What follows belongs to an exercise in optimizing a design on an open flow for a short achievable clock period and few clock cycles; a production flow would make more cautious choices.
At most, simulation tests tie the RTL to the original design; equivalence was not proved.
Not every run is shown, and edits may drop behaviour that the tests do not exercise.
The RTL of run 2 was laid out without a check of its function.
Power figures rest on the tool's default switching activity, not on a simulated workload.

## design/flow/design.v

```verilog
`timescale 1ns / 1ps
module pp_register(clk, hold, q, d, rst, flush, set_data);
input clk, hold, rst, flush;
input [31:0]set_data;
input [31:0] d;
output reg [31:0] q;
always @(posedge clk or negedge rst) begin
    if (rst == 0) begin
        q <= 0;
    end else if (hold) begin
        q <= q;
    end else if (flush == 0) begin
        q <= set_data;
    end else begin
        q <= d;
    end
end 
endmodule
`timescale 1ns / 1ps
module pp_register_bit(
    input  wire clk,
    input  wire rst,
    input  wire hold,
    input  wire flush,
    input  wire d,
    input  wire set_data,
    output reg  q
);
always @(posedge clk or negedge rst) begin
    if (!rst) begin
        q <= 1'b0;
    end else if (hold) begin
        q <= q;
    end else if (!flush) begin
        q <= set_data;
    end else begin
        q <= d;
    end
end
endmodule
`timescale 1ns / 1ps
module pp_register_inst(
    input        clk,
    input        hold,
    input        rst,
    input        flush,
    input [31:0] d,
    input [31:0] rst_set_data,
    input [31:0] flush_set_data,
    output reg [31:0] q
);
always @(posedge clk or negedge rst) begin
    if (!rst) begin
        q <= rst_set_data;
    end else if (hold) begin
        q <= q;
    end else if (!flush) begin
        q <= flush_set_data;
    end else begin
        q <= d;
    end
end
endmodule
`timescale 1ns / 1ps
module reg_file (
    input wire clk_regs,     
    input wire rst,
    input wire[4:0] rs1,    
    input wire[4:0] rs2,
    input wire[31:0] din,
    input wire [4:0] rd,
    input wire reg_wrt,
    output wire[31:0] d1_temp,
    output wire[31:0] d2_temp
);
    reg[31:0] regs[0:31];
    wire raw_rs1 = reg_wrt && (rd != 5'b0) && (rd == rs1);
    wire raw_rs2 = reg_wrt && (rd != 5'b0) && (rd == rs2);
    assign d1_temp = (rs1 == 0) ? 32'b0 : (raw_rs1 ? din : regs[rs1]);
    assign d2_temp = (rs2 == 0) ? 32'b0 : (raw_rs2 ? din : regs[rs2]);
    always @(negedge rst or posedge clk_regs)begin
        if(rst==0) begin
                     regs[0]<=0;          regs[1]<=0;          regs[2]<=0;          regs[3]<=0; 
                     regs[4]<=0;          regs[5]<=0;          regs[6]<=0;          regs[7]<=0; 
                     regs[8]<=0;          regs[9]<=0;          regs[10]<=0;         regs[11]<=0; 
                     regs[12]<=0;         regs[13]<=0;         regs[14]<=0;         regs[15]<=0; 
                     regs[16]<=0;         regs[17]<=0;         regs[18]<=0;         regs[19]<=0; 
                     regs[20]<=0;         regs[21]<=0;         regs[22]<=0;         regs[23]<=0; 
                     regs[24]<=0;         regs[25]<=0;         regs[26]<=0;         regs[27]<=0; 
                     regs[28]<=0;         regs[29]<=0;         regs[30]<=0;         regs[31]<=0;  
        end
        else if(reg_wrt & (rd != 5'b0)) begin
            regs[rd] <= din;
        end
        else begin
        end
    end   
endmodule
`timescale 1ns / 1ps
module pc_reg (clk, rst, pc_br, alu_out, pc_sel, pc, hold, flush);
    input clk;  
    input rst;
    input hold;
    input flush;
    input [31:0] pc_br;   
    input [31:0] alu_out;   
    input [1:0] pc_sel;       
    reg [31:0] pc_MUX;
    output [31:0] pc;
    pp_register pc_pp(.d(pc_MUX), .q(pc), .rst(rst), .hold(hold), .flush(1'b1), .clk(clk));
    always@(*)
    begin
    case(pc_sel)
        0 : pc_MUX = pc + 4;
        1 : pc_MUX = pc_br;
        2 : pc_MUX = alu_out;
        default pc_MUX = 0;
        endcase
    end
endmodule
`timescale 1ns / 1ps
module imm_gen (input [31:0]inst,
                input [3:0]imm_sel,
                output reg[31:0]imm);
always @(*)
begin
    if (imm_sel[2:0] == 3'b000 || imm_sel[2:0] == 3'b111)
        imm = {32{1'b0}};
    else
    begin
        if (imm_sel[2:0] == 3'b101)
            imm[31:20] = inst[31:20];
        else if (imm_sel[3])
            imm[31:20] = {12{1'b0}};
        else
            imm[31:20] = {12{inst[31]}};
        if (imm_sel[2:0] == 3'b101 || imm_sel[2:0] == 3'b110)
            imm[19:12] = inst[19:12];
        else if (imm_sel[3])
        begin
            if (imm_sel[2:0] == 3'b100)
                imm[19:12] = {{7{1'b0}},inst[31]};
            else
                imm[19:12] = {8{1'b0}};
        end
        else
            imm[19:12] = {8{inst[31]}};
        if (imm_sel[2:0] == 3'b100)
            imm[11] = inst[7];
        else if (imm_sel[2:0] == 3'b101)
            imm[11] = 1'b0;
        else if (imm_sel[2:0] == 3'b110)
            imm[11] = inst[20];
        else
            imm[11] = inst[31];
        if (imm_sel[2:0] == 3'b010 || imm_sel[2:0] == 3'b101)
            imm[10:5] = {6{1'b0}};
        else
            imm[10:5] = inst[30:25];
        if (imm_sel[2:0] == 3'b101)
            imm[4:1] = {4{1'b0}};
        else if (imm_sel[2:0] == 3'b011 || imm_sel[2:0] == 3'b100)
            imm[4:1] = inst[11:8];
        else
            imm[4:1] = inst[24:21];
        if (imm_sel[2:0] == 3'b011)
            imm[0] = inst[7];
        else if (imm_sel[2:0] == 3'b001 || imm_sel[2:0] == 3'b010)
            imm[0] = inst[20];
        else
            imm[0] = 1'b0;
    end
end
endmodule
`timescale 1ns / 1ps
module alu(alu_a,
           alu_b,
           alu_ctl,
           alu_out);
    input [31:0] alu_a, alu_b;
    input [4:0] alu_ctl;
    output reg[31:0] alu_out;
    parameter
    ADD = 5'b0000_1,
    SLT = 5'b0001_0,
    SLTU = 5'b0001_1,
    AND = 5'b0010_0,
    OR = 5'b0010_1,
    XOR = 5'b0011_0,
    SLL = 5'b0011_1,
    SRL = 5'b0100_0,
    SUB = 5'b0100_1,
    SRA = 5'b0101_0,
    BEQ = 5'b0101_1,
    BNE = 5'b0110_0,
    BLT = 5'b0110_1,
    BLTU = 5'b0111_0,
    BGE = 5'b0111_1,
    BGEU = 5'b1000_0,
    LUI = 5'b1000_1,
    ADDU = 5'b1001_0;
    always@(*)
    begin
        case(alu_ctl)
            ADD: alu_out = $signed(alu_a) + $signed(alu_b);
            SLT: begin
                if ($signed(alu_a) < $signed(alu_b))
                    alu_out = 1;
                else
                    alu_out = 0;
            end
            SLTU: begin
                if ($unsigned(alu_a)<$unsigned(alu_b))
                    alu_out = 1;
                else
                    alu_out = 0;
            end
            AND: alu_out = alu_a & alu_b;
            OR: alu_out  = alu_a | alu_b;
            XOR: alu_out = alu_a ^ alu_b;
            SLL: alu_out = $unsigned(alu_a) << alu_b[4:0];
            SRL: alu_out = $unsigned(alu_a) >> alu_b[4:0];
            SUB: alu_out = $signed($signed(alu_a) - $signed(alu_b));
            SRA: alu_out = $signed(alu_a) >>> alu_b[4:0];
            BEQ: begin
                if (alu_a == alu_b)
                    alu_out = 1;
                else
                    alu_out = 0;
            end
            BNE: begin
                if (alu_a != alu_b)
                    alu_out = 1;
                else
                    alu_out = 0;
            end
            BLT: begin
                if ($signed(alu_a) < $signed(alu_b))
                    alu_out = 1;
                else
                    alu_out = 0;
            end
            BLTU: begin
                if ($unsigned(alu_a) < $unsigned(alu_b))
                    alu_out = 1;
                else
                    alu_out = 0;
            end
            BGE: begin
                if ($signed(alu_a) >= $signed(alu_b))
                    alu_out = 1;
                else
                    alu_out = 0;
            end
            BGEU: begin
                if ($unsigned(alu_a) >= $unsigned(alu_b))
                    alu_out = 1;
                else
                    alu_out = 0;
            end
            LUI: alu_out      = $signed(alu_b);
            ADDU:alu_out      = $unsigned($unsigned(alu_a) + $signed(alu_b));
            default : alu_out = 32'bxxxx_xxxx_xxxx_xxxx_xxxx_xxxx_xxxx_xxxx;
        endcase
    end
endmodule
`timescale 1ns / 1ps
module alu_mux( pc,
                d1,
                d2,
                imm,
                alu_forward,
                din,
                trim_forward,
                A_sel,
                B_sel,
                A_out,
                B_out
                );
    input  [31:0] d1, d2, imm, pc, alu_forward, din, trim_forward;
    input  [2:0] A_sel; 
    input  [2:0] B_sel;
    output reg [31:0] A_out, B_out;
    always @(*) begin
        casex(A_sel)
            3'b000: A_out = $unsigned(pc);
            3'b001: A_out = d1;
            3'b010: A_out = alu_forward;
            3'b011: A_out = din;
            3'b1xx: A_out = trim_forward;
            default: A_out = d1;
        endcase
        casex(B_sel)
            3'b000: B_out = d2;
            3'b001: B_out = imm;
            3'b010: B_out = alu_forward;
            3'b011: B_out = din;
            3'b1xx: B_out = trim_forward;
            default: B_out = d2;
        endcase
    end
endmodule
`timescale 1ns / 1ps
module top_alu(pc,
               d1,
               d2,
               imm,
               alu_forward,
               din,
               A_sel,
               B_sel,
               alu_ctl,
               alu_out,
               trim_forward);
    input [31:0] pc, d1, d2, imm, alu_forward, din, trim_forward;
    input [2:0]A_sel, B_sel;
    input [4:0] alu_ctl;
    output [31:0] alu_out;
    wire [31:0] alu_a, alu_b;
    alu_mux alu_mux(.pc(pc),.d1(d1), .d2(d2),.imm(imm), .alu_forward(alu_forward),.din(din),.A_sel(A_sel),.B_sel(B_sel),.A_out(alu_a),.B_out(alu_b), .trim_forward(trim_forward));
    alu alu(.alu_a(alu_a),.alu_b(alu_b),.alu_out(alu_out),.alu_ctl(alu_ctl));
endmodule
`timescale 1ns / 1ps
module b_adder (input [31:0]pc,
                input [31:0]imm,
                output reg[31:0]pc_br);
always @(*)
begin
    pc_br = $unsigned($unsigned(pc) + $signed(imm));
end
endmodule
`timescale 1ns / 1ps
module din_MUX(alu_out, din_sel, pc_ma, trim_out, din);
input [31:0] alu_out, pc_ma, trim_out;
input [1:0] din_sel;
output reg [31:0] din;
always@(*)
begin
    case(din_sel)
    1 : din = pc_ma + 4;
    2 : din = alu_out;
    3 : din = trim_out;
    default din = 32'bxxxx_xxxx_xxxx_xxxx_xxxx_xxxx_xxxx_xxxx;
    endcase
    end
endmodule
`timescale 1ns / 1ps
module trim_extender(trim_ctl, trim_out,trim_in);
input [2:0] trim_ctl;
input [31:0] trim_in;
output reg[31:0] trim_out;
parameter 
LW = 3'b000,
LH = 3'b001,
LB = 3'b010,
LBU = 3'b011,
LHU = 3'b100;
always@(*) begin
    case(trim_ctl)
        LW:  trim_out = trim_in;
        LH:  trim_out = {{16{trim_in[15]}}, trim_in[15:0]};
        LB:  trim_out = {{24{trim_in[7]}},  trim_in[7:0]};
        LBU: trim_out = {{24{1'b0}},        trim_in[7:0]};
        LHU: trim_out = {{16{1'b0}},        trim_in[15:0]};
        default: trim_out = 32'hxxxx_xxxx;
    endcase
end
endmodule
`timescale 1ns / 1ps
module ID_CU(op_id,imm_sel);
input [8:0] op_id;
output [3:0] imm_sel;
ControlUnit id_cu(.inst_9(op_id) , .pc_sel(), .reg_wrt(), .imm_sel(imm_sel), .A_sel(), .B_sel(), .alu_ctl(), .b_cmp(1'b0), .dm_ctl(), .trim_ctl(), .din_sel());
endmodule
module EX_CU(op_ex,A_sel,B_sel,alu_ctl, pc_sel, b_cmp);
input [8:0] op_ex;
output A_sel,B_sel;
input b_cmp;
output [4:0] alu_ctl;
output [1:0] pc_sel;
ControlUnit id_cu(.inst_9(op_ex) , .pc_sel(pc_sel), .reg_wrt(), .imm_sel(), .A_sel(A_sel), .B_sel(B_sel), .alu_ctl(alu_ctl), .b_cmp(b_cmp), .dm_ctl(), .trim_ctl(), .din_sel());
endmodule
module MA_CU(
    op_ma,
    trim_ctl,
    din_sel,
    dm_ctl,
    mem_req,
    mem_we,
    mem_re
);
input  [8:0] op_ma;
output [2:0] trim_ctl;
output [1:0] din_sel;
output [3:0] dm_ctl;
output       mem_req;
output       mem_we;
output       mem_re;
ControlUnit id_cu(
    .inst_9   (op_ma),
    .pc_sel   (),
    .reg_wrt  (),
    .imm_sel  (),
    .A_sel    (),
    .B_sel    (),
    .alu_ctl  (),
    .b_cmp    (1'b0),
    .dm_ctl   (dm_ctl),
    .trim_ctl (trim_ctl),
    .din_sel  (din_sel)
);
wire [4:0] opcode_5 = op_ma[4:0];
assign mem_re  = (opcode_5 == 5'b00000);  
assign mem_we  = (opcode_5 == 5'b01000);  
assign mem_req = mem_re | mem_we;
endmodule
module WB_CU(op_wb,reg_wrt);
input [8:0] op_wb;
output reg_wrt;
ControlUnit id_cu(.inst_9(op_wb) , .pc_sel(), .reg_wrt(reg_wrt), .imm_sel(), .A_sel(), .B_sel(), .alu_ctl(), .b_cmp(1'b0), .dm_ctl(), .trim_ctl(), .din_sel());
endmodule
module ControlUnit(inst_9 ,pc_sel,reg_wrt,imm_sel,A_sel,B_sel,alu_ctl,b_cmp,dm_ctl,trim_ctl,din_sel);
input [8:0] inst_9;
input b_cmp;
output [2:0] trim_ctl;
output [3:0] dm_ctl;
output [1:0] din_sel;
output [1:0] pc_sel;
output reg_wrt;
output [3:0] imm_sel;
output A_sel,B_sel;
output [4:0] alu_ctl;
reg [2:0] trim_ctl;
reg [3:0] dm_ctl;
reg [1:0] din_sel;
reg [1:0] pc_sel;
reg reg_wrt;
reg [3:0] imm_sel;
reg  A_sel,B_sel;
reg [4:0] alu_ctl;
parameter I_imm= 4'b0001,
IS_imm=4'b0010,
S_imm=4'b0011,
B_imm=4'b0100,
U_imm=4'b0101,
J_imm=4'b0110,
IU_imm=4'b1001;
parameter LW = 3'b000,
LH = 3'b001,
LB = 3'b010,
LBU = 3'b011,
LHU = 3'b100;
parameter ADD  = 5'b0000_1, 
SLT = 5'b0001_0, 
SLTU = 5'b0001_1,
AND = 5'b0010_0,
OR = 5'b0010_1,
XOR = 5'b0011_0,
SLL = 5'b0011_1,
SRL = 5'b0100_0,
SUB = 5'b0100_1,
SRA = 5'b0101_0,
BEQ = 5'b0101_1,
BNE = 5'b0110_0,
BLT = 5'b0110_1,
BLTU = 5'b0111_0,
BGE = 5'b0111_1,
BGEU = 5'b1000_0,
LUI = 5'b1000_1,
ADDU = 5'b10010;
wire [14:0] CU_out;
    always@(*)begin
        pc_sel=2'b0;
        reg_wrt=2'b00;
        imm_sel=4'b0000;
        A_sel=1'b0;
        B_sel=1'b0;     
        alu_ctl=5'b0000_0;
        dm_ctl=4'b0000;
        trim_ctl=3'b000;
        din_sel=2'b00;
    case(inst_9[4:0])
        5'b01100:begin
                reg_wrt=1'b1; 
                A_sel=1'b1;                                              
                B_sel=1'b0;
                din_sel=2'b10;
                case(inst_9[7:5])
                        3'b000:begin
                                case(inst_9[8])
                                1'b0:alu_ctl=ADD; 
                                1'b1:alu_ctl=SUB; 
                                endcase
                        end
                        3'b010:alu_ctl=SLT; 
                        3'b011:alu_ctl=SLTU; 
                        3'b111:alu_ctl=AND; 
                        3'b110:alu_ctl=OR; 
                        3'b100:alu_ctl=XOR; 
                        3'b001:alu_ctl=SLL; 
                        3'b101:begin
                                case(inst_9[8])
                                1'b0:alu_ctl=SRL; 
                                1'b1:alu_ctl=SRA; 
                                endcase
                        end
                endcase
                end
        5'b00100:begin  
                reg_wrt=1'b1;                                                
                A_sel=1'b1;
                B_sel=1'b1;
                din_sel=2'b10;
                 imm_sel=I_imm;
                case(inst_9[7:5])
                        3'b000:alu_ctl=ADD; 
                        3'b010:alu_ctl=SLT; 
                        3'b011:begin
                                imm_sel=I_imm;
                                alu_ctl=SLTU; 
                        end
                        3'b111:alu_ctl=AND; 
                        3'b110:alu_ctl=OR; 
                        3'b100:alu_ctl=XOR; 
                        3'b001:alu_ctl=SLL; 
                        3'b101:begin
                        case(inst_9[8])
                            1'b0:alu_ctl=SRL; 
                            1'b1:alu_ctl=SRA; 
                            default:alu_ctl=5'bXXXXX;
                            endcase
                           end 
                        default:alu_ctl=5'bXXXXX;
                endcase    
                end
        5'b00000:begin
                reg_wrt=1'b1;
                imm_sel = I_imm;
                A_sel=1'b1;
                B_sel=1'b1;
                alu_ctl=ADD;
                din_sel=2'b11;
                dm_ctl = 4'b1000;
                case(inst_9[7:5])
                3'b000:trim_ctl=LB; 
                3'b001:trim_ctl=LH; 
                3'b010:trim_ctl=LW; 
                3'b100:begin 
                        alu_ctl=ADD;
                        trim_ctl=LBU;
                end
                3'b101:begin 
                        alu_ctl=ADD;
                        trim_ctl=LHU;
                end
                endcase            
                end
        5'b01000:begin
                imm_sel = S_imm;
                A_sel = 1'b1;
                B_sel =  1'b1;
                din_sel=2'b00;
                alu_ctl = ADD;
                case(inst_9[7:5])
                3'b000:dm_ctl=4'b001; 
                3'b001:dm_ctl=4'b0011; 
                3'b010:dm_ctl=4'b1111; 
                endcase            
                end    
        5'b11000:begin
                imm_sel=B_imm;
                A_sel=1'b1;       
                B_sel=1'b0;       
                din_sel=2'b00;
                case(inst_9[7:5])
                3'b000:alu_ctl= BEQ; 
                3'b001:alu_ctl=BNE; 
                3'b100:alu_ctl=BLT; 
                3'b101:alu_ctl=BGE; 
                3'b110:alu_ctl=BLTU; 
                3'b111:alu_ctl=BGEU; 
                endcase
                case(b_cmp)
                1'b0:pc_sel=0;
                1'b1:pc_sel=1;
                endcase
                end
        5'b01101:begin
                reg_wrt=1'b1;
                imm_sel=U_imm;
                A_sel=1'bx;
                B_sel=1'b1;
                alu_ctl=LUI;
                din_sel=2'b10;
                end
        5'b00101:begin
                reg_wrt=1'b1;
                imm_sel=U_imm;
                A_sel=1'b0;    
                B_sel=1'b1;    
                alu_ctl=ADD;   
                din_sel=2'b10;
                end
        5'b11011:begin
                pc_sel=2'b10;
                reg_wrt=1'b1;
                imm_sel=J_imm;
                A_sel=1'b0;
                B_sel=1'b1;                
                din_sel=2'b01;
                alu_ctl=ADD;
                end
        5'b11001:begin
                pc_sel=2'b10;
                reg_wrt=1'b1;
                imm_sel=I_imm;
                A_sel=1'b1;
                B_sel=1'b1;
                alu_ctl=ADD;
                din_sel=2'b01;
                end
    endcase
    end  
endmodule
`timescale 1ns / 1ps
module hold_CU(dm_ack, im_ack, hold, inst_5);
input dm_ack, im_ack;  
output reg hold;
input [4:0] inst_5;  
reg buffer;
always @(*) begin
    case (inst_5)
        5'b00000,
        5'b01000: hold = ~(im_ack & dm_ack);
        default:  hold = ~im_ack;
    endcase
end
endmodule
`timescale 1ns / 1ps
module CU_forwarding(CU_A_sel, CU_B_sel, inst_EX, inst_MA, inst_WB, A_sel, B_sel);
    input   CU_A_sel;
    input   CU_B_sel;
    input   [14:0]inst_EX;
    input   [9:0]inst_MA;
    input   [9:0]inst_WB;
    output  reg[2:0]A_sel;
    output  reg[2:0]B_sel;
    parameter Rtype = 5'b01100;
    parameter Itype = 5'b00100;
    parameter LUI   = 5'b01101;
    parameter AUIPC = 5'b00101;
    parameter JAL   = 5'b11011;
    parameter JALR  = 5'b11001;
    parameter Ltype = 5'b00000;
    parameter Stype = 5'b01000;
    parameter Btype = 5'b11000;
    wire    [4:0] opcode_EX;
    wire    [4:0] opcode_MA;
    wire    [4:0] opcode_WB;
    wire    [4:0] rd_MA, rd_WB;
    wire    [4:0] rs1;
    wire    [4:0] rs2;
    assign opcode_EX = inst_EX[4:0];
    assign opcode_MA = inst_MA[4:0];
    assign opcode_WB = inst_WB[4:0];
    assign rd_MA = inst_MA[9:5];
    assign rd_WB = inst_WB[9:5];
    assign rs1 = inst_EX[9:5];
    assign rs2 = inst_EX[14:10];
wire reg_wrt_ma = (opcode_MA == Rtype) | (opcode_MA == Itype) | (opcode_MA == Ltype) |
                  (opcode_MA == LUI)   | (opcode_MA == AUIPC) | (opcode_MA == JAL)  | (opcode_MA == JALR);
wire reg_wrt_wb = (opcode_WB == Rtype) | (opcode_WB == Itype) | (opcode_WB == Ltype) |
                  (opcode_WB == LUI)   | (opcode_WB == AUIPC) | (opcode_WB == JAL)  | (opcode_WB == JALR);
always @(*) begin
    A_sel = {2'b00, CU_A_sel};
    B_sel = {2'b00, CU_B_sel};
    if ((opcode_EX == Rtype) | (opcode_EX == Itype) | (opcode_EX == Ltype) | (opcode_EX == Stype) | (opcode_EX == Btype) | (opcode_EX == JALR)) begin
        if (reg_wrt_ma && (rd_MA != 5'b0)) begin
            if (rd_MA == rs1 && CU_A_sel) begin
                if (opcode_MA == Ltype) A_sel = 3'b100;       
                else                    A_sel = 3'b010;       
            end
            if (rd_MA == rs2 && !CU_B_sel) begin
                if (opcode_MA == Ltype) B_sel = 3'b100;
                else                    B_sel = 3'b010;
            end
        end
        if (reg_wrt_wb && (rd_WB != 5'b0)) begin
            if (A_sel == {2'b00, CU_A_sel} && (rd_WB == rs1) && CU_A_sel)
                A_sel = 3'b011;  
            if (B_sel == {2'b00, CU_B_sel} && (rd_WB == rs2) && !CU_B_sel)
                B_sel = 3'b011;  
        end
    end
end
endmodule
`timescale 1ns / 1ps
module if_module(clk, rst, pc_br, alu_out, pc_sel, im_inst,im_addr, pc_id, inst_id, inst_valid_id, flush, hold);
    input clk;
    input rst, flush, hold;
    input [31:0] pc_br;     
    input [31:0] alu_out;         
    input [1:0] pc_sel;
    input [31:0] im_inst;
    wire [31:0] pc;
    output [31:0] im_addr;
    assign im_addr = pc;
    output [31:0] pc_id;
    output [31:0] inst_id;
    output        inst_valid_id;
pc_reg PC_module(
    .clk(clk),
    .rst(rst),
    .pc_br(pc_br),
    .alu_out(alu_out),
    .pc_sel(pc_sel),
    .pc(pc),
    .hold(hold),
    .flush(flush)
);
pp_register_inst inst_id_pp(
    .clk(clk),
    .hold(hold),
    .rst(rst),
    .flush(flush),
    .d(im_inst),
    .rst_set_data(32'b0000_0000_0000_000000_000_00000_0010011),
    .flush_set_data(32'b0000_0000_0000_000000_000_00000_0010011),
    .q(inst_id)
);
pp_register_bit inst_valid_id_pp(
    .clk      (clk),
    .rst      (rst),
    .hold     (hold),
    .flush    (flush),
    .d        (1'b1),
    .set_data (1'b0),
    .q        (inst_valid_id)
);
pp_register pc_id_pp(.q(pc_id), .d(pc), .set_data(32'b0), .flush(1'b1), .hold(hold), .rst(rst), .clk(clk));
endmodule
`timescale 1ns / 1ps
module id_module (clk, rst, inst_id, pc_id, inst_valid_id, din, rd, reg_wrt, inst_ex, inst_valid_ex, d1, d2, pc_ex, hold, flush, imm_sel, imm_ex,
                  d1_id, imm_id);
    input               clk;
    input               rst;
    input               hold;
    input               flush;
    input wire[31:0]    inst_id;
    input wire[31:0]    pc_id;
    input               inst_valid_id;
    input wire[31:0]    din;
    input wire[4:0]     rd;
    input               reg_wrt;
    input [3:0]         imm_sel;
    output [31:0] inst_ex;
    output        inst_valid_ex;
    output [31:0] imm_ex;
    output [31:0] d1_id;
    output [31:0] imm_id;
    wire[4:0] rs1;
    wire[4:0] rs2;
    wire[31:0] d1_temp, d2_temp;
    output [31:0] d1;
    output [31:0] d2;
    output [31:0] pc_ex;
    assign rs1 = inst_id[19:15];
    assign rs2 = inst_id[24:20];
    wire[31:0] imm;
pp_register d1_pp(.rst(rst), .clk(clk),.set_data(32'b0), .hold(hold), .flush(flush), .d(d1_temp), .q(d1));
pp_register d2_pp(.rst(rst), .clk(clk), .set_data(32'b0),.hold(hold), .flush(flush), .d(d2_temp), .q(d2));
pp_register pc_ex_pp(.rst(rst), .clk(clk), .set_data(32'b0), .hold(hold), .flush(1'b1), .d(pc_id), .q(pc_ex));
pp_register_inst inst_ex_pp(
    .clk(clk),
    .hold(hold),
    .rst(rst),
    .flush(flush),
    .d(inst_id),
    .rst_set_data(32'b0000_0000_0000_000000_000_00000_0010011),
    .flush_set_data(32'b0000_0000_0000_000000_000_00000_0010011),
    .q(inst_ex)
);
pp_register_bit inst_valid_ex_pp(
    .clk      (clk),
    .rst      (rst),
    .hold     (hold),
    .flush    (flush),
    .d        (inst_valid_id),
    .set_data (1'b0),
    .q        (inst_valid_ex)
);
pp_register imm_pp(.rst(rst), .clk(clk), .set_data(32'b0),.hold(hold), .flush(flush), .d(imm), .q(imm_ex));
reg_file registers_file(
    .clk_regs(clk),
    .rst(rst),
    .rs1(rs1),
    .rs2(rs2),
    .din(din),
    .rd(rd),
    .reg_wrt(reg_wrt),
    .d1_temp(d1_temp),
    .d2_temp(d2_temp)
);
assign d1_id  = d1_temp;
assign imm_id = imm;
imm_gen imm_gen(.inst(inst_id),
                .imm_sel(imm_sel),
                .imm(imm));
endmodule
`timescale 1ns / 1ps
module ex_module (pc_ex, d1, d2,din, inst_ex, inst_valid_ex, A_sel, B_sel, alu_ctl, clk, rst, pc_br, pc_ma, alu_out, d2_ma, inst_ma, inst_valid_ma, flush, hold,
trim_forward, imm_ex, alu_pc);
                  input [31:0]imm_ex;
                  input [31:0]pc_ex;
                  input [31:0]d1;
                  input [31:0]d2;
                  input [31:0]din;
                  input [31:0]inst_ex;
                  input        inst_valid_ex;
                  input [2:0]A_sel;
                  input [2:0]B_sel;
                  input [4:0] alu_ctl;
                  input clk;
                  input rst;
                  input flush;
                  input hold;
                  output [31:0]pc_br;
                  output [31:0]pc_ma;
                  output [31:0]alu_out;
                  output [31:0]d2_ma;
                  output [31:0]inst_ma;
                  output        inst_valid_ma;
                  input [31:0] trim_forward;
                  output [31:0] alu_pc;
wire[31:0] pc_br_temp, alu_out_temp;
assign alu_pc = alu_out_temp;
b_adder b_adder(.pc(pc_ex),
                .imm(imm_ex),
                .pc_br(pc_br_temp));
top_alu top_alu(.pc(pc_ex),
               .d1(d1),
               .d2(d2),
               .imm(imm_ex),
               .alu_forward(alu_out),
               .din(din),
               .A_sel(A_sel),
               .B_sel(B_sel),
               .alu_ctl(alu_ctl),
               .alu_out(alu_out_temp),
               .trim_forward(trim_forward));
assign pc_br = pc_br_temp;
pp_register pc_ma_pp(clk, hold, pc_ma, pc_ex, rst, 1'b1, 32'b0);  
pp_register_inst inst_ma_pp(
    .clk(clk),
    .hold(hold),
    .rst(rst),
    .flush(1'b1),
    .d(inst_ex),
    .rst_set_data(32'b0000_0000_0000_000000_000_00000_0010011),
    .flush_set_data(32'b0000_0000_0000_000000_000_00000_0010011),
    .q(inst_ma)
);
pp_register_bit inst_valid_ma_pp(
    .clk      (clk),
    .rst      (rst),
    .hold     (hold),
    .flush    (1'b1),
    .d        (inst_valid_ex),
    .set_data (1'b0),
    .q        (inst_valid_ma)
);
pp_register alu_out_pp(clk, hold, alu_out, alu_out_temp, rst, 1'b1, 32'b0);
pp_register d2_ma_pp(clk, hold, d2_ma, d2, rst, 1'b1, 32'b0);
endmodule
`timescale 1ns / 1ps
module ma_module(
    alu_out,
    pc_ma,
    inst_valid_ma,
    dm_load,
    din_sel,
    trim_ctl,
    din,
    clk,
    rst,
    inst_ma,
    inst_wb,
    pc_wb,
    inst_valid_wb,
    op_ma,
    b_cmp,
    d2_ma,
    dm_store,
    dm_addr,
    hold,
    trim_forward,
    reg_wrt_wb
);
output wire[8:0] op_ma;
output wire b_cmp;
input [31:0]alu_out, dm_load, inst_ma,d2_ma;
input [31:0] pc_ma;
input        inst_valid_ma;
input [1:0] din_sel;
input [2:0] trim_ctl;
input clk, rst, hold;
output [31:0] din; 
output [31:0] inst_wb, trim_forward;
output [31:0] pc_wb;
output        inst_valid_wb;
output wire[31:0] dm_addr, dm_store;
input             reg_wrt_wb;
wire [31:0] trim_out, din_temp;
assign b_cmp = alu_out[0];
assign op_ma = {inst_ma[30], inst_ma[14:12], inst_ma[6:2]};
wire [4:0] opcode_ma = inst_ma[6:2];
wire [4:0] rs2_ma    = inst_ma[24:20];
wire [4:0] rd_wb     = inst_wb[11:7];
wire       is_store  = (opcode_ma == 5'b01000);
wire       fwd_store_from_wb = is_store && reg_wrt_wb && (rd_wb != 5'b0) && (rd_wb == rs2_ma);
wire [1:0] byte_off = alu_out[1:0];
wire [31:0] dm_load_lane = dm_load >> (byte_off * 8);
wire [31:0] store_data_raw = fwd_store_from_wb ? din : d2_ma;
wire [31:0] store_data_lane = store_data_raw << (byte_off * 8);
assign dm_store = store_data_lane;
assign dm_addr  = alu_out;
assign trim_forward = trim_out;
wire flush;
pp_register din_pp(.d(din_temp), .q(din), .set_data(32'b0), .clk(clk), .rst(rst), .flush(1'b1), .hold(hold));
pp_register_inst inst_wb_pp(
    .clk(clk),
    .hold(hold),
    .rst(rst),
    .flush(1'b1),
    .d(inst_ma),
    .rst_set_data(32'b0000_0000_0000_000000_000_00000_0010011),
    .flush_set_data(32'b0000_0000_0000_000000_000_00000_0010011),
    .q(inst_wb)
);
pp_register_bit inst_valid_wb_pp(
    .clk      (clk),
    .rst      (rst),
    .hold     (hold),
    .flush    (1'b1),
    .d        (inst_valid_ma),
    .set_data (1'b0),
    .q        (inst_valid_wb)
);
pp_register pc_wb_pp(clk, hold, pc_wb, pc_ma, rst, 1'b1, 32'b0);
trim_extender trim_extender(.trim_ctl(trim_ctl), .trim_out(trim_out), .trim_in(dm_load_lane));
din_MUX din_MUX(.alu_out(alu_out), .din_sel(din_sel), .pc_ma(pc_ma), .trim_out(trim_out), .din(din_temp));
endmodule
`timescale 1ns / 1ps
module SynCPU(
    dm_load,
    dm_addr,
    dm_store,
    im_addr,
    im_inst,
    dm_ctl,
    mem_req,
    mem_we,
    mem_re,
    trace_valid,
    trace_pc,
    trace_inst,
    trace_rd,
    trace_rd_data,
    clk,
    rst,
    dm_ack,
    im_ack
);
input               clk, rst, dm_ack, im_ack;
input  wire [31:0]  im_inst, dm_load;
output wire [31:0]  dm_addr, dm_store, im_addr;
output wire [3:0]   dm_ctl;
output wire         trace_valid;
output wire [31:0]  trace_pc;
output wire [31:0]  trace_inst;
output wire [4:0]   trace_rd;
output wire [31:0]  trace_rd_data;
output wire         mem_req;
output wire         mem_we;
output wire         mem_re;
wire [31:0] alu_out, pc_ex, d2_ma, inst_ex, pc_br, pc_id, d1, d2, inst_id, imm_ex, trim_forward;
wire [31:0] din, inst_ma, pc_ma, inst_wb, pc_wb, alu_pc;
wire [31:0] d1_id, imm_id;
wire        hold, flush_ifid, flush_idex;            
wire inst_valid_id;
wire inst_valid_ex;
wire inst_valid_ma;
wire inst_valid_wb;
wire [4:0]  rd       = inst_wb[11:7];
wire [8:0] op_id = {inst_id[30], inst_id[14:12], inst_id[6:2]}; 
wire [3:0] imm_sel;
wire [8:0] op_ex = {inst_ex[30], inst_ex[14:12], inst_ex[6:2]}; 
wire [2:0]A_sel, B_sel;
wire [4:0] alu_ctl;
wire [8:0] op_ma = {inst_ma[30], inst_ma[14:12], inst_ma[6:2]};
wire b_cmp_ma;
wire b_cmp_ex;
wire [2:0] trim_ctl;
wire [1:0] din_sel;
wire [1:0] pc_sel;
wire [3:0] dm_ctl_raw;
wire is_jalr_ex = (inst_ex[6:2] == 5'b11001);
wire [31:0] jump_target_ex = is_jalr_ex ? (alu_pc & 32'hFFFF_FFFE) : alu_pc;
wire [1:0] pc_sel_final_raw = pc_sel;
wire [31:0] alu_out_for_pc  = jump_target_ex;
wire [1:0] pc_sel_final = pc_sel_final_raw;
wire flush_redirect = (((pc_sel_final == 2'b01) | (pc_sel_final == 2'b10)) ? 1'b0 : 1'b1);
assign flush_ifid = flush_redirect;
assign flush_idex = flush_redirect;
wire flush = flush_ifid;
wire [8:0] op_wb = {inst_wb[30], inst_wb[14:12], inst_wb[6:2]};
wire reg_wrt;
wire [4:0] inst_5 = inst_ma[6:2];
wire CU_A_sel, CU_B_sel;
if_module IF(
    .clk           (clk),
    .rst           (rst),
    .pc_br         (pc_br),
    .alu_out       (alu_out_for_pc),
    .pc_sel        (pc_sel_final),
    .im_inst       (im_inst),
    .im_addr       (im_addr),
    .pc_id         (pc_id),
    .inst_id       (inst_id),
    .inst_valid_id (inst_valid_id),
    .flush         (flush_ifid),
    .hold          (hold)
);
id_module ID(
    .clk           (clk),
    .rst           (rst),
    .inst_id       (inst_id),
    .pc_id         (pc_id),
    .inst_valid_id (inst_valid_id),
    .din           (din),
    .rd            (rd),
    .reg_wrt       (reg_wrt),
    .inst_ex       (inst_ex),
    .inst_valid_ex (inst_valid_ex),
    .d1            (d1),
    .d2            (d2),
    .pc_ex         (pc_ex),
    .flush         (flush_idex),
    .hold          (hold),
    .imm_ex        (imm_ex),
    .imm_sel       (imm_sel),
    .d1_id         (d1_id),
    .imm_id        (imm_id)
);
wire [4:0] opcode_ex_5 = inst_ex[6:2];
wire [4:0] rs2_ex      = inst_ex[24:20];
wire       is_store_ex = (opcode_ex_5 == 5'b01000);
wire [4:0] opcode_ma_5 = inst_ma[6:2];
wire [4:0] rd_ma_full  = inst_ma[11:7];
wire [4:0] rd_wb_full  = inst_wb[11:7];
wire reg_wrt_ma_full = (opcode_ma_5 == 5'b01100) | (opcode_ma_5 == 5'b00100) | (opcode_ma_5 == 5'b00000) |
                       (opcode_ma_5 == 5'b01101) | (opcode_ma_5 == 5'b00101) | (opcode_ma_5 == 5'b11011) | (opcode_ma_5 == 5'b11001);
wire fwd_store_from_ma = is_store_ex && reg_wrt_ma_full && (rd_ma_full != 5'b0) && (rd_ma_full == rs2_ex);
wire fwd_store_from_wb = is_store_ex && reg_wrt && (rd_wb_full != 5'b0) && (rd_wb_full == rs2_ex);
wire [31:0] store_data_ma = (opcode_ma_5 == 5'b00000) ? trim_forward : alu_out;
wire [31:0] d2_ex_fwd = fwd_store_from_ma ? store_data_ma : (fwd_store_from_wb ? din : d2);
ex_module EX(
    .alu_out       (alu_out),
    .d1            (d1),
    .d2            (d2_ex_fwd),
    .inst_ex       (inst_ex),
    .inst_valid_ex (inst_valid_ex),
    .A_sel         (A_sel),
    .B_sel         (B_sel),
    .alu_ctl       (alu_ctl),
    .clk           (clk),
    .rst           (rst),
    .pc_br         (pc_br),
    .pc_ma         (pc_ma),
    .pc_ex         (pc_ex),
    .d2_ma         (d2_ma),
    .inst_ma       (inst_ma),
    .inst_valid_ma (inst_valid_ma),
    .flush         (flush),
    .hold          (hold),
    .imm_ex        (imm_ex),
    .din           (din),
    .trim_forward  (trim_forward),
    .alu_pc        (alu_pc)
);
ma_module MA(
    .alu_out        (alu_out),
    .pc_ma          (pc_ma),
    .inst_valid_ma  (inst_valid_ma),
    .dm_load        (dm_load),
    .trim_ctl       (trim_ctl),
    .din            (din),
    .clk            (clk),
    .rst            (rst),
    .inst_ma        (inst_ma),
    .inst_wb        (inst_wb),
    .pc_wb          (pc_wb),
    .inst_valid_wb  (inst_valid_wb),
    .b_cmp          (b_cmp_ma),
    .d2_ma          (d2_ma),
    .dm_store       (dm_store),
    .dm_addr        (dm_addr),
    .op_ma          (op_ma),
    .din_sel        (din_sel),
    .hold           (hold),
    .trim_forward   (trim_forward),
    .reg_wrt_wb     (reg_wrt)
);
ID_CU ID_CU(
    .op_id   (op_id),
    .imm_sel (imm_sel)
);
assign b_cmp_ex = alu_pc[0];
EX_CU EX_CU(
    .op_ex   (op_ex),
    .A_sel   (CU_A_sel),
    .B_sel   (CU_B_sel),
    .alu_ctl (alu_ctl),
    .b_cmp   (b_cmp_ex),
    .pc_sel  (pc_sel)
); 
MA_CU MA_CU(
    .op_ma    (op_ma),
    .trim_ctl (trim_ctl),
    .din_sel  (din_sel),
    .dm_ctl   (dm_ctl_raw),
    .mem_req  (mem_req),
    .mem_we   (mem_we),
    .mem_re   (mem_re)
);
assign dm_ctl = mem_we ? (dm_ctl_raw << dm_addr[1:0]) : dm_ctl_raw;
WB_CU WB_CU(
    .op_wb   (op_wb),
    .reg_wrt (reg_wrt)
);
hold_CU HOLD_CU(
    .dm_ack (dm_ack),
    .im_ack (im_ack),
    .hold   (hold),
    .inst_5 (inst_5)
);
CU_forwarding CU_forwarding(
    .CU_A_sel (CU_A_sel),
    .CU_B_sel (CU_B_sel),
    .inst_EX  ({inst_ex[24:20], inst_ex[19:15], inst_ex[6:2]}),
    .inst_MA  ({inst_ma[11:7], inst_ma[6:2]}),
    .A_sel    (A_sel),
    .B_sel    (B_sel),
    .inst_WB  ({inst_wb[11:7], inst_wb[6:2]})
);
assign trace_valid   = inst_valid_wb & ~hold;
assign trace_pc      = pc_wb;
assign trace_inst    = inst_wb;
assign trace_rd      = (inst_valid_wb && reg_wrt) ? rd : 5'd0;
assign trace_rd_data = (inst_valid_wb && reg_wrt) ? din : 32'd0;
endmodule
```

## design/flow/run.sh

```bash
#!/bin/bash
# synth_recipe.tcl (not shown) runs the flow's synth.tcl, then flattens the netlist and writes it again
# the make line also repeats each setting of config.mk as NAME=value (left out here)
make -C /OpenROAD-flow-scripts/flow DESIGN_CONFIG=/design/flow/config.mk WORK_HOME=/design/flow/orfs CLKGATE_MAP_FILE= SYNTH_SCRIPT=/design/flow/synth_recipe.tcl finish
```

## design/flow/config.mk

```make
export PLATFORM = sky130hd
export DESIGN_NAME = SynCPU
export DESIGN_NICKNAME = SynCPU
export VERILOG_FILES = /design/flow/design.v
export SDC_FILE = /design/flow/constraint.sdc
export NUM_CORES = 4
export LEC_CHECK = 0
export CAP_MARGIN = 20
export CORE_MARGIN = 2
export CORE_UTILIZATION = 30
export SLEW_MARGIN = 20
```

## design/flow/constraint.sdc

```tcl
create_clock -name core_clock -period 11.0 [get_ports {clk}]
set_input_delay 2.2000 -clock core_clock [delete_from_list [all_inputs] [get_ports {clk}]]
set_output_delay 2.2000 -clock core_clock [all_outputs]
set_load 0.01 [all_outputs]
```

Run 1, clock network drawn from the DEF:
Drawn at 1.5 px/µm.
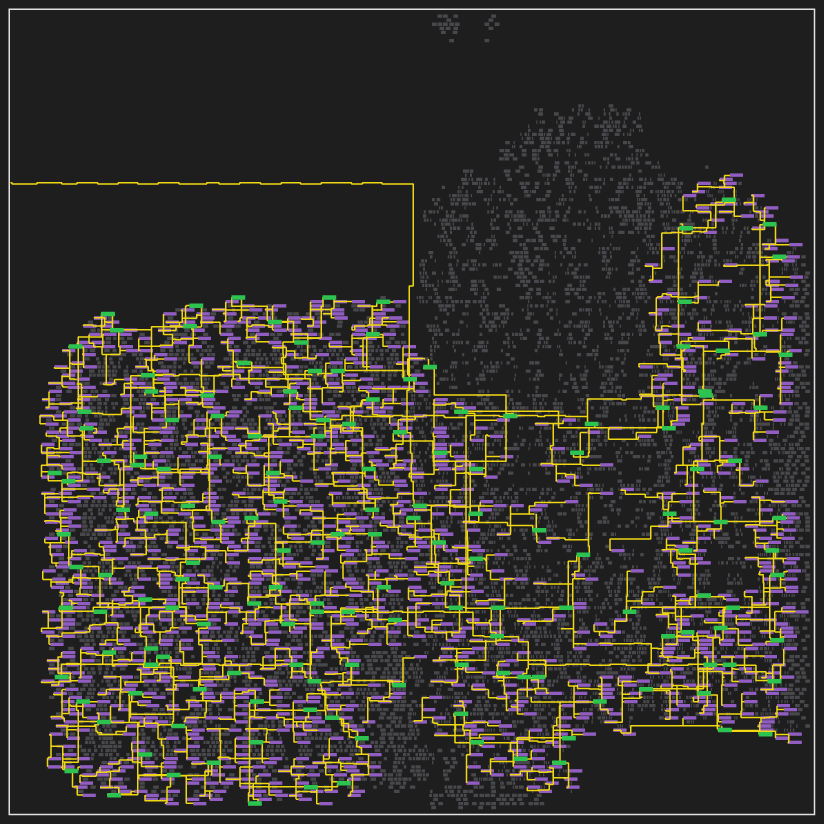
Key: purple = flip-flops [count 1476]; yellow = clock wires [length 20.9 mm]; green = cells driving clock nets [count 162]
There are 163 routed clock nets.
clock network latency to the later pin of the worst-skew pair: 0.89 ns
clock share of power: 17.4%
worst setup skew after layout: 0.0851 ns
Clk. pwr: 5.89 mW

Run 1, signal wires on met1:
Drawn at 1 px/µm.
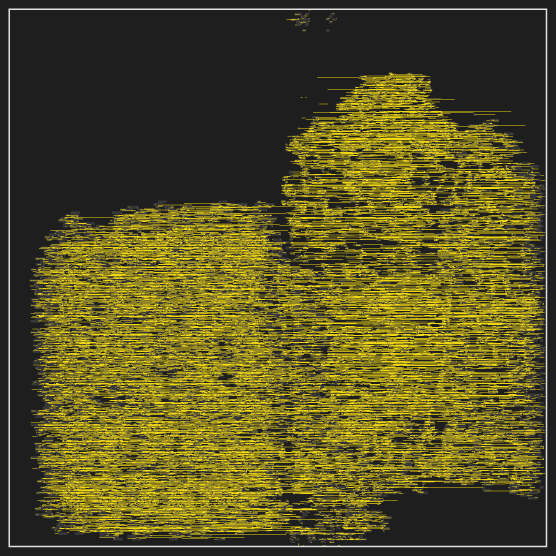
8364 nets have wire on it. The layer carries 169 mm of wire. The layer holds 36% of the routed length. The longest straight run is 93.4 µm.
met1 track utilization from global routing: 38.1%
final wirelength: 465000 µm
routed vias: 82.3k

Run 1, path with the least slack:
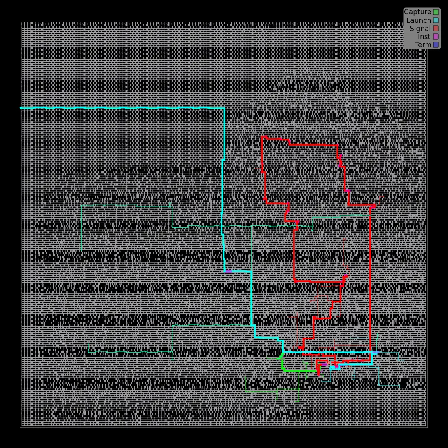
non-filler cells in the finished layout: 12.7k
end-of-flow core utilization: 35.1%
TNS Setup: 0 ns

==> report_table.html, run 1 <==
<table>
<tr><th>Metric</th><th>Value</th></tr>
<tr><th colspan="2">Outcome</th></tr>
<tr><td>Status</td><td>timing/DRC/antenna clean</td></tr>
<tr><th colspan="2">Clock network</th></tr>
<tr><td>CTS resizes</td><td>0</td></tr>
<tr><td>Clock tree from TritonCTS</td><td>done</td></tr>
<tr><td>Clock Tree Buf Depth</td><td>3</td></tr>
<tr><td>Hold-fix buffer count after cts</td><td>0</td></tr>
<tr><td>Worst-path clk slew</td><td>0.06 ns</td></tr>
<tr><td>Clock Root Buffer</td><td>sky130_fd_sc_hd__clkbuf_16</td></tr>
<tr><th colspan="2">STA</th></tr>
<tr><td>Worst Tran Pin Value</td><td>1.38 ns</td></tr>
<tr><td>Shortest clock period the worst path allows after layout</td><td>9.37 ns</td></tr>
<tr><th colspan="2">Floorplanning</th></tr>
<tr><td>Std-Cell Core Area</td><td>282000 µm²</td></tr>
<tr><td>Die footprint</td><td>287000 µm²</td></tr>
<tr><td>Floorplan die width</td><td>536 µm</td></tr>
<tr><td># IOs</td><td>273</td></tr>
<tr><th colspan="2">Critical path</th></tr>
<tr><td>Endpoint of the most critical register-to-register path</td><td>ID.imm_pp.q[17]</td></tr>
<tr><td>Critical Path Slowest Stage Cell</td><td>sky130_fd_sc_hd__nor4_1</td></tr>
<tr><td>Data arrival time of the critical path</td><td>10.13 ns</td></tr>
<tr><td>Peak per-stage delay on the critical path</td><td>0.87 ns</td></tr>
<tr><td>R2R depth</td><td>32</td></tr>
<tr><th colspan="2">Logic synthesis</th></tr>
<tr><td>Number of warnings printed during yosys synthesis</td><td>16</td></tr>
<tr><td>Count of state elements after synthesis</td><td>1476</td></tr>
<tr><td>Synthesized instance count</td><td>8741</td></tr>
<tr><td>Compound-gate portion of the synthesized area</td><td>19.1%</td></tr>
<tr><td>Largest family of logic cells by synthesized area</td><td>compound AO/OA/AOI/OAI gates</td></tr>
<tr><td>Most common cell in the synthesized netlist</td><td>sky130_fd_sc_hd__dfrtp_1</td></tr>
<tr><td>Count of unique library cells instantiated by Yosys</td><td>99</td></tr>
<tr><td>Count of flip-flops with a built-in enable after synthesis</td><td>0</td></tr>
<tr><td>Syn Nets</td><td>8946</td></tr>
<tr><th colspan="2">Cells and area</th></tr>
<tr><td>Most frequent standard cell in the layout excluding fill and tap cells</td><td>sky130_fd_sc_hd__dfrtp_1</td></tr>
<tr><th colspan="2">Power and ir drop</th></tr>
<tr><td>Portion of total power attributed to combinational logic</td><td>55.0%</td></tr>
<tr><td>Internal power contribution</td><td>16.2 mW</td></tr>
<tr><th colspan="2">Detailed routing</th></tr>
<tr><td>Final routed DRC violation total</td><td>0</td></tr>
<tr><th colspan="2">Global route</th></tr>
<tr><td>Initial antenna violation count</td><td>30</td></tr>
<tr><th colspan="2">Placement</th></tr>
<tr><td>Final Wtd Congestion</td><td>1.00</td></tr>
</table>
Testbench counts for the RTL of run 1, summed over its fixed seeds: cycles 35,717.
-- run 1: per-layer routing --
layer	track usage, %	wire, µm
met2	44.4	189000
met5	0.483	719
met3	11.9	61600
met1	38.1	169000
met4	23.9	44100
-- run 1: through the flow --
step	instances	worst slack, ns	hold WS, ns	utilization [%]
6_report	12700	1.63	0.449	35.1
2_1_floorplan	8741	2.79	0.432	-
3_5_place_dp	12300	0.952	0.444	33.0
4_1_cts	12600	1.77	0.447	35.0
5_1_grt	12600	1.13	0.473	35.1
3_3_place_gp	12300	1.03	0.442	33.0
-- run 1: layout make-up --
type,instances,area share (%)
well taps,3743,4.74
diodes,31,0.0785
clock buffers,225,4.63
flip-flops and latches,1476,37.4
multi-input cells,6344,45.8
repair buffers,636,5.77
inverters,135,0.513
clock inverters,68,1.10
-- run 1: power by group through the flow --
| stage | Clock [mW] | Combinational [mW] | Sequential [mW] |
|---|---|---|---|
| CTS | 5.90 | 17.7 | 9.21 |
| global placement | 0 | 17.6 | 9.23 |
| floorplan | 0 | 9.79 | 8.22 |
| detailed placement | 0 | 17.6 | 9.29 |
| finish | 5.89 | 18.6 | 9.32 |
| global route | 6.12 | 19.1 | 9.44 |
==> run 2: a larger rewrite; changed files in full <==
==> design/flow/design.v <==
`timescale 1ns / 1ps
module reg_file (
    input  wire        clk,
    input  wire        rst,
    input  wire [4:0]  rs1,
    input  wire [4:0]  rs2,
    input  wire        we,
    input  wire [4:0]  rd,
    input  wire [31:0] din,
    output wire [31:0] d1,
    output wire [31:0] d2
);
    reg [31:0] regs [1:31];
    integer i;
    always @(posedge clk or negedge rst) begin
        if (!rst) begin
            for (i = 1; i < 32; i = i + 1) regs[i] <= 32'd0;
        end else if (we && rd != 5'd0) begin
            regs[rd] <= din;
        end
    end
    wire [31:0] r1 = (rs1 == 5'd0) ? 32'd0 : regs[rs1];
    wire [31:0] r2 = (rs2 == 5'd0) ? 32'd0 : regs[rs2];
    wire byp1 = we && (rd != 5'd0) && (rd == rs1);
    wire byp2 = we && (rd != 5'd0) && (rd == rs2);
    assign d1 = byp1 ? din : r1;
    assign d2 = byp2 ? din : r2;
endmodule
`timescale 1ns / 1ps
module SynCPU(
    dm_load,
    dm_addr,
    dm_store,
    im_addr,
    im_inst,
    dm_ctl,
    mem_req,
    mem_we,
    mem_re,
    trace_valid,
    trace_pc,
    trace_inst,
    trace_rd,
    trace_rd_data,
    clk,
    rst,
    dm_ack,
    im_ack
);
input               clk, rst, dm_ack, im_ack;
input  wire [31:0]  im_inst, dm_load;
output wire [31:0]  dm_addr, dm_store, im_addr;
output wire [3:0]   dm_ctl;
output wire         trace_valid;
output wire [31:0]  trace_pc;
output wire [31:0]  trace_inst;
output wire [4:0]   trace_rd;
output wire [31:0]  trace_rd_data;
output wire         mem_req;
output wire         mem_we;
output wire         mem_re;
localparam OP_LOAD  = 5'b00000;
localparam OP_OPIMM = 5'b00100;
localparam OP_AUIPC = 5'b00101;
localparam OP_STORE = 5'b01000;
localparam OP_OP    = 5'b01100;
localparam OP_LUI   = 5'b01101;
localparam OP_BR    = 5'b11000;
localparam OP_JALR  = 5'b11001;
localparam OP_JAL   = 5'b11011;
reg  [31:0] pc_q;
reg         v_id;
reg  [31:0] inst_id, pc_id;
reg         v_ex;
reg  [31:0] inst_ex, pc_ex;
reg  [31:0] a_ex, b_ex, sd_ex, cst_ex;
reg         fa_ma, fa_wb, fb_ma, fb_wb, fs_ma, fs_wb;
reg         add_ex, sub_ex, sll_ex, srl_ex, sra_ex, slt_ex, sltu_ex, xor_ex, or_ex, and_ex, cst_sel_ex;
reg         br_ex, jalr_ex, load_ex, store_ex, rdw_ex, pred_ex;
reg         v_ma;
reg  [31:0] inst_ma, pc_ma, res_ma, sd_ma;
reg  [3:0]  be_ma;
reg         we_ma, re_ma, rdw_ma, load_ma;
reg         v_wb;
reg  [31:0] inst_wb, pc_wb, res_wb;
reg  [4:0]  rd_wb;
wire mem_stall = (we_ma | re_ma) & ~dm_ack;
wire lu_stall;
wire ex_redirect;
wire [31:0] ex_tgt;
wire [4:0] opc_id = inst_id[6:2];
wire [2:0] f3_id  = inst_id[14:12];
wire       f7_id  = inst_id[30];
wire [4:0] rd_id  = inst_id[11:7];
wire [4:0] rs1_id = inst_id[19:15];
wire [4:0] rs2_id = inst_id[24:20];
wire id_load  = (opc_id == OP_LOAD);
wire id_opimm = (opc_id == OP_OPIMM);
wire id_auipc = (opc_id == OP_AUIPC);
wire id_store = (opc_id == OP_STORE);
wire id_op    = (opc_id == OP_OP);
wire id_lui   = (opc_id == OP_LUI);
wire id_br    = (opc_id == OP_BR);
wire id_jalr  = (opc_id == OP_JALR);
wire id_jal   = (opc_id == OP_JAL);
wire id_alu   = id_op | id_opimm;
wire id_use1 = id_load | id_opimm | id_store | id_op | id_br | id_jalr;
wire id_use2 = id_store | id_op | id_br;
wire id_rdw  = id_load | id_opimm | id_auipc | id_op | id_lui | id_jalr | id_jal;
wire [31:0] imm_i = {{20{inst_id[31]}}, inst_id[31:20]};
wire [31:0] imm_s = {{20{inst_id[31]}}, inst_id[31:25], inst_id[11:7]};
wire [31:0] imm_b = {{19{inst_id[31]}}, inst_id[31], inst_id[7], inst_id[30:25], inst_id[11:8], 1'b0};
wire [31:0] imm_u = {inst_id[31:12], 12'b0};
wire [31:0] imm_j = {{11{inst_id[31]}}, inst_id[31], inst_id[19:12], inst_id[20], inst_id[30:21], 1'b0};
wire [31:0] pcimm  = id_jal ? imm_j : (id_br ? imm_b : imm_u);
wire [31:0] tsum   = pc_id + pcimm;    
wire [31:0] pc4_id = pc_id + 32'd4;
wire pred_id = v_id & (id_jal | (id_br & inst_id[31]));
wire [31:0] rf_d1, rf_d2;
wire        rf_we = v_wb & (rd_wb != 5'd0);
reg_file RF(
    .clk (clk),
    .rst (rst),
    .rs1 (rs1_id),
    .rs2 (rs2_id),
    .we  (rf_we),
    .rd  (rd_wb),
    .din (res_wb),
    .d1  (rf_d1),
    .d2  (rf_d2)
);
wire [4:0] rd_ex = inst_ex[11:7];
wire [4:0] rd_ma = inst_ma[11:7];
wire prod_ex = v_ex & rdw_ex & (rd_ex != 5'd0);
wire prod_ma = v_ma & rdw_ma & (rd_ma != 5'd0);
wire m1_ex = prod_ex & (rd_ex == rs1_id);
wire m2_ex = prod_ex & (rd_ex == rs2_id);
wire m1_ma = prod_ma & (rd_ma == rs1_id);
wire m2_ma = prod_ma & (rd_ma == rs2_id);
assign lu_stall = v_id & load_ex & ((id_use1 & m1_ex) | (id_use2 & m2_ex));
assign im_addr = pc_q;
always @(posedge clk or negedge rst) begin
    if (!rst) begin
        pc_q <= 32'd0;
        v_id <= 1'b0;
    end else if (!mem_stall) begin
        if (ex_redirect) begin
            pc_q <= ex_tgt;
            v_id <= 1'b0;
        end else if (!lu_stall) begin
            if (pred_id)
                pc_q <= tsum;
            else if (im_ack)
                pc_q <= pc_q + 32'd4;
            v_id <= im_ack & ~pred_id;
        end
    end
end
always @(posedge clk) begin
    if (!mem_stall && !lu_stall) begin
        inst_id <= im_inst;
        pc_id   <= pc_q;
    end
end
always @(posedge clk or negedge rst) begin
    if (!rst)
        v_ex <= 1'b0;
    else if (!mem_stall)
        v_ex <= v_id & ~lu_stall & ~ex_redirect;
end
always @(posedge clk) begin
    if (!mem_stall) begin
        inst_ex  <= inst_id;
        pc_ex    <= pc_id;
        a_ex     <= rf_d1;
        b_ex     <= (id_op | id_br) ? rf_d2 : (id_store ? imm_s : imm_i);
        sd_ex    <= rf_d2;
        cst_ex   <= id_lui ? imm_u : (id_auipc ? tsum : (id_br ? (pred_id ? pc4_id : tsum) : pc4_id));
        fa_ma    <= id_use1 & m1_ex;
        fa_wb    <= id_use1 & ~m1_ex & m1_ma;
        fb_ma    <= (id_op | id_br) & m2_ex;
        fb_wb    <= (id_op | id_br) & ~m2_ex & m2_ma;
        fs_ma    <= id_store & m2_ex;
        fs_wb    <= id_store & ~m2_ex & m2_ma;
        add_ex   <= (id_op & f3_id == 3'b000 & ~f7_id) | (id_opimm & f3_id == 3'b000) | id_load | id_store;
        sub_ex   <= id_op & f3_id == 3'b000 & f7_id;
        sll_ex   <= id_alu & f3_id == 3'b001;
        slt_ex   <= id_alu & f3_id == 3'b010;
        sltu_ex  <= id_alu & f3_id == 3'b011;
        xor_ex   <= id_alu & f3_id == 3'b100;
        srl_ex   <= id_alu & f3_id == 3'b101 & ~f7_id;
        sra_ex   <= id_alu & f3_id == 3'b101 & f7_id;
        or_ex    <= id_alu & f3_id == 3'b110;
        and_ex   <= id_alu & f3_id == 3'b111;
        cst_sel_ex <= id_lui | id_auipc | id_jal | id_jalr;
        br_ex    <= id_br;
        jalr_ex  <= id_jalr;
        load_ex  <= id_load;
        store_ex <= id_store;
        rdw_ex   <= id_rdw;
        pred_ex  <= pred_id;
    end
end
wire [31:0] A  = fa_ma ? res_ma : (fa_wb ? res_wb : a_ex);
wire [31:0] B  = fb_ma ? res_ma : (fb_wb ? res_wb : b_ex);
wire [31:0] SD = fs_ma ? res_ma : (fs_wb ? res_wb : sd_ex);
wire [31:0] sum = A + B;
wire [31:0] dif = A - B;
wire        lt  = $signed(A) < $signed(B);
wire        ltu = A < B;
wire        eq  = (A == B);
wire [31:0] shl = A << B[4:0];
wire [31:0] shr = A >> B[4:0];
wire [31:0] sra = $signed(A) >>> B[4:0];
wire [31:0] res =
      ({32{add_ex}}  & sum)
    | ({32{sub_ex}}  & dif)
    | ({32{sll_ex}}  & shl)
    | ({32{srl_ex}}  & shr)
    | ({32{sra_ex}}  & sra)
    | {31'd0, (slt_ex & lt) | (sltu_ex & ltu)}
    | ({32{xor_ex}}  & (A ^ B))
    | ({32{or_ex}}   & (A | B))
    | ({32{and_ex}}  & (A & B))
    | ({32{cst_sel_ex}} & cst_ex);
wire [2:0] f3_ex = inst_ex[14:12];
reg taken;
always @(*) begin
    case (f3_ex)
        3'b000:  taken = eq;
        3'b001:  taken = ~eq;
        3'b100:  taken = lt;
        3'b101:  taken = ~lt;
        3'b110:  taken = ltu;
        default: taken = ~ltu;
    endcase
end
assign ex_redirect = v_ex & (jalr_ex | (br_ex & (taken ^ pred_ex)));
assign ex_tgt      = jalr_ex ? {sum[31:1], 1'b0} : cst_ex;
wire [1:0] lane = sum[1:0];
reg  [3:0] be_raw;
always @(*) begin
    case (f3_ex[1:0])
        2'b00:   be_raw = 4'b0001;
        2'b01:   be_raw = 4'b0011;
        default: be_raw = 4'b1111;
    endcase
end
always @(posedge clk or negedge rst) begin
    if (!rst) begin
        v_ma  <= 1'b0;
        we_ma <= 1'b0;
        re_ma <= 1'b0;
    end else if (!mem_stall) begin
        v_ma  <= v_ex;
        we_ma <= v_ex & store_ex;
        re_ma <= v_ex & load_ex;
    end
end
always @(posedge clk) begin
    if (!mem_stall) begin
        inst_ma <= inst_ex;
        pc_ma   <= pc_ex;
        res_ma  <= res;
        sd_ma   <= SD << {lane, 3'b000};
        be_ma   <= store_ex ? (be_raw << lane) : (load_ex ? 4'b1000 : 4'b0000);
        rdw_ma  <= rdw_ex;
        load_ma <= load_ex;
    end
end
assign dm_addr  = res_ma;
assign dm_store = sd_ma;
assign dm_ctl   = be_ma;
assign mem_we   = we_ma;
assign mem_re   = re_ma;
assign mem_req  = we_ma | re_ma;
wire [2:0]  f3_ma = inst_ma[14:12];
wire [31:0] ld_sh = dm_load >> {res_ma[1:0], 3'b000};
reg  [31:0] ld_val;
always @(*) begin
    case (f3_ma)
        3'b000:  ld_val = {{24{ld_sh[7]}}, ld_sh[7:0]};
        3'b001:  ld_val = {{16{ld_sh[15]}}, ld_sh[15:0]};
        3'b100:  ld_val = {24'd0, ld_sh[7:0]};
        3'b101:  ld_val = {16'd0, ld_sh[15:0]};
        default: ld_val = ld_sh;
    endcase
end
always @(posedge clk or negedge rst) begin
    if (!rst)
        v_wb <= 1'b0;
    else
        v_wb <= v_ma & ~mem_stall;
end
always @(posedge clk) begin
    if (!mem_stall) begin
        inst_wb <= inst_ma;
        pc_wb   <= pc_ma;
        res_wb  <= rdw_ma ? (load_ma ? ld_val : res_ma) : 32'd0;
        rd_wb   <= rdw_ma ? rd_ma : 5'd0;
    end
end
assign trace_valid   = v_wb;
assign trace_pc      = pc_wb;
assign trace_inst    = inst_wb;
assign trace_rd      = rd_wb;
assign trace_rd_data = res_wb;
endmodule
==> design/flow/config.mk <==
export PLATFORM = sky130hd
export DESIGN_NAME = SynCPU
export DESIGN_NICKNAME = SynCPU
export VERILOG_FILES = /design/flow/design.v
export SDC_FILE = /design/flow/constraint.sdc
export NUM_CORES = 4
export LEC_CHECK = 0
export ABC_CLOCK_PERIOD_IN_PS = 2000
export CAP_MARGIN = 20
export CORE_MARGIN = 2
export CORE_UTILIZATION = 30
export SETUP_SLACK_MARGIN = 5
export SLEW_MARGIN = 20
==> report_table.html, run 2 <==
<table>
<tr><th>Metric</th><th>Value</th></tr>
<tr><th colspan="2">Clock network</th></tr>
<tr><td>Number of buffers added by the clock tree synthesis step</td><td>168</td></tr>
<tr><td>Number of clock sinks seen by CTS</td><td>1544</td></tr>
<tr><td>H-tree lvl count</td><td>4</td></tr>
<tr><td>Hold-fix buffer count after cts</td><td>0 (unchanged)</td></tr>
<tr><td>Clock Root Buffer</td><td>sky130_fd_sc_hd__clkbuf_16</td></tr>
<tr><td>CTS resizes</td><td>0 (unchanged)</td></tr>
<tr><td>Clock network latency to the later pin of the worst-skew pair</td><td>0.88 ns (about the same)</td></tr>
<tr><td>Clock Tree Buf Depth</td><td>3 (unchanged)</td></tr>
<tr><td>Clock tree from TritonCTS</td><td>done</td></tr>
<tr><td>Worst-path clk slew</td><td>0.07 ns (about the same)</td></tr>
<tr><th colspan="2">Logic synthesis</th></tr>
<tr><td>Synthesized instance count</td><td>7431 (-15%)</td></tr>
<tr><td>Compound-gate portion of the synthesized area</td><td>17.6% (-1.5 points)</td></tr>
<tr><td>Largest family of logic cells by synthesized area</td><td>compound AO/OA/AOI/OAI gates</td></tr>
<tr><td>Count of unique library cells instantiated by Yosys</td><td>102 (+3.0%)</td></tr>
<tr><td>Count of flip-flops with a built-in enable after synthesis</td><td>514 (+514)</td></tr>
<tr><td>Most common cell in the synthesized netlist</td><td>sky130_fd_sc_hd__mux2_2</td></tr>
<tr><td>Count of state elements after synthesis</td><td>1544 (+4.6%)</td></tr>
<tr><td>Syn Nets</td><td>7631 (-15%)</td></tr>
<tr><td>Number of warnings printed during yosys synthesis</td><td>3 (-13)</td></tr>
<tr><th colspan="2">Critical path</th></tr>
<tr><td>Sequence of cells on the critical path</td><td>buf_4 &gt; mux2i_1 &gt; o21ai_1 &gt; inv_1 &gt; ha_1 &gt; and4_1 &gt; nand4_1 &gt; o2111ai_1 &gt; a211oi_1 &gt; o41ai_1 &gt; a31oi_1 &gt; a221oi_1 &gt; nor2_1 &gt; or3_1</td></tr>
<tr><td>R2R depth</td><td>14 (-56%)</td></tr>
<tr><td>Peak per-stage delay on the critical path</td><td>0.81 ns (-0.06 ns)</td></tr>
<tr><td>Critical Path Slowest Stage Cell</td><td>sky130_fd_sc_hd__o41ai_1</td></tr>
<tr><td>Family with the most delay on the worst path</td><td>compound AO/OA/AOI/OAI gates</td></tr>
<tr><td>Data arrival time of the critical path</td><td>6.33 ns (-3.80 ns)</td></tr>
<tr><th colspan="2">Cells and area</th></tr>
<tr><td>End-of-flow core utilization</td><td>35.0% (-0.053 points)</td></tr>
<tr><td>Layout Area Growth over Synthesis</td><td>16.2%</td></tr>
<tr><td>Non-filler cells in the finished layout</td><td>11.3k (-11%)</td></tr>
<tr><td>Layout filler cell count</td><td>27.2k</td></tr>
<tr><td>Most frequent standard cell in the layout excluding fill and tap cells</td><td>sky130_fd_sc_hd__mux2_2</td></tr>
<tr><th colspan="2">Global route</th></tr>
<tr><td>Global route overflow</td><td>0</td></tr>
<tr><td>Global routing usage on met3</td><td>10.1% (-1.8 points)</td></tr>
<tr><td>Initial antenna violation count</td><td>33 (+10%)</td></tr>
<tr><td>Met2 usage in global routing</td><td>41.1% (-3.3 points)</td></tr>
<tr><td>Busiest grt layer</td><td>met2</td></tr>
<tr><td>Met1 track utilization from global routing</td><td>34.7% (-3.4 points)</td></tr>
<tr><td>Maximum number of pins on one net before global-route repair</td><td>191</td></tr>
<tr><th colspan="2">Outcome</th></tr>
<tr><td>Status</td><td>timing/DRC/antenna clean</td></tr>
<tr><th colspan="2">STA</th></tr>
<tr><td>Shortest clock period the worst path allows after layout</td><td>5.75 ns (-3.62 ns)</td></tr>
<tr><td>TNS Setup</td><td>0 ns (unchanged)</td></tr>
<tr><td>Final count of pins violating max slew</td><td>0</td></tr>
<tr><td>Smallest hold slack</td><td>0.410 ns (-0.0388 ns)</td></tr>
<tr><td>Worst Tran Pin Value</td><td>1.34 ns (-0.0324 ns)</td></tr>
<tr><td>Final worst setup slack</td><td>5.25 ns (+3.62 ns)</td></tr>
<tr><th colspan="2">Power and ir drop</th></tr>
<tr><td>Portion of total power attributed to combinational logic</td><td>45.8% (-9.2 points)</td></tr>
<tr><td>Internal power contribution</td><td>15.6 mW (-3.8%)</td></tr>
<tr><th colspan="2">Placement</th></tr>
<tr><td>Placed cells</td><td>11.0k (-11%)</td></tr>
<tr><td>Post-Place Setup Slack</td><td>5.16 ns (+4.21 ns)</td></tr>
<tr><td>Final Wtd Congestion</td><td>1.05 (+4.4%)</td></tr>
<tr><th colspan="2">Floorplanning</th></tr>
<tr><td>Std-Cell Core Area</td><td>276000 µm² (-2.1%)</td></tr>
<tr><td>Floorplan die width</td><td>531 µm (-0.99%)</td></tr>
<tr><td>Die footprint</td><td>281000 µm² (-2.0%)</td></tr>
<tr><td># IOs</td><td>273 (unchanged)</td></tr>
<tr><th colspan="2">Hold path</th></tr>
<tr><td>Tightest Hold Check Type</td><td>reg2reg</td></tr>
<tr><th colspan="2">Detailed routing</th></tr>
<tr><td>Total routed wire length on the met1 layer</td><td>151000 µm (-11%)</td></tr>
<tr><td>Length of routed met3 wiring</td><td>54900 µm (-11%)</td></tr>
<tr><td>Final routed DRC violation total</td><td>0 (unchanged)</td></tr>
<tr><td>Length of routed met2 wiring</td><td>171000 µm (-9.7%)</td></tr>
</table>
## run 2: power groups by stage
stage | Clock [mW] | Combinational [mW] | Sequential [mW]
2_1_floorplan | 0 | 7.39 | 9.02
3_3_place_gp | 0 | 12.6 | 9.54
3_5_place_dp | 0 | 12.6 | 9.58
4_1_cts | 6.10 | 12.6 | 9.49
5_1_grt | 6.33 | 13.6 | 9.62
6_report | 6.08 | 13.2 | 9.52
## run 2: worst paths after layout
path | start | to | slack (ns)
max | fa_wb | res_ma[29] | 5.25
min | inst_ma[16] | inst_wb[16] | 0.41
max reg2reg | fa_wb | res_ma[29] | 5.25
min reg2reg | inst_ma[16] | inst_wb[16] | 0.41
max in group asynchronous | rst | RF.regs[1][6] | 7.43
min in group asynchronous | rst | RF.regs[28][17] | 1.34
## run 2: final cells by class
class | instances | area (µm²) | share of cell area, %
inverters | 127 | 480 | 0.497
multi-input cells | 5080 | 39600 | 41.0
well taps | 3705 | 4640 | 4.80
clock buffers | 221 | 4710 | 4.87
diodes | 19 | 47.5 | 0.0492
flip-flops and latches | 1544 | 41200 | 42.6
clock inverters | 86 | 1170 | 1.21
repair buffers | 526 | 4790 | 4.95
Run 2, signal wires on met1:
Drawn at 1 px/µm.
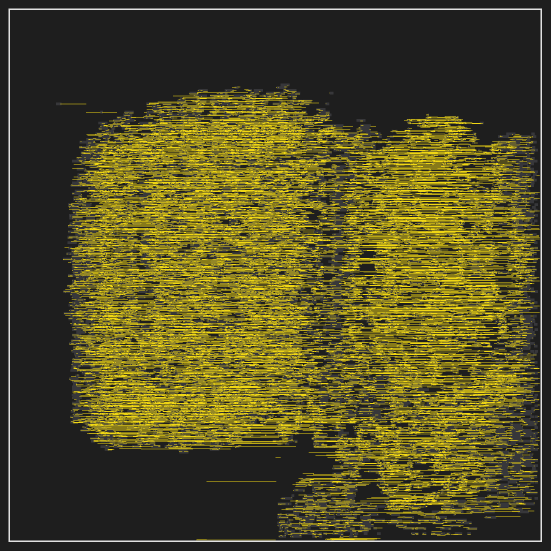
The wires run mostly horizontal. The longest straight run is 129 µm. 7099 nets have wire on it. The layer holds 37% of the routed length. The layer carries 151 mm of wire.

Run 2, clock network drawn from the DEF:
Drawn at 1.5 px/µm.
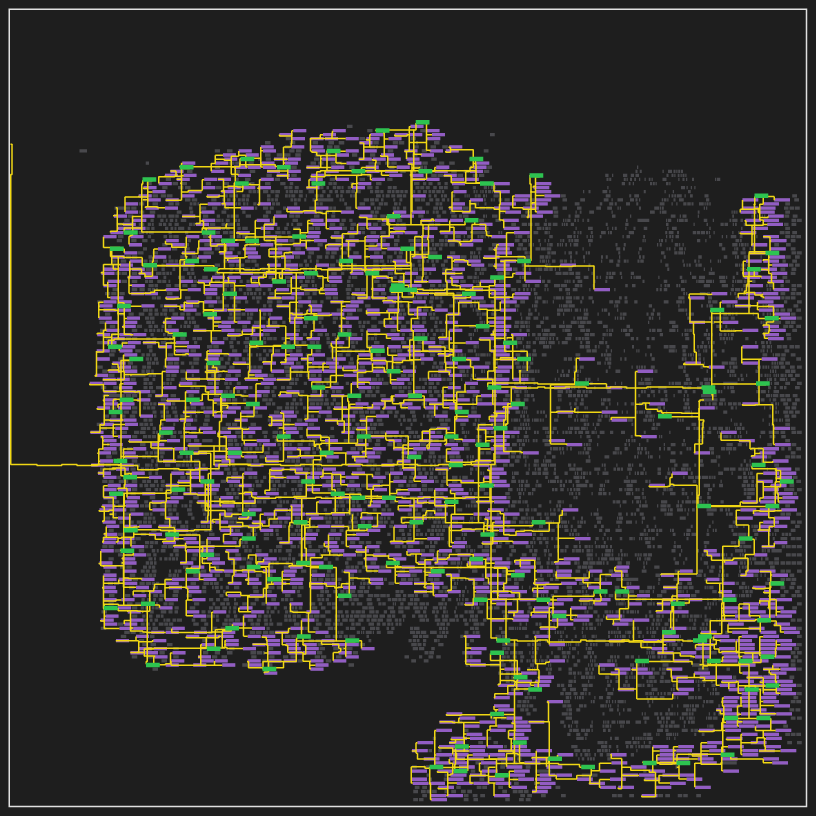
Key: yellow = clock wires [length 21.0 mm]; purple = flip-flops [count 1544]; green = cells driving clock nets [count 168]
There are 169 routed clock nets.
clock share of power: 21.1%
worst setup skew after layout: 0.0688 ns

Run 2, wiring heat map:
27 x 27 tiles, from dark blue (low) to red (high), scaled to the fullest tile. Values are wire area over tile area, all layers added.
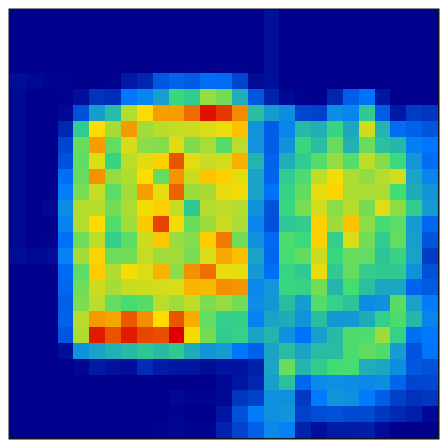
30% of the tiles are over half the peak. 33% of the tiles are nearly empty. The densest ninth of the die: centre. The mean over all tiles is 0.26. The fullest tile reaches 0.87.
final wirelength: 410000 µm
Total Routing Usage GR: 28.0%
routed vias: 72.4k
Routed wire per std cell: 36.2 µm

--- run 3 (diff from run 2) ---
--- a/design/flow/design.v
+++ b/design/flow/design.v
@@ -72,4 +72,7 @@
 reg         v_id;
 reg  [31:0] inst_id, pc_id;
+reg         bhit_id, bpred_id;
+reg  [29:0] ptgt_id;
+reg  [1:0]  bctr_id;
 reg         v_ex;
 reg  [31:0] inst_ex, pc_ex;
@@ -78,4 +81,9 @@
 reg         add_ex, sub_ex, sll_ex, srl_ex, sra_ex, slt_ex, sltu_ex, xor_ex, or_ex, and_ex, cst_sel_ex;
 reg         br_ex, jalr_ex, load_ex, store_ex, rdw_ex, pred_ex;
+reg         jal_ex, other_ex, bpred_ex, jpred_ex, bhit_ex;
+reg  [29:0] ptgt_ex;
+reg         bad_ma;
+reg  [1:0]  bctr_ex;
+reg  [31:0] bt_ex, e0_ex, e1_ex;
 reg         v_ma;
 reg  [31:0] inst_ma, pc_ma, res_ma, sd_ma;
@@ -85,5 +93,5 @@
 reg  [31:0] inst_wb, pc_wb, res_wb;
 reg  [4:0]  rd_wb;
-wire mem_stall = (we_ma | re_ma) & ~dm_ack;
+wire rep = ((we_ma | re_ma) & ~dm_ack) | bad_ma;
 wire lu_stall;
 wire ex_redirect;
@@ -116,5 +124,8 @@
 wire [31:0] tsum   = pc_id + pcimm;    
 wire [31:0] pc4_id = pc_id + 32'd4;
-wire pred_id = v_id & (id_jal | (id_br & inst_id[31]));
+wire id_redirect = v_id & ((id_jal & ~bpred_id) | (id_br & inst_id[31] & ~bhit_id));
+wire pred_id = bpred_id | id_jal | (id_br & inst_id[31] & ~bhit_id);
+wire [31:0] e0_id = {ptgt_id, 2'b00} - imm_i;
+wire [31:0] e1_id = {ptgt_id, 2'b01} - imm_i;
 wire [31:0] rf_d1, rf_d2;
 wire        rf_we = v_wb & (rd_wb != 5'd0);
@@ -140,25 +151,43 @@
 assign lu_stall = v_id & load_ex & ((id_use1 & m1_ex) | (id_use2 & m2_ex));
 assign im_addr = pc_q;
+reg         bt_v   [0:31];
+reg  [11:0] bt_tag [0:31];
+reg  [29:0] bt_tgt [0:31];
+reg  [1:0]  bt_ctr [0:31];
+reg         bt_unc [0:31];
+wire [4:0]  b_idx  = pc_q[6:2];
+wire        b_hit  = bt_v[b_idx] & (bt_tag[b_idx] == pc_q[18:7]);
+wire        b_pred = b_hit & (bt_unc[b_idx] | bt_ctr[b_idx][1]);
+wire [29:0] b_tgt  = bt_tgt[b_idx];
+wire [1:0]  b_ctr  = bt_ctr[b_idx];
+wire [31:0] if_next = b_pred ? {b_tgt, 2'b00} : pc_q + 32'd4;
 always @(posedge clk or negedge rst) begin
     if (!rst) begin
         pc_q <= 32'd0;
         v_id <= 1'b0;
-    end else if (!mem_stall) begin
-        if (ex_redirect) begin
+    end else begin
+        if (rep) begin
+            pc_q <= pc_ma;
+            v_id <= 1'b0;
+        end else if (ex_redirect) begin
             pc_q <= ex_tgt;
             v_id <= 1'b0;
         end else if (!lu_stall) begin
-            if (pred_id)
+            if (id_redirect)
                 pc_q <= tsum;
             else if (im_ack)
-                pc_q <= pc_q + 32'd4;
-            v_id <= im_ack & ~pred_id;
+                pc_q <= if_next;
+            v_id <= im_ack & ~id_redirect;
         end
     end
 end
 always @(posedge clk) begin
-    if (!mem_stall && !lu_stall) begin
-        inst_id <= im_inst;
-        pc_id   <= pc_q;
+    if (!lu_stall) begin
+        inst_id  <= im_inst;
+        pc_id    <= pc_q;
+        bhit_id  <= b_hit;
+        bpred_id <= b_pred;
+        ptgt_id  <= b_tgt;
+        bctr_id  <= b_ctr;
     end
 end
@@ -166,9 +195,9 @@
     if (!rst)
         v_ex <= 1'b0;
-    else if (!mem_stall)
-        v_ex <= v_id & ~lu_stall & ~ex_redirect;
+    else
+        v_ex <= v_id & ~lu_stall & ~ex_redirect & ~rep;
 end
 always @(posedge clk) begin
-    if (!mem_stall) begin
+    begin
         inst_ex  <= inst_id;
         pc_ex    <= pc_id;
@@ -200,4 +229,14 @@
         rdw_ex   <= id_rdw;
         pred_ex  <= pred_id;
+        jal_ex   <= id_jal;
+        other_ex <= ~(id_jal | id_br | id_jalr);
+        bpred_ex <= bpred_id;
+        ptgt_ex  <= ptgt_id;
+        jpred_ex <= bpred_id & id_jalr;
+        bhit_ex  <= bhit_id;
+        bctr_ex  <= bctr_id;
+        bt_ex    <= tsum;
+        e0_ex    <= e0_id;
+        e1_ex    <= e1_id;
     end
 end
@@ -236,6 +275,52 @@
     endcase
 end
-assign ex_redirect = v_ex & (jalr_ex | (br_ex & (taken ^ pred_ex)));
+wire jalr_ok = jpred_ex & ((A == e0_ex) | (A == e1_ex));
+assign ex_redirect = v_ex & ((jalr_ex & ~jalr_ok) | (br_ex & (taken ^ pred_ex)));
 assign ex_tgt      = jalr_ex ? {sum[31:1], 1'b0} : cst_ex;
+wire bad_ex = bpred_ex & (other_ex | ((jal_ex | br_ex) & ({ptgt_ex, 2'b00} != bt_ex)));
+wire [1:0]  ctr_inc = (bhit_ex & bctr_ex != 2'b11) ? bctr_ex + 2'd1 : (bhit_ex ? 2'b11 : 2'b10);
+wire [1:0]  ctr_dec = (bctr_ex != 2'b00) ? bctr_ex - 2'd1 : 2'b00;
+reg         u_inv, u_set, u_ctr_we, u_unc;
+reg  [4:0]  u_idx;
+reg  [11:0] u_tag;
+reg  [29:0] u_tgt;
+reg  [1:0]  u_ctr;
+always @(posedge clk or negedge rst) begin
+    if (!rst) begin
+        u_inv    <= 1'b0;
+        u_set    <= 1'b0;
+        u_ctr_we <= 1'b0;
+    end else begin
+        u_inv    <= v_ex & bad_ex;
+        u_set    <= v_ex & ~bad_ex & (jal_ex | jalr_ex | (br_ex & taken));
+        u_ctr_we <= v_ex & ~bad_ex & (jal_ex | jalr_ex | (br_ex & (taken | bhit_ex)));
+    end
+end
+always @(posedge clk) begin
+    u_idx <= pc_ex[6:2];
+    u_tag <= pc_ex[18:7];
+    u_tgt <= jalr_ex ? sum[31:2] : bt_ex[31:2];
+    u_unc <= ~br_ex;
+    u_ctr <= ~br_ex ? 2'b11 : (taken ? ctr_inc : ctr_dec);
+end
+integer k;
+always @(posedge clk or negedge rst) begin
+    if (!rst) begin
+        for (k = 0; k < 32; k = k + 1) bt_v[k] <= 1'b0;
+    end else if (u_inv) begin
+        bt_v[u_idx] <= 1'b0;
+    end else if (u_set) begin
+        bt_v[u_idx] <= 1'b1;
+    end
+end
+always @(posedge clk) begin
+    if (u_set) begin
+        bt_tag[u_idx] <= u_tag;
+        bt_tgt[u_idx] <= u_tgt;
+        bt_unc[u_idx] <= u_unc;
+    end
+    if (u_ctr_we)
+        bt_ctr[u_idx] <= u_ctr;
+end
 wire [1:0] lane = sum[1:0];
 reg  [3:0] be_raw;
@@ -250,14 +335,16 @@
     if (!rst) begin
         v_ma  <= 1'b0;
+        bad_ma <= 1'b0;
         we_ma <= 1'b0;
         re_ma <= 1'b0;
-    end else if (!mem_stall) begin
-        v_ma  <= v_ex;
-        we_ma <= v_ex & store_ex;
-        re_ma <= v_ex & load_ex;
+    end else begin
+        v_ma  <= v_ex & ~rep;
+        we_ma <= v_ex & ~bad_ex & store_ex & ~rep;
+        re_ma <= v_ex & ~bad_ex & load_ex & ~rep;
+        bad_ma <= v_ex & bad_ex & ~rep;
     end
 end
 always @(posedge clk) begin
-    if (!mem_stall) begin
+    begin
         inst_ma <= inst_ex;
         pc_ma   <= pc_ex;
@@ -291,8 +378,8 @@
         v_wb <= 1'b0;
     else
-        v_wb <= v_ma & ~mem_stall;
+        v_wb <= v_ma & ~rep;
 end
 always @(posedge clk) begin
-    if (!mem_stall) begin
+    begin
         inst_wb <= inst_ma;
         pc_wb   <= pc_ma;
--- a/design/flow/config.mk
+++ b/design/flow/config.mk
@@ -9,5 +9,5 @@
 export CAP_MARGIN = 20
 export CORE_MARGIN = 2
-export CORE_UTILIZATION = 30
+export CORE_UTILIZATION = 45
 export SETUP_SLACK_MARGIN = 5
 export SLEW_MARGIN = 20
==> report_table.html, run 3 <==
<table>
<tr><th>Metric</th><th>Value</th></tr>
<tr><th colspan="2">Cells and area</th></tr>
<tr><td>Most frequent standard cell in the layout excluding fill and tap cells</td><td>sky130_fd_sc_hd__edfxtp_1</td></tr>
<tr><td>Number of non-clock buffers</td><td>621 (+18%)</td></tr>
<tr><td>Largest class</td><td>registers</td></tr>
<tr><td>Number of inverters outside the clock class in the layout</td><td>189 (+49%)</td></tr>
<tr><td>Proportion of cell area occupied by multi-input gates</td><td>34.0% (-7.0 points)</td></tr>
<tr><td>Multi-input combinational cell count</td><td>6577 (+29%)</td></tr>
<tr><td>Clk_buf instances</td><td>491 (+120%)</td></tr>
<tr><td>Layout filler cell count</td><td>26.6k (-2.1%)</td></tr>
<tr><td>Non-filler cells in the finished layout</td><td>15.4k (+37%)</td></tr>
<tr><td>FF+latch count</td><td>3217 (+110%)</td></tr>
<tr><td>Share of the final layout cell area in sequential cells</td><td>51.8% (+9.2 points)</td></tr>
<tr><td>Footprint of the flip-flops and latches</td><td>85200 µm² (+110%)</td></tr>
<tr><td>Antenna Diode Count</td><td>25 (+6)</td></tr>
<tr><td>End-of-flow core utilization</td><td>51.7% (+17 points)</td></tr>
<tr><th colspan="2">STA</th></tr>
<tr><td>Worst Tran Pin Value</td><td>1.29 ns (-0.0572 ns)</td></tr>
<tr><td>Final count of pins violating max slew</td><td>0 (unchanged)</td></tr>
<tr><td>TNS Setup</td><td>0 ns (unchanged)</td></tr>
<tr><td>Worst setup skew after layout</td><td>0.0802 ns (+0.0115 ns)</td></tr>
<tr><th colspan="2">Power and ir drop</th></tr>
<tr><td>Clk. pwr</td><td>12.2 mW (+100%)</td></tr>
<tr><td>Internal power contribution</td><td>24.2 mW (+55%)</td></tr>
<tr><td>Biggest power consumer among the groups</td><td>sequential cells</td></tr>
<tr><td>Portion of total power attributed to combinational logic</td><td>21.9% (-24 points)</td></tr>
<tr><td>Combinational gate power</td><td>7.77 mW (-41%)</td></tr>
<tr><td>Clock share of power</td><td>34.5% (+13 points)</td></tr>
<tr><th colspan="2">Outcome</th></tr>
<tr><td>Status</td><td>timing/DRC/antenna clean</td></tr>
<tr><th colspan="2">Clock network</th></tr>
<tr><td>Number of clock sinks seen by CTS</td><td>3217 (+110%)</td></tr>
<tr><td>Hold-fix buffer count after cts</td><td>0 (unchanged)</td></tr>
<tr><td>Number of buffers added by the clock tree synthesis step</td><td>345 (+110%)</td></tr>
<tr><td>Clock Root Buffer</td><td>sky130_fd_sc_hd__clkbuf_16</td></tr>
<tr><td>Clock tree from TritonCTS</td><td>done</td></tr>
<tr><td>H-tree lvl count</td><td>5 (+1)</td></tr>
<tr><td>CTS resizes</td><td>10 (+10)</td></tr>
<tr><td>Clock network latency to the later pin of the worst-skew pair</td><td>0.97 ns (+0.09 ns)</td></tr>
<tr><th colspan="2">Floorplanning</th></tr>
<tr><td>Floorplan die width</td><td>570 µm (+7.4%)</td></tr>
<tr><td># IOs</td><td>273 (unchanged)</td></tr>
<tr><td>Die footprint</td><td>325000 µm² (+15%)</td></tr>
<tr><td>Std-Cell Core Area</td><td>318000 µm² (+15%)</td></tr>
<tr><th colspan="2">Detailed routing</th></tr>
<tr><td>Length of routed met2 wiring</td><td>256000 µm (+50%)</td></tr>
<tr><td>Length of routed met3 wiring</td><td>75200 µm (+37%)</td></tr>
<tr><td>Total routed wire length on the met1 layer</td><td>229000 µm (+52%)</td></tr>
<tr><td>Routed wire per std cell</td><td>39.3 µm (+8.4%)</td></tr>
<tr><td>Final routed DRC violation total</td><td>0 (unchanged)</td></tr>
<tr><td>Final wirelength</td><td>607000 µm (+48%)</td></tr>
<tr><th colspan="2">Logic synthesis</th></tr>
<tr><td>Syn Nets</td><td>11.1k (+45%)</td></tr>
<tr><td>Count of unique library cells instantiated by Yosys</td><td>91 (-11%)</td></tr>
<tr><td>Count of flip-flops with a built-in enable after synthesis</td><td>1538 (+200%)</td></tr>
<tr><td>Number of warnings printed during yosys synthesis</td><td>4 (+1)</td></tr>
<tr><td>Compound-gate portion of the synthesized area</td><td>12.2% (-5.4 points)</td></tr>
<tr><td>Most common cell in the synthesized netlist</td><td>sky130_fd_sc_hd__edfxtp_1</td></tr>
<tr><td>Synthesized instance count</td><td>10.8k (+46%)</td></tr>
<tr><th colspan="2">Critical path</th></tr>
<tr><td>Peak per-stage delay on the critical path</td><td>0.51 ns (-0.30 ns)</td></tr>
<tr><td>Data arrival time of the critical path</td><td>6.79 ns (+0.46 ns)</td></tr>
<tr><td>Sequence of cells on the critical path</td><td>buf_4 &gt; mux2i_1 &gt; o21a_2 &gt; buf_4 &gt; inv_1 &gt; buf_4 &gt; ha_1 &gt; o21ai_0 &gt; o21ai_0 &gt; nand4_1 &gt; a311oi_1 &gt; o32a_1 &gt; a21bo_2 &gt; a21oi_1 &gt; xnor2_1 &gt; nand2_1 &gt; a21oi_1 &gt; o32a_1</td></tr>
<tr><th colspan="2">Global route</th></tr>
<tr><td>Initial antenna violation count</td><td>44 (+33%)</td></tr>
<tr><td>Global route overflow</td><td>0 (unchanged)</td></tr>
<tr><td>Maximum number of pins on one net before global-route repair</td><td>161 (-16%)</td></tr>
<tr><td>Busiest grt layer</td><td>met2</td></tr>
<tr><th colspan="2">Placement</th></tr>
<tr><td>Placed cells</td><td>14.8k (+35%)</td></tr>
<tr><th colspan="2">Hold path</th></tr>
<tr><td>Tightest Hold Check Type</td><td>reg2reg</td></tr>
</table>
Testbench counts for the RTL of run 3, summed over its fixed seeds: cycles 30,304.
-- run 3: cell types whose count changed in the layout (fill, tap and decap cells not counted), sizes merged, moves of 69 or more --
| cell | delta |
|---|---|
| clkbuf | +269 |
| xnor2 | +100 |
| inv | +74 |
| mux4 | +389 |
| dfxtp | +613 |
| nor2 | +69 |
| o21ai | +105 |
| edfxtp | +1024 |
| buf | +95 |
| and2 | +81 |
| nand2 | +215 |
-- run 3: critical path, delay by kind of cell, from the launching register on --
family | cells | cell delay, ns
AOI/OAI and AO/OA | 9 | 2.50
xor gates and xnor gates | 1 | 0.50
adders and majority gates | 1 | 0.34
buffers and inverters | 4 | 1.40
DFF | 1 | 0.33
muxes | 1 | 0.19
and+or+nand+nor | 2 | 0.49
-- run 3: final timing paths --
path | from | endpoint | depth (start not counted) | slack (ns)
setup / recovery | fb_wb | pc_q[28] | 18 | 5.06
hold / removal | inst_ma[28] | inst_wb[28] | 0 | 0.32
setup reg to reg | fb_wb | pc_q[28] | 18 | 5.06
hold reg to reg | inst_ma[28] | inst_wb[28] | 0 | 0.32
max in group asynchronous | rst | RF.regs[2][22] | 3 | 7.35
min in group asynchronous | rst | pc_q[31] | 1 | 1.21
Run 3, placement density heat map:
Drawn at 0.5 px/µm. 28 x 28 tiles, from dark blue (low) to red (high), 0 to 100% covered.
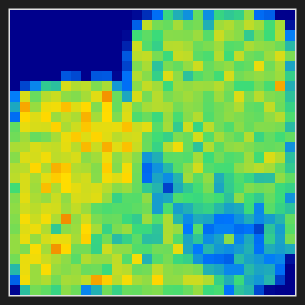
The densest ninth of the die: middle left. The fullest tile reaches 84%. The mean over all tiles is 49%. 11% of the tiles are nearly empty. 4.1% of the tiles are over 75% full. The emptiest ninth of the die: upper left.

Run 3, signal wires on met1:
Drawn at 1 px/µm.
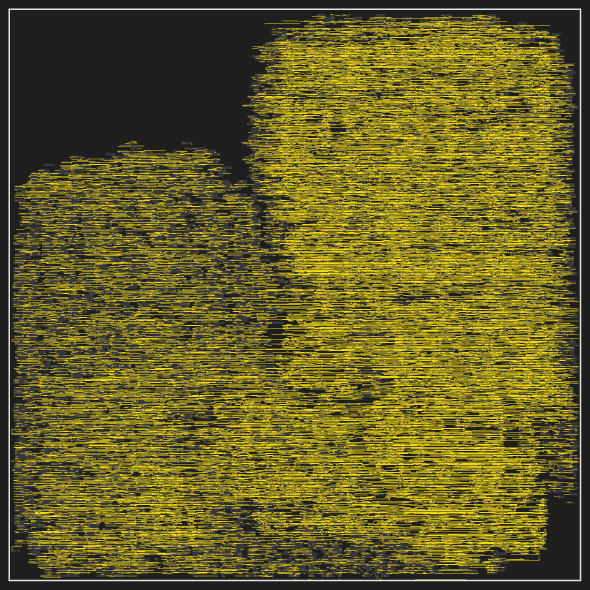
The layer carries 229 mm of wire. The longest straight run is 117 µm. The wires run mostly horizontal. 10662 nets have wire on it. The layer holds 38% of the routed length.

Run 3, path with the least slack:
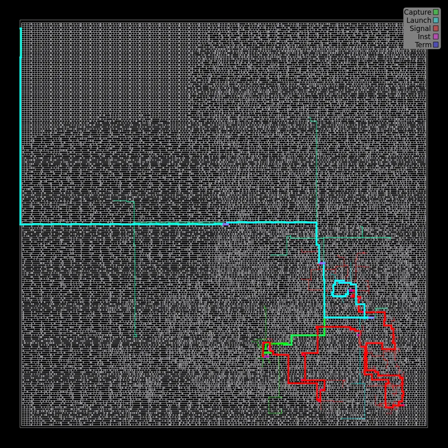
final worst setup slack: 5.06 ns
shortest clock period the worst path allows after layout: 5.94 ns

--- run 4 (diff from run 3) ---
--- a/design/flow/design.v
+++ b/design/flow/design.v
@@ -12,14 +12,18 @@
 );
     reg [31:0] regs [1:31];
-    integer i;
+    reg [31:1] valid;
     always @(posedge clk or negedge rst) begin
-        if (!rst) begin
-            for (i = 1; i < 32; i = i + 1) regs[i] <= 32'd0;
-        end else if (we && rd != 5'd0) begin
+        if (!rst)
+            valid <= 31'd0;
+        else if (we && rd != 5'd0)
+            valid[rd] <= 1'b1;
+    end
+    always @(posedge clk) begin
+        if (we && rd != 5'd0)
             regs[rd] <= din;
-        end
     end
-    wire [31:0] r1 = (rs1 == 5'd0) ? 32'd0 : regs[rs1];
-    wire [31:0] r2 = (rs2 == 5'd0) ? 32'd0 : regs[rs2];
+    wire [31:0] vfull = {valid, 1'b0};
+    wire [31:0] r1 = (rs1 == 5'd0) ? 32'd0 : (regs[rs1] & {32{vfull[rs1]}});
+    wire [31:0] r2 = (rs2 == 5'd0) ? 32'd0 : (regs[rs2] & {32{vfull[rs2]}});
     wire byp1 = we && (rd != 5'd0) && (rd == rs1);
     wire byp2 = we && (rd != 5'd0) && (rd == rs2);
@@ -82,4 +86,5 @@
 reg         br_ex, jalr_ex, load_ex, store_ex, rdw_ex, pred_ex;
 reg         jal_ex, other_ex, bpred_ex, jpred_ex, bhit_ex;
+reg         r_eq, r_ne, r_lt, r_ge, r_ltu, r_geu, r_jn, r_jp;
 reg  [29:0] ptgt_ex;
 reg         bad_ma;
@@ -90,10 +95,16 @@
 reg  [3:0]  be_ma;
 reg         we_ma, re_ma, rdw_ma, load_ma;
+reg  [3:0]  ls0, sg;
+reg         ls1_l1, ls1_l3, ls1_ex, hi_raw, alu_sel;
 reg         v_wb;
 reg  [31:0] inst_wb, pc_wb, res_wb;
 reg  [4:0]  rd_wb;
-wire rep = ((we_ma | re_ma) & ~dm_ack) | bad_ma;
+wire fail_ma = ((we_ma | re_ma) & ~dm_ack) | bad_ma;
+reg  rep_q;      
+reg  fr_q;       
+wire rep = rep_q;
 wire lu_stall;
 wire ex_redirect;
+wire id_go;        
 wire [31:0] ex_tgt;
 wire [4:0] opc_id = inst_id[6:2];
@@ -150,4 +161,5 @@
 wire m2_ma = prod_ma & (rd_ma == rs2_id);
 assign lu_stall = v_id & load_ex & ((id_use1 & m1_ex) | (id_use2 & m2_ex));
+assign id_go    = v_id & ~lu_stall & ~ex_redirect & ~rep;
 assign im_addr = pc_q;
 reg         bt_v   [0:31];
@@ -167,14 +179,17 @@
         v_id <= 1'b0;
     end else begin
-        if (rep) begin
-            pc_q <= pc_ma;
+        if (rep_q) begin
+            pc_q <= pc_wb;
             v_id <= 1'b0;
         end else if (ex_redirect) begin
             pc_q <= ex_tgt;
             v_id <= 1'b0;
+        end else if (fr_q) begin
+            pc_q <= pc_id;
+            v_id <= 1'b0;
         end else if (!lu_stall) begin
             if (id_redirect)
                 pc_q <= tsum;
-            else if (im_ack)
+            else
                 pc_q <= if_next;
             v_id <= im_ack & ~id_redirect;
@@ -182,4 +197,13 @@
     end
 end
+always @(posedge clk or negedge rst) begin
+    if (!rst) begin
+        fr_q  <= 1'b0;
+        rep_q <= 1'b0;
+    end else begin
+        fr_q  <= ~im_ack & ~rep_q & ~ex_redirect & ~fr_q & ~lu_stall & ~id_redirect;
+        rep_q <= v_ma & fail_ma & ~rep_q;
+    end
+end
 always @(posedge clk) begin
     if (!lu_stall) begin
@@ -196,5 +220,26 @@
         v_ex <= 1'b0;
     else
-        v_ex <= v_id & ~lu_stall & ~ex_redirect & ~rep;
+        v_ex <= id_go;
+end
+always @(posedge clk or negedge rst) begin
+    if (!rst) begin
+        r_eq  <= 1'b0;
+        r_ne  <= 1'b0;
+        r_lt  <= 1'b0;
+        r_ge  <= 1'b0;
+        r_ltu <= 1'b0;
+        r_geu <= 1'b0;
+        r_jn  <= 1'b0;
+        r_jp  <= 1'b0;
+    end else begin
+        r_eq  <= id_go & id_br & ((f3_id == 3'b000 & ~pred_id) | (f3_id == 3'b001 &  pred_id));
+        r_ne  <= id_go & id_br & ((f3_id == 3'b000 &  pred_id) | (f3_id == 3'b001 & ~pred_id));
+        r_lt  <= id_go & id_br & ((f3_id == 3'b100 & ~pred_id) | (f3_id == 3'b101 &  pred_id));
+        r_ge  <= id_go & id_br & ((f3_id == 3'b100 &  pred_id) | (f3_id == 3'b101 & ~pred_id));
+        r_ltu <= id_go & id_br & ((f3_id == 3'b110 & ~pred_id) | (f3_id == 3'b111 &  pred_id));
+        r_geu <= id_go & id_br & ((f3_id == 3'b110 &  pred_id) | (f3_id == 3'b111 & ~pred_id));
+        r_jn  <= id_go & id_jalr & ~bpred_id;
+        r_jp  <= id_go & id_jalr &  bpred_id;
+    end
 end
 always @(posedge clk) begin
@@ -275,6 +320,6 @@
     endcase
 end
-wire jalr_ok = jpred_ex & ((A == e0_ex) | (A == e1_ex));
-assign ex_redirect = v_ex & ((jalr_ex & ~jalr_ok) | (br_ex & (taken ^ pred_ex)));
+assign ex_redirect = (r_eq & eq) | (r_ne & ~eq) | (r_lt & lt) | (r_ge & ~lt) | (r_ltu & ltu) | (r_geu & ~ltu)
+                   | r_jn | (r_jp & ~((A == e0_ex) | (A == e1_ex)));
 assign ex_tgt      = jalr_ex ? {sum[31:1], 1'b0} : cst_ex;
 wire bad_ex = bpred_ex & (other_ex | ((jal_ex | br_ex) & ({ptgt_ex, 2'b00} != bt_ex)));
@@ -336,4 +381,11 @@
         v_ma  <= 1'b0;
         bad_ma <= 1'b0;
+        ls0    <= 4'b0000;
+        ls1_l1 <= 1'b0;
+        ls1_l3 <= 1'b0;
+        ls1_ex <= 1'b0;
+        hi_raw <= 1'b0;
+        sg     <= 4'b0000;
+        alu_sel <= 1'b0;
         we_ma <= 1'b0;
         re_ma <= 1'b0;
@@ -343,4 +395,11 @@
         re_ma <= v_ex & ~bad_ex & load_ex & ~rep;
         bad_ma <= v_ex & bad_ex & ~rep;
+        ls0    <= {4{v_ex & load_ex & ~rep}} & (4'b0001 << lane);
+        ls1_l1 <= (f3_ex[1] | (f3_ex[0] & ~lane[1]));
+        ls1_l3 <= f3_ex[0] & lane[1];
+        ls1_ex <= ~f3_ex[1] & ~f3_ex[0];
+        hi_raw <= f3_ex[1];
+        sg     <= f3_ex[2] ? 4'b0000 : (f3_ex[1] ? 4'b0000 : (f3_ex[0] ? (4'b0010 << lane) : (4'b0001 << lane)));
+        alu_sel <= rdw_ex & ~load_ex;
     end
 end
@@ -359,24 +418,19 @@
 assign dm_store = sd_ma;
 assign dm_ctl   = be_ma;
-assign mem_we   = we_ma;
-assign mem_re   = re_ma;
-assign mem_req  = we_ma | re_ma;
-wire [2:0]  f3_ma = inst_ma[14:12];
-wire [31:0] ld_sh = dm_load >> {res_ma[1:0], 3'b000};
-reg  [31:0] ld_val;
-always @(*) begin
-    case (f3_ma)
-        3'b000:  ld_val = {{24{ld_sh[7]}}, ld_sh[7:0]};
-        3'b001:  ld_val = {{16{ld_sh[15]}}, ld_sh[15:0]};
-        3'b100:  ld_val = {24'd0, ld_sh[7:0]};
-        3'b101:  ld_val = {16'd0, ld_sh[15:0]};
-        default: ld_val = ld_sh;
-    endcase
-end
+assign mem_we   = we_ma & ~rep_q;
+assign mem_re   = re_ma & ~rep_q;
+assign mem_req  = (we_ma | re_ma) & ~rep_q;
+wire        ld_is = |ls0;
+wire        ld_ext = |(sg & {dm_load[31], dm_load[23], dm_load[15], dm_load[7]});
+wire [7:0]  ld_b0 = ({8{ls0[0]}} & dm_load[7:0])   | ({8{ls0[1]}} & dm_load[15:8])
+                  | ({8{ls0[2]}} & dm_load[23:16]) | ({8{ls0[3]}} & dm_load[31:24]);
+wire [7:0]  ld_b1 = ({8{ls1_l1}} & dm_load[15:8]) | ({8{ls1_l3}} & dm_load[31:24]) | ({8{ls1_ex & ld_ext}});
+wire [15:0] ld_hi = ({16{hi_raw}} & dm_load[31:16]) | {16{~hi_raw & ld_ext}};
+wire [31:0] ld_val = {ld_hi & {16{ld_is}}, ld_b1 & {8{ld_is}}, ld_b0};
 always @(posedge clk or negedge rst) begin
     if (!rst)
         v_wb <= 1'b0;
     else
-        v_wb <= v_ma & ~rep;
+        v_wb <= v_ma & ~fail_ma & ~rep_q;
 end
 always @(posedge clk) begin
@@ -384,5 +438,5 @@
         inst_wb <= inst_ma;
         pc_wb   <= pc_ma;
-        res_wb  <= rdw_ma ? (load_ma ? ld_val : res_ma) : 32'd0;
+        res_wb  <= ld_val | ({32{alu_sel}} & res_ma);
         rd_wb   <= rdw_ma ? rd_ma : 5'd0;
     end
==> design/flow/flow/run.sh (new file) <==
#!/bin/bash
set -euo pipefail
bash standard.sh SETUP_SLACK_MARGIN=7.5 finish > flow_make.log 2>&1
==> design/flow/standard.sh (new file) <==
#!/bin/bash
# synth_recipe.tcl (not shown) runs the flow's synth.tcl, then flattens the netlist and writes it again
# the make line also repeats each setting of config.mk as NAME=value (left out here)
make -C /OpenROAD-flow-scripts/flow DESIGN_CONFIG=/design/flow/config.mk WORK_HOME=/design/flow/orfs CLKGATE_MAP_FILE= SYNTH_SCRIPT=/design/flow/synth_recipe.tcl "${@:-finish}"
--- a/design/flow/config.mk
+++ b/design/flow/config.mk
@@ -10,4 +10,3 @@
 export CORE_MARGIN = 2
 export CORE_UTILIZATION = 45
-export SETUP_SLACK_MARGIN = 5
 export SLEW_MARGIN = 20
removed: design/flow/run.sh
==> report_table.html, run 4 <==
<table>
<tr><th>Metric</th><th>Value</th></tr>
<tr><th colspan="2">Outcome</th></tr>
<tr><td>Status</td><td>timing/DRC/antenna clean</td></tr>
<tr><th colspan="2">Cells and area</th></tr>
<tr><td>Number of non-clock buffers</td><td>1163 (+87%)</td></tr>
<tr><td>Clk_buf instances</td><td>488 (-0.61%)</td></tr>
<tr><td>Largest class</td><td>registers</td></tr>
<tr><td>Non-filler cells in the finished layout</td><td>14.8k (-4.1%)</td></tr>
<tr><td>FF+latch count</td><td>3278 (+1.9%)</td></tr>
<tr><td>Multi-input combinational cell count</td><td>5167 (-21%)</td></tr>
<tr><td>Share of the final layout cell area in sequential cells</td><td>52.0% (+0.18 points)</td></tr>
<tr><td>Most frequent standard cell in the layout excluding fill and tap cells</td><td>sky130_fd_sc_hd__edfxtp_1</td></tr>
<tr><th colspan="2">Logic synthesis</th></tr>
<tr><td>Count of flip-flops with a built-in enable after synthesis</td><td>2530 (+64%)</td></tr>
<tr><td>Syn Nets</td><td>9489 (-14%)</td></tr>
<tr><td>Most common cell in the synthesized netlist</td><td>sky130_fd_sc_hd__edfxtp_1</td></tr>
<tr><td>Number of warnings printed during yosys synthesis</td><td>3 (-1)</td></tr>
<tr><td>Synthesized instance count</td><td>9238 (-15%)</td></tr>
<tr><th colspan="2">Detailed routing</th></tr>
<tr><td>Length of routed met3 wiring</td><td>61000 µm (-19%)</td></tr>
<tr><td>Routed wire per std cell</td><td>39.4 µm (+0.22%)</td></tr>
<tr><td>Total routed wire length on the met1 layer</td><td>223000 µm (-2.6%)</td></tr>
<tr><th colspan="2">STA</th></tr>
<tr><td>Worst setup skew after layout</td><td>0.0612 ns (-0.0191 ns)</td></tr>
<tr><td>Worst Tran Pin Value</td><td>1.25 ns (-0.0351 ns)</td></tr>
<tr><td>TNS Setup</td><td>0 ns (unchanged)</td></tr>
<tr><td>Final count of pins violating max slew</td><td>0 (unchanged)</td></tr>
<tr><td>Shortest clock period the worst path allows after layout</td><td>4.69 ns (-1.24 ns)</td></tr>
<tr><th colspan="2">Clock network</th></tr>
<tr><td>CTS resizes</td><td>2089 (+2079)</td></tr>
<tr><td>Hold-fix buffer count after cts</td><td>0 (unchanged)</td></tr>
<tr><td>Clock network latency to the later pin of the worst-skew pair</td><td>0.96 ns (about the same)</td></tr>
<tr><td>H-tree lvl count</td><td>5 (unchanged)</td></tr>
<tr><td>Clock Root Buffer</td><td>sky130_fd_sc_hd__clkbuf_16</td></tr>
<tr><th colspan="2">Critical path</th></tr>
<tr><td>Data arrival time of the critical path</td><td>5.56 ns (-1.23 ns)</td></tr>
<tr><td>Family with the most delay on the worst path</td><td>simple AND/OR/NAND/NOR gates</td></tr>
<tr><td>Register-to-register path setup slack</td><td>6.31 ns (+1.24 ns)</td></tr>
<tr><td>Source of the worst register-to-register timing path</td><td>fa_wb</td></tr>
<tr><td>Number of buffers and inverters on the critical path</td><td>3 (-1)</td></tr>
<tr><td>Sequence of cells on the critical path</td><td>buf_12 &gt; mux2_4 &gt; mux2i_4 &gt; ha_4 &gt; or3_4 &gt; nand3b_1 &gt; nor4_4 &gt; mux2_4 &gt; a311o_1 &gt; a211oi_2 &gt; o2111ai_4 &gt; buf_12 &gt; nor3_4 &gt; buf_6 &gt; nor2b_4 &gt; o211ai_1 &gt; nand2_1</td></tr>
<tr><td>R2R depth</td><td>17 (-1)</td></tr>
<tr><td>Endpoint of the most critical register-to-register path</td><td>pc_q[8]</td></tr>
<tr><th colspan="2">Global route</th></tr>
<tr><td>Maximum number of pins on one net before global-route repair</td><td>92 (-43%)</td></tr>
<tr><td>Global route overflow</td><td>0 (unchanged)</td></tr>
<tr><td>Busiest grt layer</td><td>met2</td></tr>
<tr><td>Initial antenna violation count</td><td>54 (+23%)</td></tr>
<tr><th colspan="2">Hold path</th></tr>
<tr><td>Hold Path Cell Cnt</td><td>0 (unchanged)</td></tr>
<tr><th colspan="2">Floorplanning</th></tr>
<tr><td>Die footprint</td><td>326000 µm² (+0.40%)</td></tr>
<tr><th colspan="2">Power and ir drop</th></tr>
<tr><td>Clock share of power</td><td>30.4% (-4.1 points)</td></tr>
<tr><td>Portion of total power attributed to combinational logic</td><td>26.7% (+4.8 points)</td></tr>
<tr><th colspan="2">Placement</th></tr>
<tr><td>Placed cells</td><td>13.4k (-9.1%)</td></tr>
</table>
Testbench counts for the RTL of run 4, summed over its fixed seeds: cycles 30,304.
==> run 4: how the worst max path moves through the flow <==
stage / startpoint / endpoint / slack [ns] / depth (start not counted)
6_report: fa_wb / pc_q[8] / 6.31 / 17
5_1_grt: fa_wb / pc_q[2] / 6.29 / 17
4_1_cts: fb_wb / pc_q[4] / 6.50 / 19
3_5_place_dp: fa_ma / pc_q[15] / 4.00 / 14
3_3_place_gp: fa_ma / pc_q[15] / 4.15 / 14
2_1_floorplan: res_wb[3] / pc_q[15] / 6.69 / 18
==> run 4: power groups by stage <==
stage	Sequential, mW	Clock, mW	Combinational, mW
floorplan	16.0	0	5.03
global placement	17.0	0	8.04
detailed placement	17.1	0	8.03
CTS	16.6	11.9	9.82
global route	16.8	12.4	10.7
finish	16.7	11.8	10.4
==> run 4: kinds of logic (layout without fill, tap and decap cells) <==
group / Yosys count / after routing / synth area share [%]
AOI/OAI and AO/OA: 1584 / 1587 / 7.20
xor gates and xnor gates: 301 / 301 / 1.82
adders and majority gates: 183 / 183 / 1.60
buffers and inverters: 799 / 2026 / 2.26
DFF: 3278 / 3278 / 63.3
muxes: 1421 / 1421 / 18.5
other: 0 / 36 / 0
and+or+nand+nor: 1672 / 1675 / 5.24
Run 4, wiring heat map:
Drawn at 0.5 px/µm. 29 x 29 tiles, from dark blue (low) to red (high), scaled to the fullest tile. Values are wire area over tile area, all layers added.
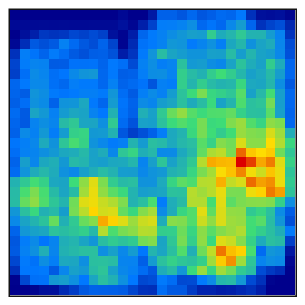
22% of the tiles are over half the peak. The fullest tile reaches 0.84. The emptiest ninth of the die: upper left. 4.6% of the tiles are nearly empty. The densest ninth of the die: middle right.

Run 4, placement density heat map:
Drawn at 0.5 px/µm. 29 x 29 tiles, from dark blue (low) to red (high), 0 to 100% covered.
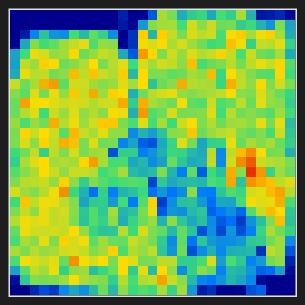
The mean over all tiles is 53%. 8.7% of the tiles are over 75% full. The emptiest ninth of the die: lower right. The fullest tile reaches 94%.
Std-Cell Core Area: 320000 µm²
end-of-flow core utilization: 55.3%
initial core utilization: 45.1%

Run 4, signal wires on met1:
Drawn at 1 px/µm.
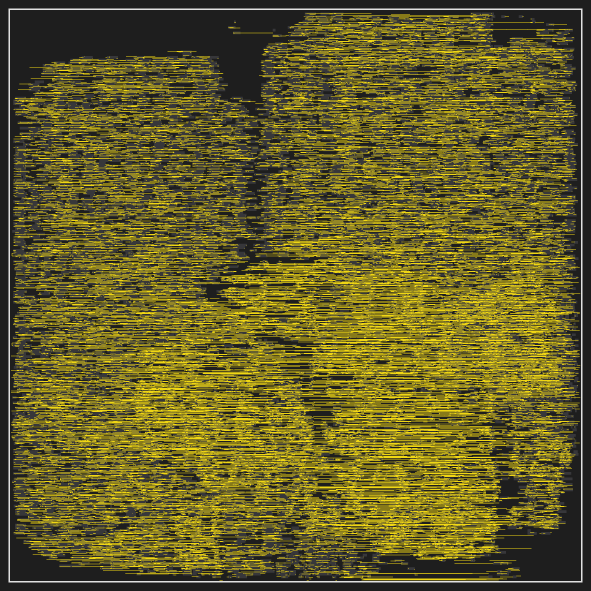
final wirelength: 583000 µm
met1 track utilization from global routing: 47.4%
routed vias: 95.7k

--- run 5: outline of the changes from run 4 ---
design/flow/design.v: 449 -> 527 lines; modules unchanged: 1
  ks_add32: new, 28 lines
  SynCPU: edited, 416 -> 465 lines
==> module ks_add32 as of run 5 <==
module ks_add32 (
    input  wire [31:0] a,
    input  wire [31:0] b,
    input  wire        cin,
    output wire [31:0] s,
    output wire        cout
);
    wire [32*6-1:0] G, P;
    assign G[31:0] = {a[31:1] & b[31:1], (a[0] & b[0]) | ((a[0] | b[0]) & cin)};
    assign P[31:0] = {a[31:1] | b[31:1], 1'b0};
    genvar l, i;
    generate
        for (l = 1; l <= 5; l = l + 1) begin : lv
            for (i = 0; i < 32; i = i + 1) begin : bt
                if (i >= (1 << (l - 1))) begin : cmb
                    assign G[32*l + i] = G[32*(l-1) + i] | (P[32*(l-1) + i] & G[32*(l-1) + i - (1 << (l - 1))]);
                    assign P[32*l + i] = P[32*(l-1) + i] & P[32*(l-1) + i - (1 << (l - 1))];
                end else begin : pass
                    assign G[32*l + i] = G[32*(l-1) + i];
                    assign P[32*l + i] = P[32*(l-1) + i];
                end
            end
        end
    endgenerate
    wire [32:0] c = {G[32*5 +: 32], cin};
    assign s    = a ^ (b ^ c[31:0]);
    assign cout = c[32];
endmodule
--- a/design/flow/config.mk
+++ b/design/flow/config.mk
@@ -9,4 +9,4 @@
 export CAP_MARGIN = 20
 export CORE_MARGIN = 2
-export CORE_UTILIZATION = 45
+export CORE_UTILIZATION = 60
 export SLEW_MARGIN = 20
==> report_table.html, run 5 <==
<table>
<tr><th>Metric</th><th>Value</th></tr>
<tr><th colspan="2">Global route</th></tr>
<tr><td>Met1 track utilization from global routing</td><td>59.7% (+12 points)</td></tr>
<tr><td>Global route overflow</td><td>0 (unchanged)</td></tr>
<tr><td>Maximum number of pins on one net before global-route repair</td><td>98 (+6.5%)</td></tr>
<tr><td>Busiest grt layer</td><td>met2</td></tr>
<tr><td>Initial antenna violation count</td><td>65 (+20%)</td></tr>
<tr><th colspan="2">Cells and area</th></tr>
<tr><td>Multi-input combinational cell count</td><td>6087 (+18%)</td></tr>
<tr><td>Largest class</td><td>registers</td></tr>
<tr><td>FF+latch count</td><td>3347 (+2.1%)</td></tr>
<tr><td>Number of non-clock buffers</td><td>1154 (-0.77%)</td></tr>
<tr><td>Share of the final layout cell area in sequential cells</td><td>51.1% (-0.90 points)</td></tr>
<tr><td>Most frequent standard cell in the layout excluding fill and tap cells</td><td>sky130_fd_sc_hd__edfxtp_1</td></tr>
<tr><th colspan="2">Logic synthesis</th></tr>
<tr><td>XOR/XNOR share of the synthesized area</td><td>4.65% (+2.8 points)</td></tr>
<tr><td>Fraction of the mapped netlist area in adder cells</td><td>2.08% (+0.47 points)</td></tr>
<tr><td>Count of flip-flops with a built-in enable after synthesis</td><td>2530 (unchanged)</td></tr>
<tr><td>Most common cell in the synthesized netlist</td><td>sky130_fd_sc_hd__edfxtp_1</td></tr>
<tr><td>Largest family of logic cells by synthesized area</td><td>multiplexers</td></tr>
<tr><td>Syn Nets</td><td>10.5k (+11%)</td></tr>
<tr><td>Fraction of synthesized area in multiplexers</td><td>16.6% (-2.0 points)</td></tr>
<tr><td>Number of warnings printed during yosys synthesis</td><td>3 (unchanged)</td></tr>
<tr><th colspan="2">Clock network</th></tr>
<tr><td>Hold-fix buffer count after cts</td><td>0 (unchanged)</td></tr>
<tr><td>H-tree lvl count</td><td>5 (unchanged)</td></tr>
<tr><td>CTS resizes</td><td>2068 (-1.0%)</td></tr>
<tr><td>Clock network latency to the later pin of the worst-skew pair</td><td>1.01 ns (+0.05 ns)</td></tr>
<tr><td>Clock Root Buffer</td><td>sky130_fd_sc_hd__clkbuf_16</td></tr>
<tr><th colspan="2">Floorplanning</th></tr>
<tr><td>Die footprint</td><td>256000 µm² (-21%)</td></tr>
<tr><th colspan="2">Critical path</th></tr>
<tr><td>Register-to-register path setup slack</td><td>6.67 ns (+0.36 ns)</td></tr>
<tr><td>CP endpoint</td><td>im_addr[7]</td></tr>
<tr><td>Source of the worst register-to-register timing path</td><td>fb_wb</td></tr>
<tr><td>Critical path launch point</td><td>exr_q</td></tr>
<tr><td>Number of buffers and inverters on the critical path</td><td>3 (unchanged)</td></tr>
<tr><td>Sequence of cells on the critical path</td><td>buf_16 &gt; buf_6 &gt; mux2_4 &gt; buf_6</td></tr>
<tr><td>R2R depth</td><td>16 (-1)</td></tr>
<tr><th colspan="2">STA</th></tr>
<tr><td>Shortest clock period the worst path allows after layout</td><td>4.58 ns (-0.112 ns)</td></tr>
<tr><td>Final count of pins violating max slew</td><td>0 (unchanged)</td></tr>
<tr><td>Worst Tran Pin Value</td><td>1.18 ns (-0.0719 ns)</td></tr>
<tr><th colspan="2">Hold path</th></tr>
<tr><td>Hold Path Cell Cnt</td><td>0 (unchanged)</td></tr>
<tr><th colspan="2">Outcome</th></tr>
<tr><td>Status</td><td>timing/DRC/antenna clean</td></tr>
<tr><th colspan="2">Detailed routing</th></tr>
<tr><td>Length of routed met3 wiring</td><td>83700 µm (+37%)</td></tr>
<tr><th colspan="2">Placement</th></tr>
<tr><td>Placed cells</td><td>13.5k (+0.42%)</td></tr>
</table>
Testbench counts for the RTL of run 5, summed over its fixed seeds: cycles 29,649.
run 5: changes by cell type after synthesis, moves of 50 or more:
cell | before | now
sky130_fd_sc_hd__xor2_1 | 94 | 417
sky130_fd_sc_hd__nor2_1 | 495 | 688
sky130_fd_sc_hd__xnor2_1 | 207 | 384
sky130_fd_sc_hd__nor4_1 | 45 | 137
sky130_fd_sc_hd__nand4_1 | 48 | 131
sky130_fd_sc_hd__mux4_2 | 993 | 913
sky130_fd_sc_hd__dfxtp_1 | 620 | 687
sky130_fd_sc_hd__ha_1 | 179 | 243
sky130_fd_sc_hd__mux2_2 | 66 | 127
sky130_fd_sc_hd__and2_1 | 85 | 27
sky130_fd_sc_hd__nor3_1 | 64 | 121
sky130_fd_sc_hd__a21oi_1 | 393 | 443
run 5: cell families (layout without fill, tap and decap cells):
family          count (synthesis)  count (layout)
compound gates               1528            1531
xor+xnor                      802             802
fa+ha+maj                     248             248
buf+inv                       802            1973
flops                        3347            3347
mux                          1350            1350
other cells                     0              35
simple gates                 2156            2156
run 5: power breakdown:
group	switching, mW	leakage [nW]	internal [mW]
Sequential	1.23	30.6	15.3
Clock	5.12	5.49	6.87
Combinational	7.46	28.3	4.53
Run 5, wiring heat map:
25 x 25 tiles, from dark blue (low) to red (high), scaled to the fullest tile. Values are wire area over tile area, all layers added.
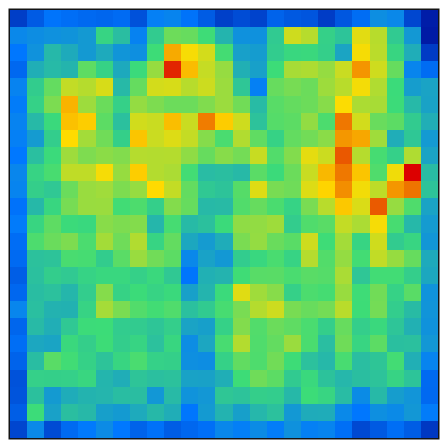
final wirelength: 607000 µm
Total Routing Usage GR: 46.5%
Routed wire per std cell: 41.0 µm

Run 5, path with the least slack:
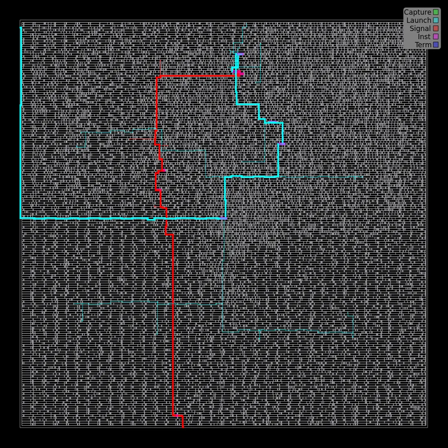
final worst setup slack: 6.42 ns
non-filler cells in the finished layout: 14.8k

Run 5, placement density heat map:
25 x 25 tiles, from dark blue (low) to red (high), 0 to 100% covered.
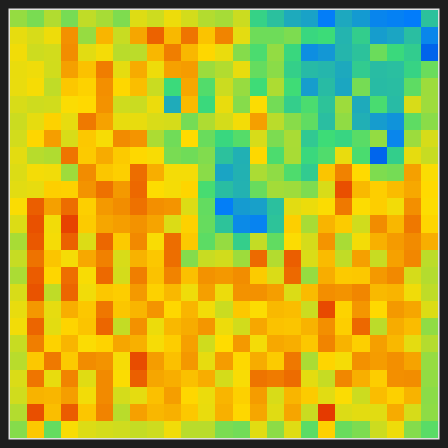
Std-Cell Core Area: 251000 µm²
initial core utilization: 60.2%
end-of-flow core utilization: 72.9%

--- run 6 (diff from run 5) ---
--- a/design/flow/design.v
+++ b/design/flow/design.v
@@ -170,10 +170,6 @@
 wire br_next  = (imm_b == 32'd4);
 wire jal_next = (imm_j == 32'd4);
-wire br_same = id_br & (rs1_id == rs2_id);
-wire br_alw  = br_same & (f3_id == 3'b000 | f3_id == 3'b101 | f3_id == 3'b111);
-wire br_nev  = br_same & (f3_id == 3'b001 | f3_id == 3'b100 | f3_id == 3'b110);
-wire br_st   = id_br & (br_alw | (inst_id[31] & ~br_nev)) & (~bhit_id | br_alw);
-wire id_redirect = v_id & ((id_jal & ~jal_next & ~bpred_id) | (br_st & ~br_next & ~bpred_id));
-wire pred_id = bpred_id | id_jal | br_st;
+wire id_redirect = v_id & ((id_jal & ~jal_next & ~bpred_id) | (id_br & inst_id[31] & ~bhit_id));
+wire pred_id = bpred_id | id_jal | (id_br & inst_id[31] & ~bhit_id);
 wire [31:0] e0_id = {ptgt_id, 2'b00} - imm_i;
 wire [31:0] e1_id = {ptgt_id, 2'b01} - imm_i;
--- a/design/flow/config.mk
+++ b/design/flow/config.mk
@@ -9,4 +9,4 @@
 export CAP_MARGIN = 20
 export CORE_MARGIN = 2
-export CORE_UTILIZATION = 60
+export CORE_UTILIZATION = 70
 export SLEW_MARGIN = 20
==> report_table.html, run 6 <==
<table>
<tr><th>Metric</th><th>Value</th></tr>
<tr><th colspan="2">Outcome</th></tr>
<tr><td>Status</td><td>aborted with a tool error</td></tr>
<tr><td>Exit stage</td><td>5_1_grt</td></tr>
<tr><td>Log Error</td><td>[ERROR GRT-0116] Global routing finished with congestion. Check the congestion regions in the DRC Viewer.</td></tr>
<tr><th colspan="2">Global route</th></tr>
<tr><td>Global route overflow</td><td>5180</td></tr>
<tr><td>Global-route wire length before repair</td><td>1270000 µm</td></tr>
<tr><td>Maximum number of pins on one net before global-route repair</td><td>73</td></tr>
<tr><td>Total Routing Usage GR</td><td>84.3%</td></tr>
<tr><td>Vias in the first global route</td><td>141k</td></tr>
<tr><th colspan="2">Placement</th></tr>
<tr><td>Post-detail-place hpwl</td><td>388000 µm</td></tr>
<tr><td>Placed cells</td><td>12.8k (-5.5%)</td></tr>
<tr><td>Placed cell area</td><td>157000 µm²</td></tr>
<tr><td>Post-Place Setup Slack</td><td>4.76 ns</td></tr>
<tr><td>Final Wtd Congestion</td><td>1.06</td></tr>
<tr><td>Count of port buffers added during placement</td><td>272</td></tr>
<tr><th colspan="2">Clock network</th></tr>
<tr><td>Number of clock sinks seen by CTS</td><td>3347</td></tr>
<tr><td>Clock Tree Buf Depth</td><td>4</td></tr>
<tr><td>Number of buffers added by the clock tree synthesis step</td><td>340</td></tr>
<tr><td>Clock Root Buffer</td><td>sky130_fd_sc_hd__clkbuf_16</td></tr>
<tr><td>H-tree lvl count</td><td>5 (unchanged)</td></tr>
<tr><td>Hold-fix buffer count after cts</td><td>0 (unchanged)</td></tr>
<tr><th colspan="2">Logic synthesis</th></tr>
<tr><td>Area share of the leading cell type in the synthesized netlist</td><td>50.5%</td></tr>
<tr><td>Number of warnings printed during yosys synthesis</td><td>3 (unchanged)</td></tr>
<tr><td>Most common cell in the synthesized netlist</td><td>sky130_fd_sc_hd__edfxtp_1</td></tr>
<tr><td>Part of the Yosys area used for sequential elements</td><td>61.8%</td></tr>
<tr><td>Top cells by area, synth</td><td>sky130_fd_sc_hd__edfxtp_1 (50%), sky130_fd_sc_hd__mux4_2 (14%), sky130_fd_sc_hd__dfxtp_1 (9.1%)</td></tr>
<tr><td>Synthesized instance count</td><td>9987</td></tr>
<tr><td>Share of async-settable or async-resettable flops after synthesis</td><td>3.88%</td></tr>
<tr><td>Most frequent cells after synthesis</td><td>sky130_fd_sc_hd__edfxtp_1 (2530), sky130_fd_sc_hd__mux4_2 (913), sky130_fd_sc_hd__dfxtp_1 (687)</td></tr>
<tr><td>Cell area after synthesis</td><td>151000 µm²</td></tr>
<tr><td>Top cell type by total area after synthesis</td><td>sky130_fd_sc_hd__edfxtp_1</td></tr>
<tr><td>Count of unique library cells instantiated by Yosys</td><td>107</td></tr>
<tr><td>Syn Nets</td><td>10.3k (-2.3%)</td></tr>
<tr><td>Count of state elements after synthesis</td><td>3347</td></tr>
<tr><td>Flip-flop cell with the highest count after synthesis</td><td>sky130_fd_sc_hd__edfxtp_1</td></tr>
<tr><td>Synthesized area divided by synthesized cell count</td><td>15.1 µm²</td></tr>
<tr><td>Count of flip-flops with a built-in enable after synthesis</td><td>2530 (unchanged)</td></tr>
<tr><th colspan="2">Floorplanning</th></tr>
<tr><td>Floorplan die width</td><td>468 µm</td></tr>
<tr><td>Initial core utilization</td><td>70.3% (+10 points)</td></tr>
<tr><td># IOs</td><td>273</td></tr>
<tr><td>Number of rows created at floorplan</td><td>170</td></tr>
<tr><td>Vert. Die Dim</td><td>468 µm</td></tr>
</table>
Testbench counts for the RTL of run 6, summed over its fixed seeds: cycles 29,737.
## run 6: layer usage
| metal | track usage [%] | GRT overflow |
|---|---|---|
| met5 | 48.3 | 61 |
| met4 | 82.6 | 1353 |
| met3 | 69.6 | 439 |
| met2 | 99.3 | 2870 |
| met1 | 84.7 | 457 |
## run 6: worst min-delay path by stage
| stage | end | slack (ns) | cells after the start |
|---|---|---|---|
| 3_5_place_dp | inst_ma[31] | 0.31 | 0 |
| 3_3_place_gp | u_bctr[1] | 0.31 | 0 |
| 4_1_cts | inst_ma[30] | 0.31 | 0 |
| 2_1_floorplan | inst_ma[0] | 0.31 | 0 |
## run 6: what timing repair did
action / in CTS
gates resized for setup: 2182
gates cloned: 60
endpoints found under the setup margin: 727
pin swaps: 213
buffers inserted: 458
## run 6: metrics by stage
stage | utilization [%] | power, mW
after CTS | 83.2 | 39.6
after floorplan | - | 21.7
after global placement | 73.4 | 25.4
after detailed placement | 73.4 | 26.0
## run 6: cells by family after synthesis
group	synth area share (%)
compound gates	6.44
xor+xnor	4.63
fa+ha+maj	2.09
buf+inv	2.17
flops	61.8
mux	16.9
simple gates	6.04

==> layout pictures side by side <==
Clock network drawn from the DEF.
Drawn at 1.5 px/µm.
Plate I
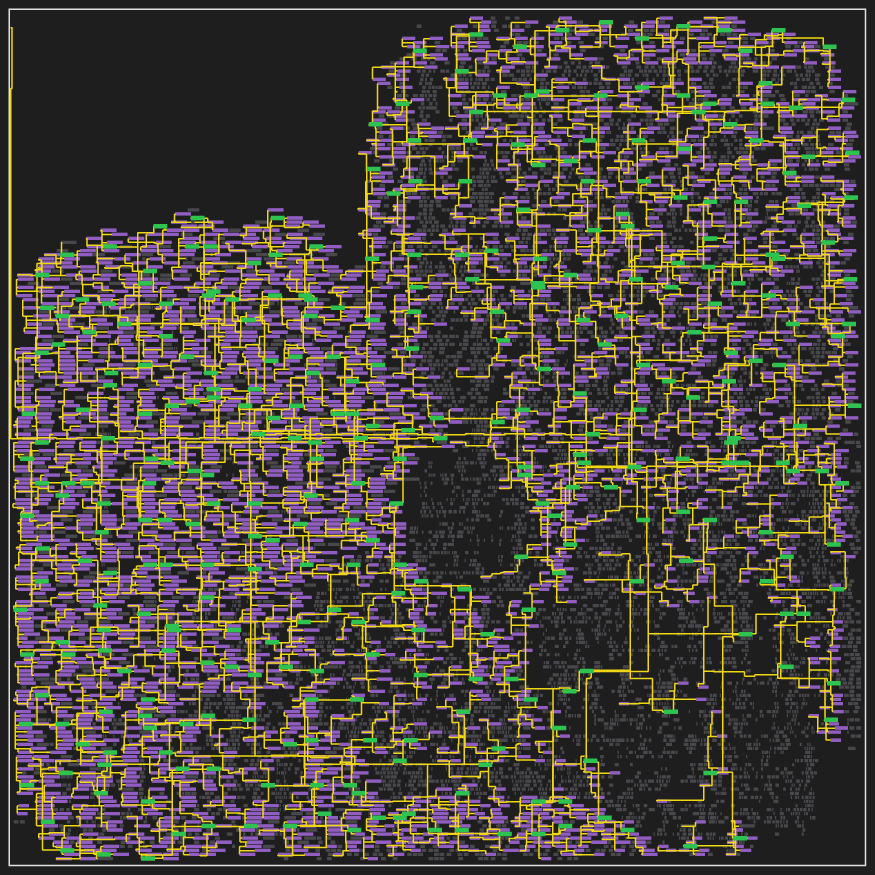
Plate II
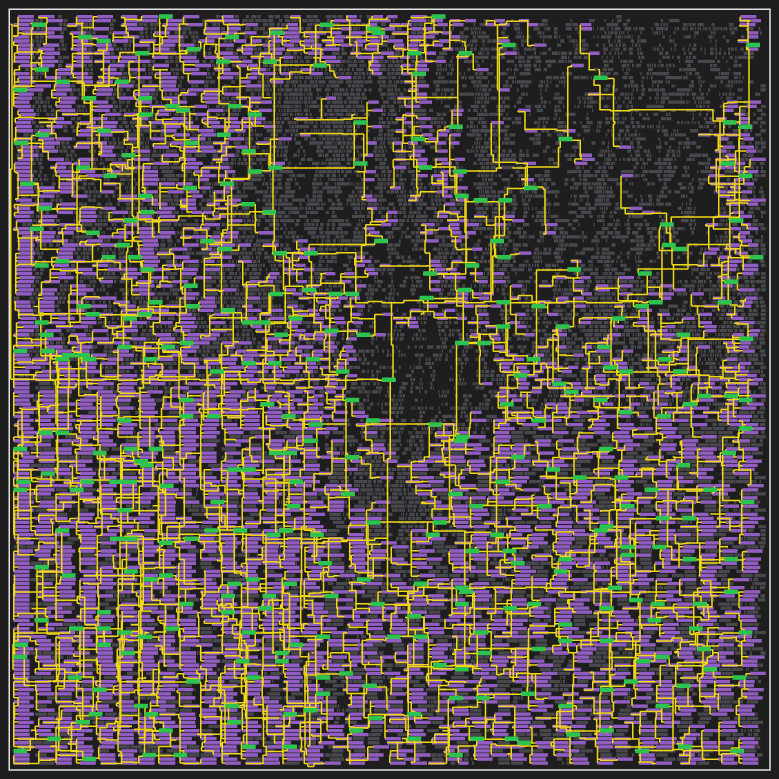
Plate III
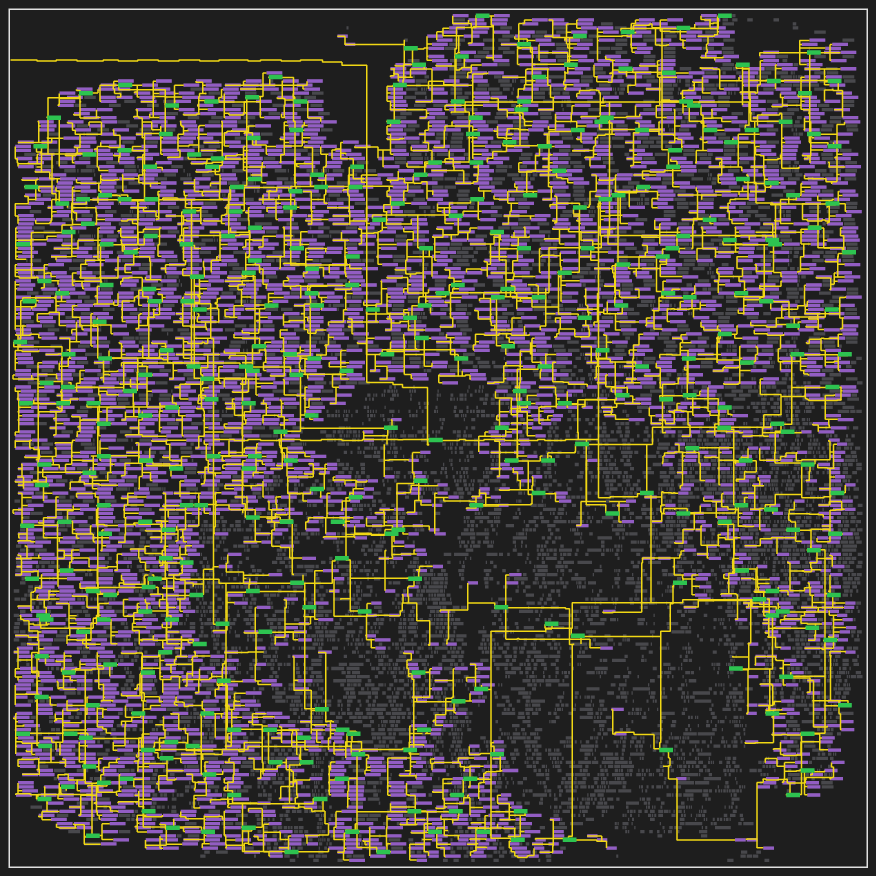
- smallest die: Plate II
| from | picture |
|---|---|
| run 4 | Plate III |
| run 3 | Plate I |
| run 5 | Plate II |

Key to Plate III:
Key: green = cells driving clock nets [count 351]; yellow = clock wires [length 40.2 mm]; purple = flip-flops [count 3278]
Position of the flops: spread over the die. There are 352 routed clock nets.

==> re-timing with driven ports <==
The results above use ideal ports. As a check the final layouts listed here were re-extracted and re-timed, cells and wires unchanged.
Step 1: set_driving_cell puts a clkbuf_16 on clk and a buf_2 on each other input, an assumption about the parent block.
Step 2 moves the port delays by t, midway between the first and last clock arrival at a register: inputs arrive t later, outputs are due t later. That takes back most of the time a late clock gives input paths.
a / b / c = ideal / step 1 / step 2; a / b = the first two.
run	t (ns)	setup slack, ns	pins driven straight from the clock port
run 1	0.935	1.630 / 1.630 / 0.792	1
run 2	0.945	5.250 / 5.250 / 5.250	1
run 3	1.028	5.063 / 5.063 / 5.063	1
run 4	1.030	6.308 / 6.308 / 6.308	1
run 5	1.069	6.420 / 6.318 / 6.515	1
After both steps every run listed still meets setup and hold. For run 1, which loses most, drivers alone change the setup slack by 0.000 ns; drivers and shift together by -0.838 ns. The worst setup slack also covers recovery checks on asynchronous resets.
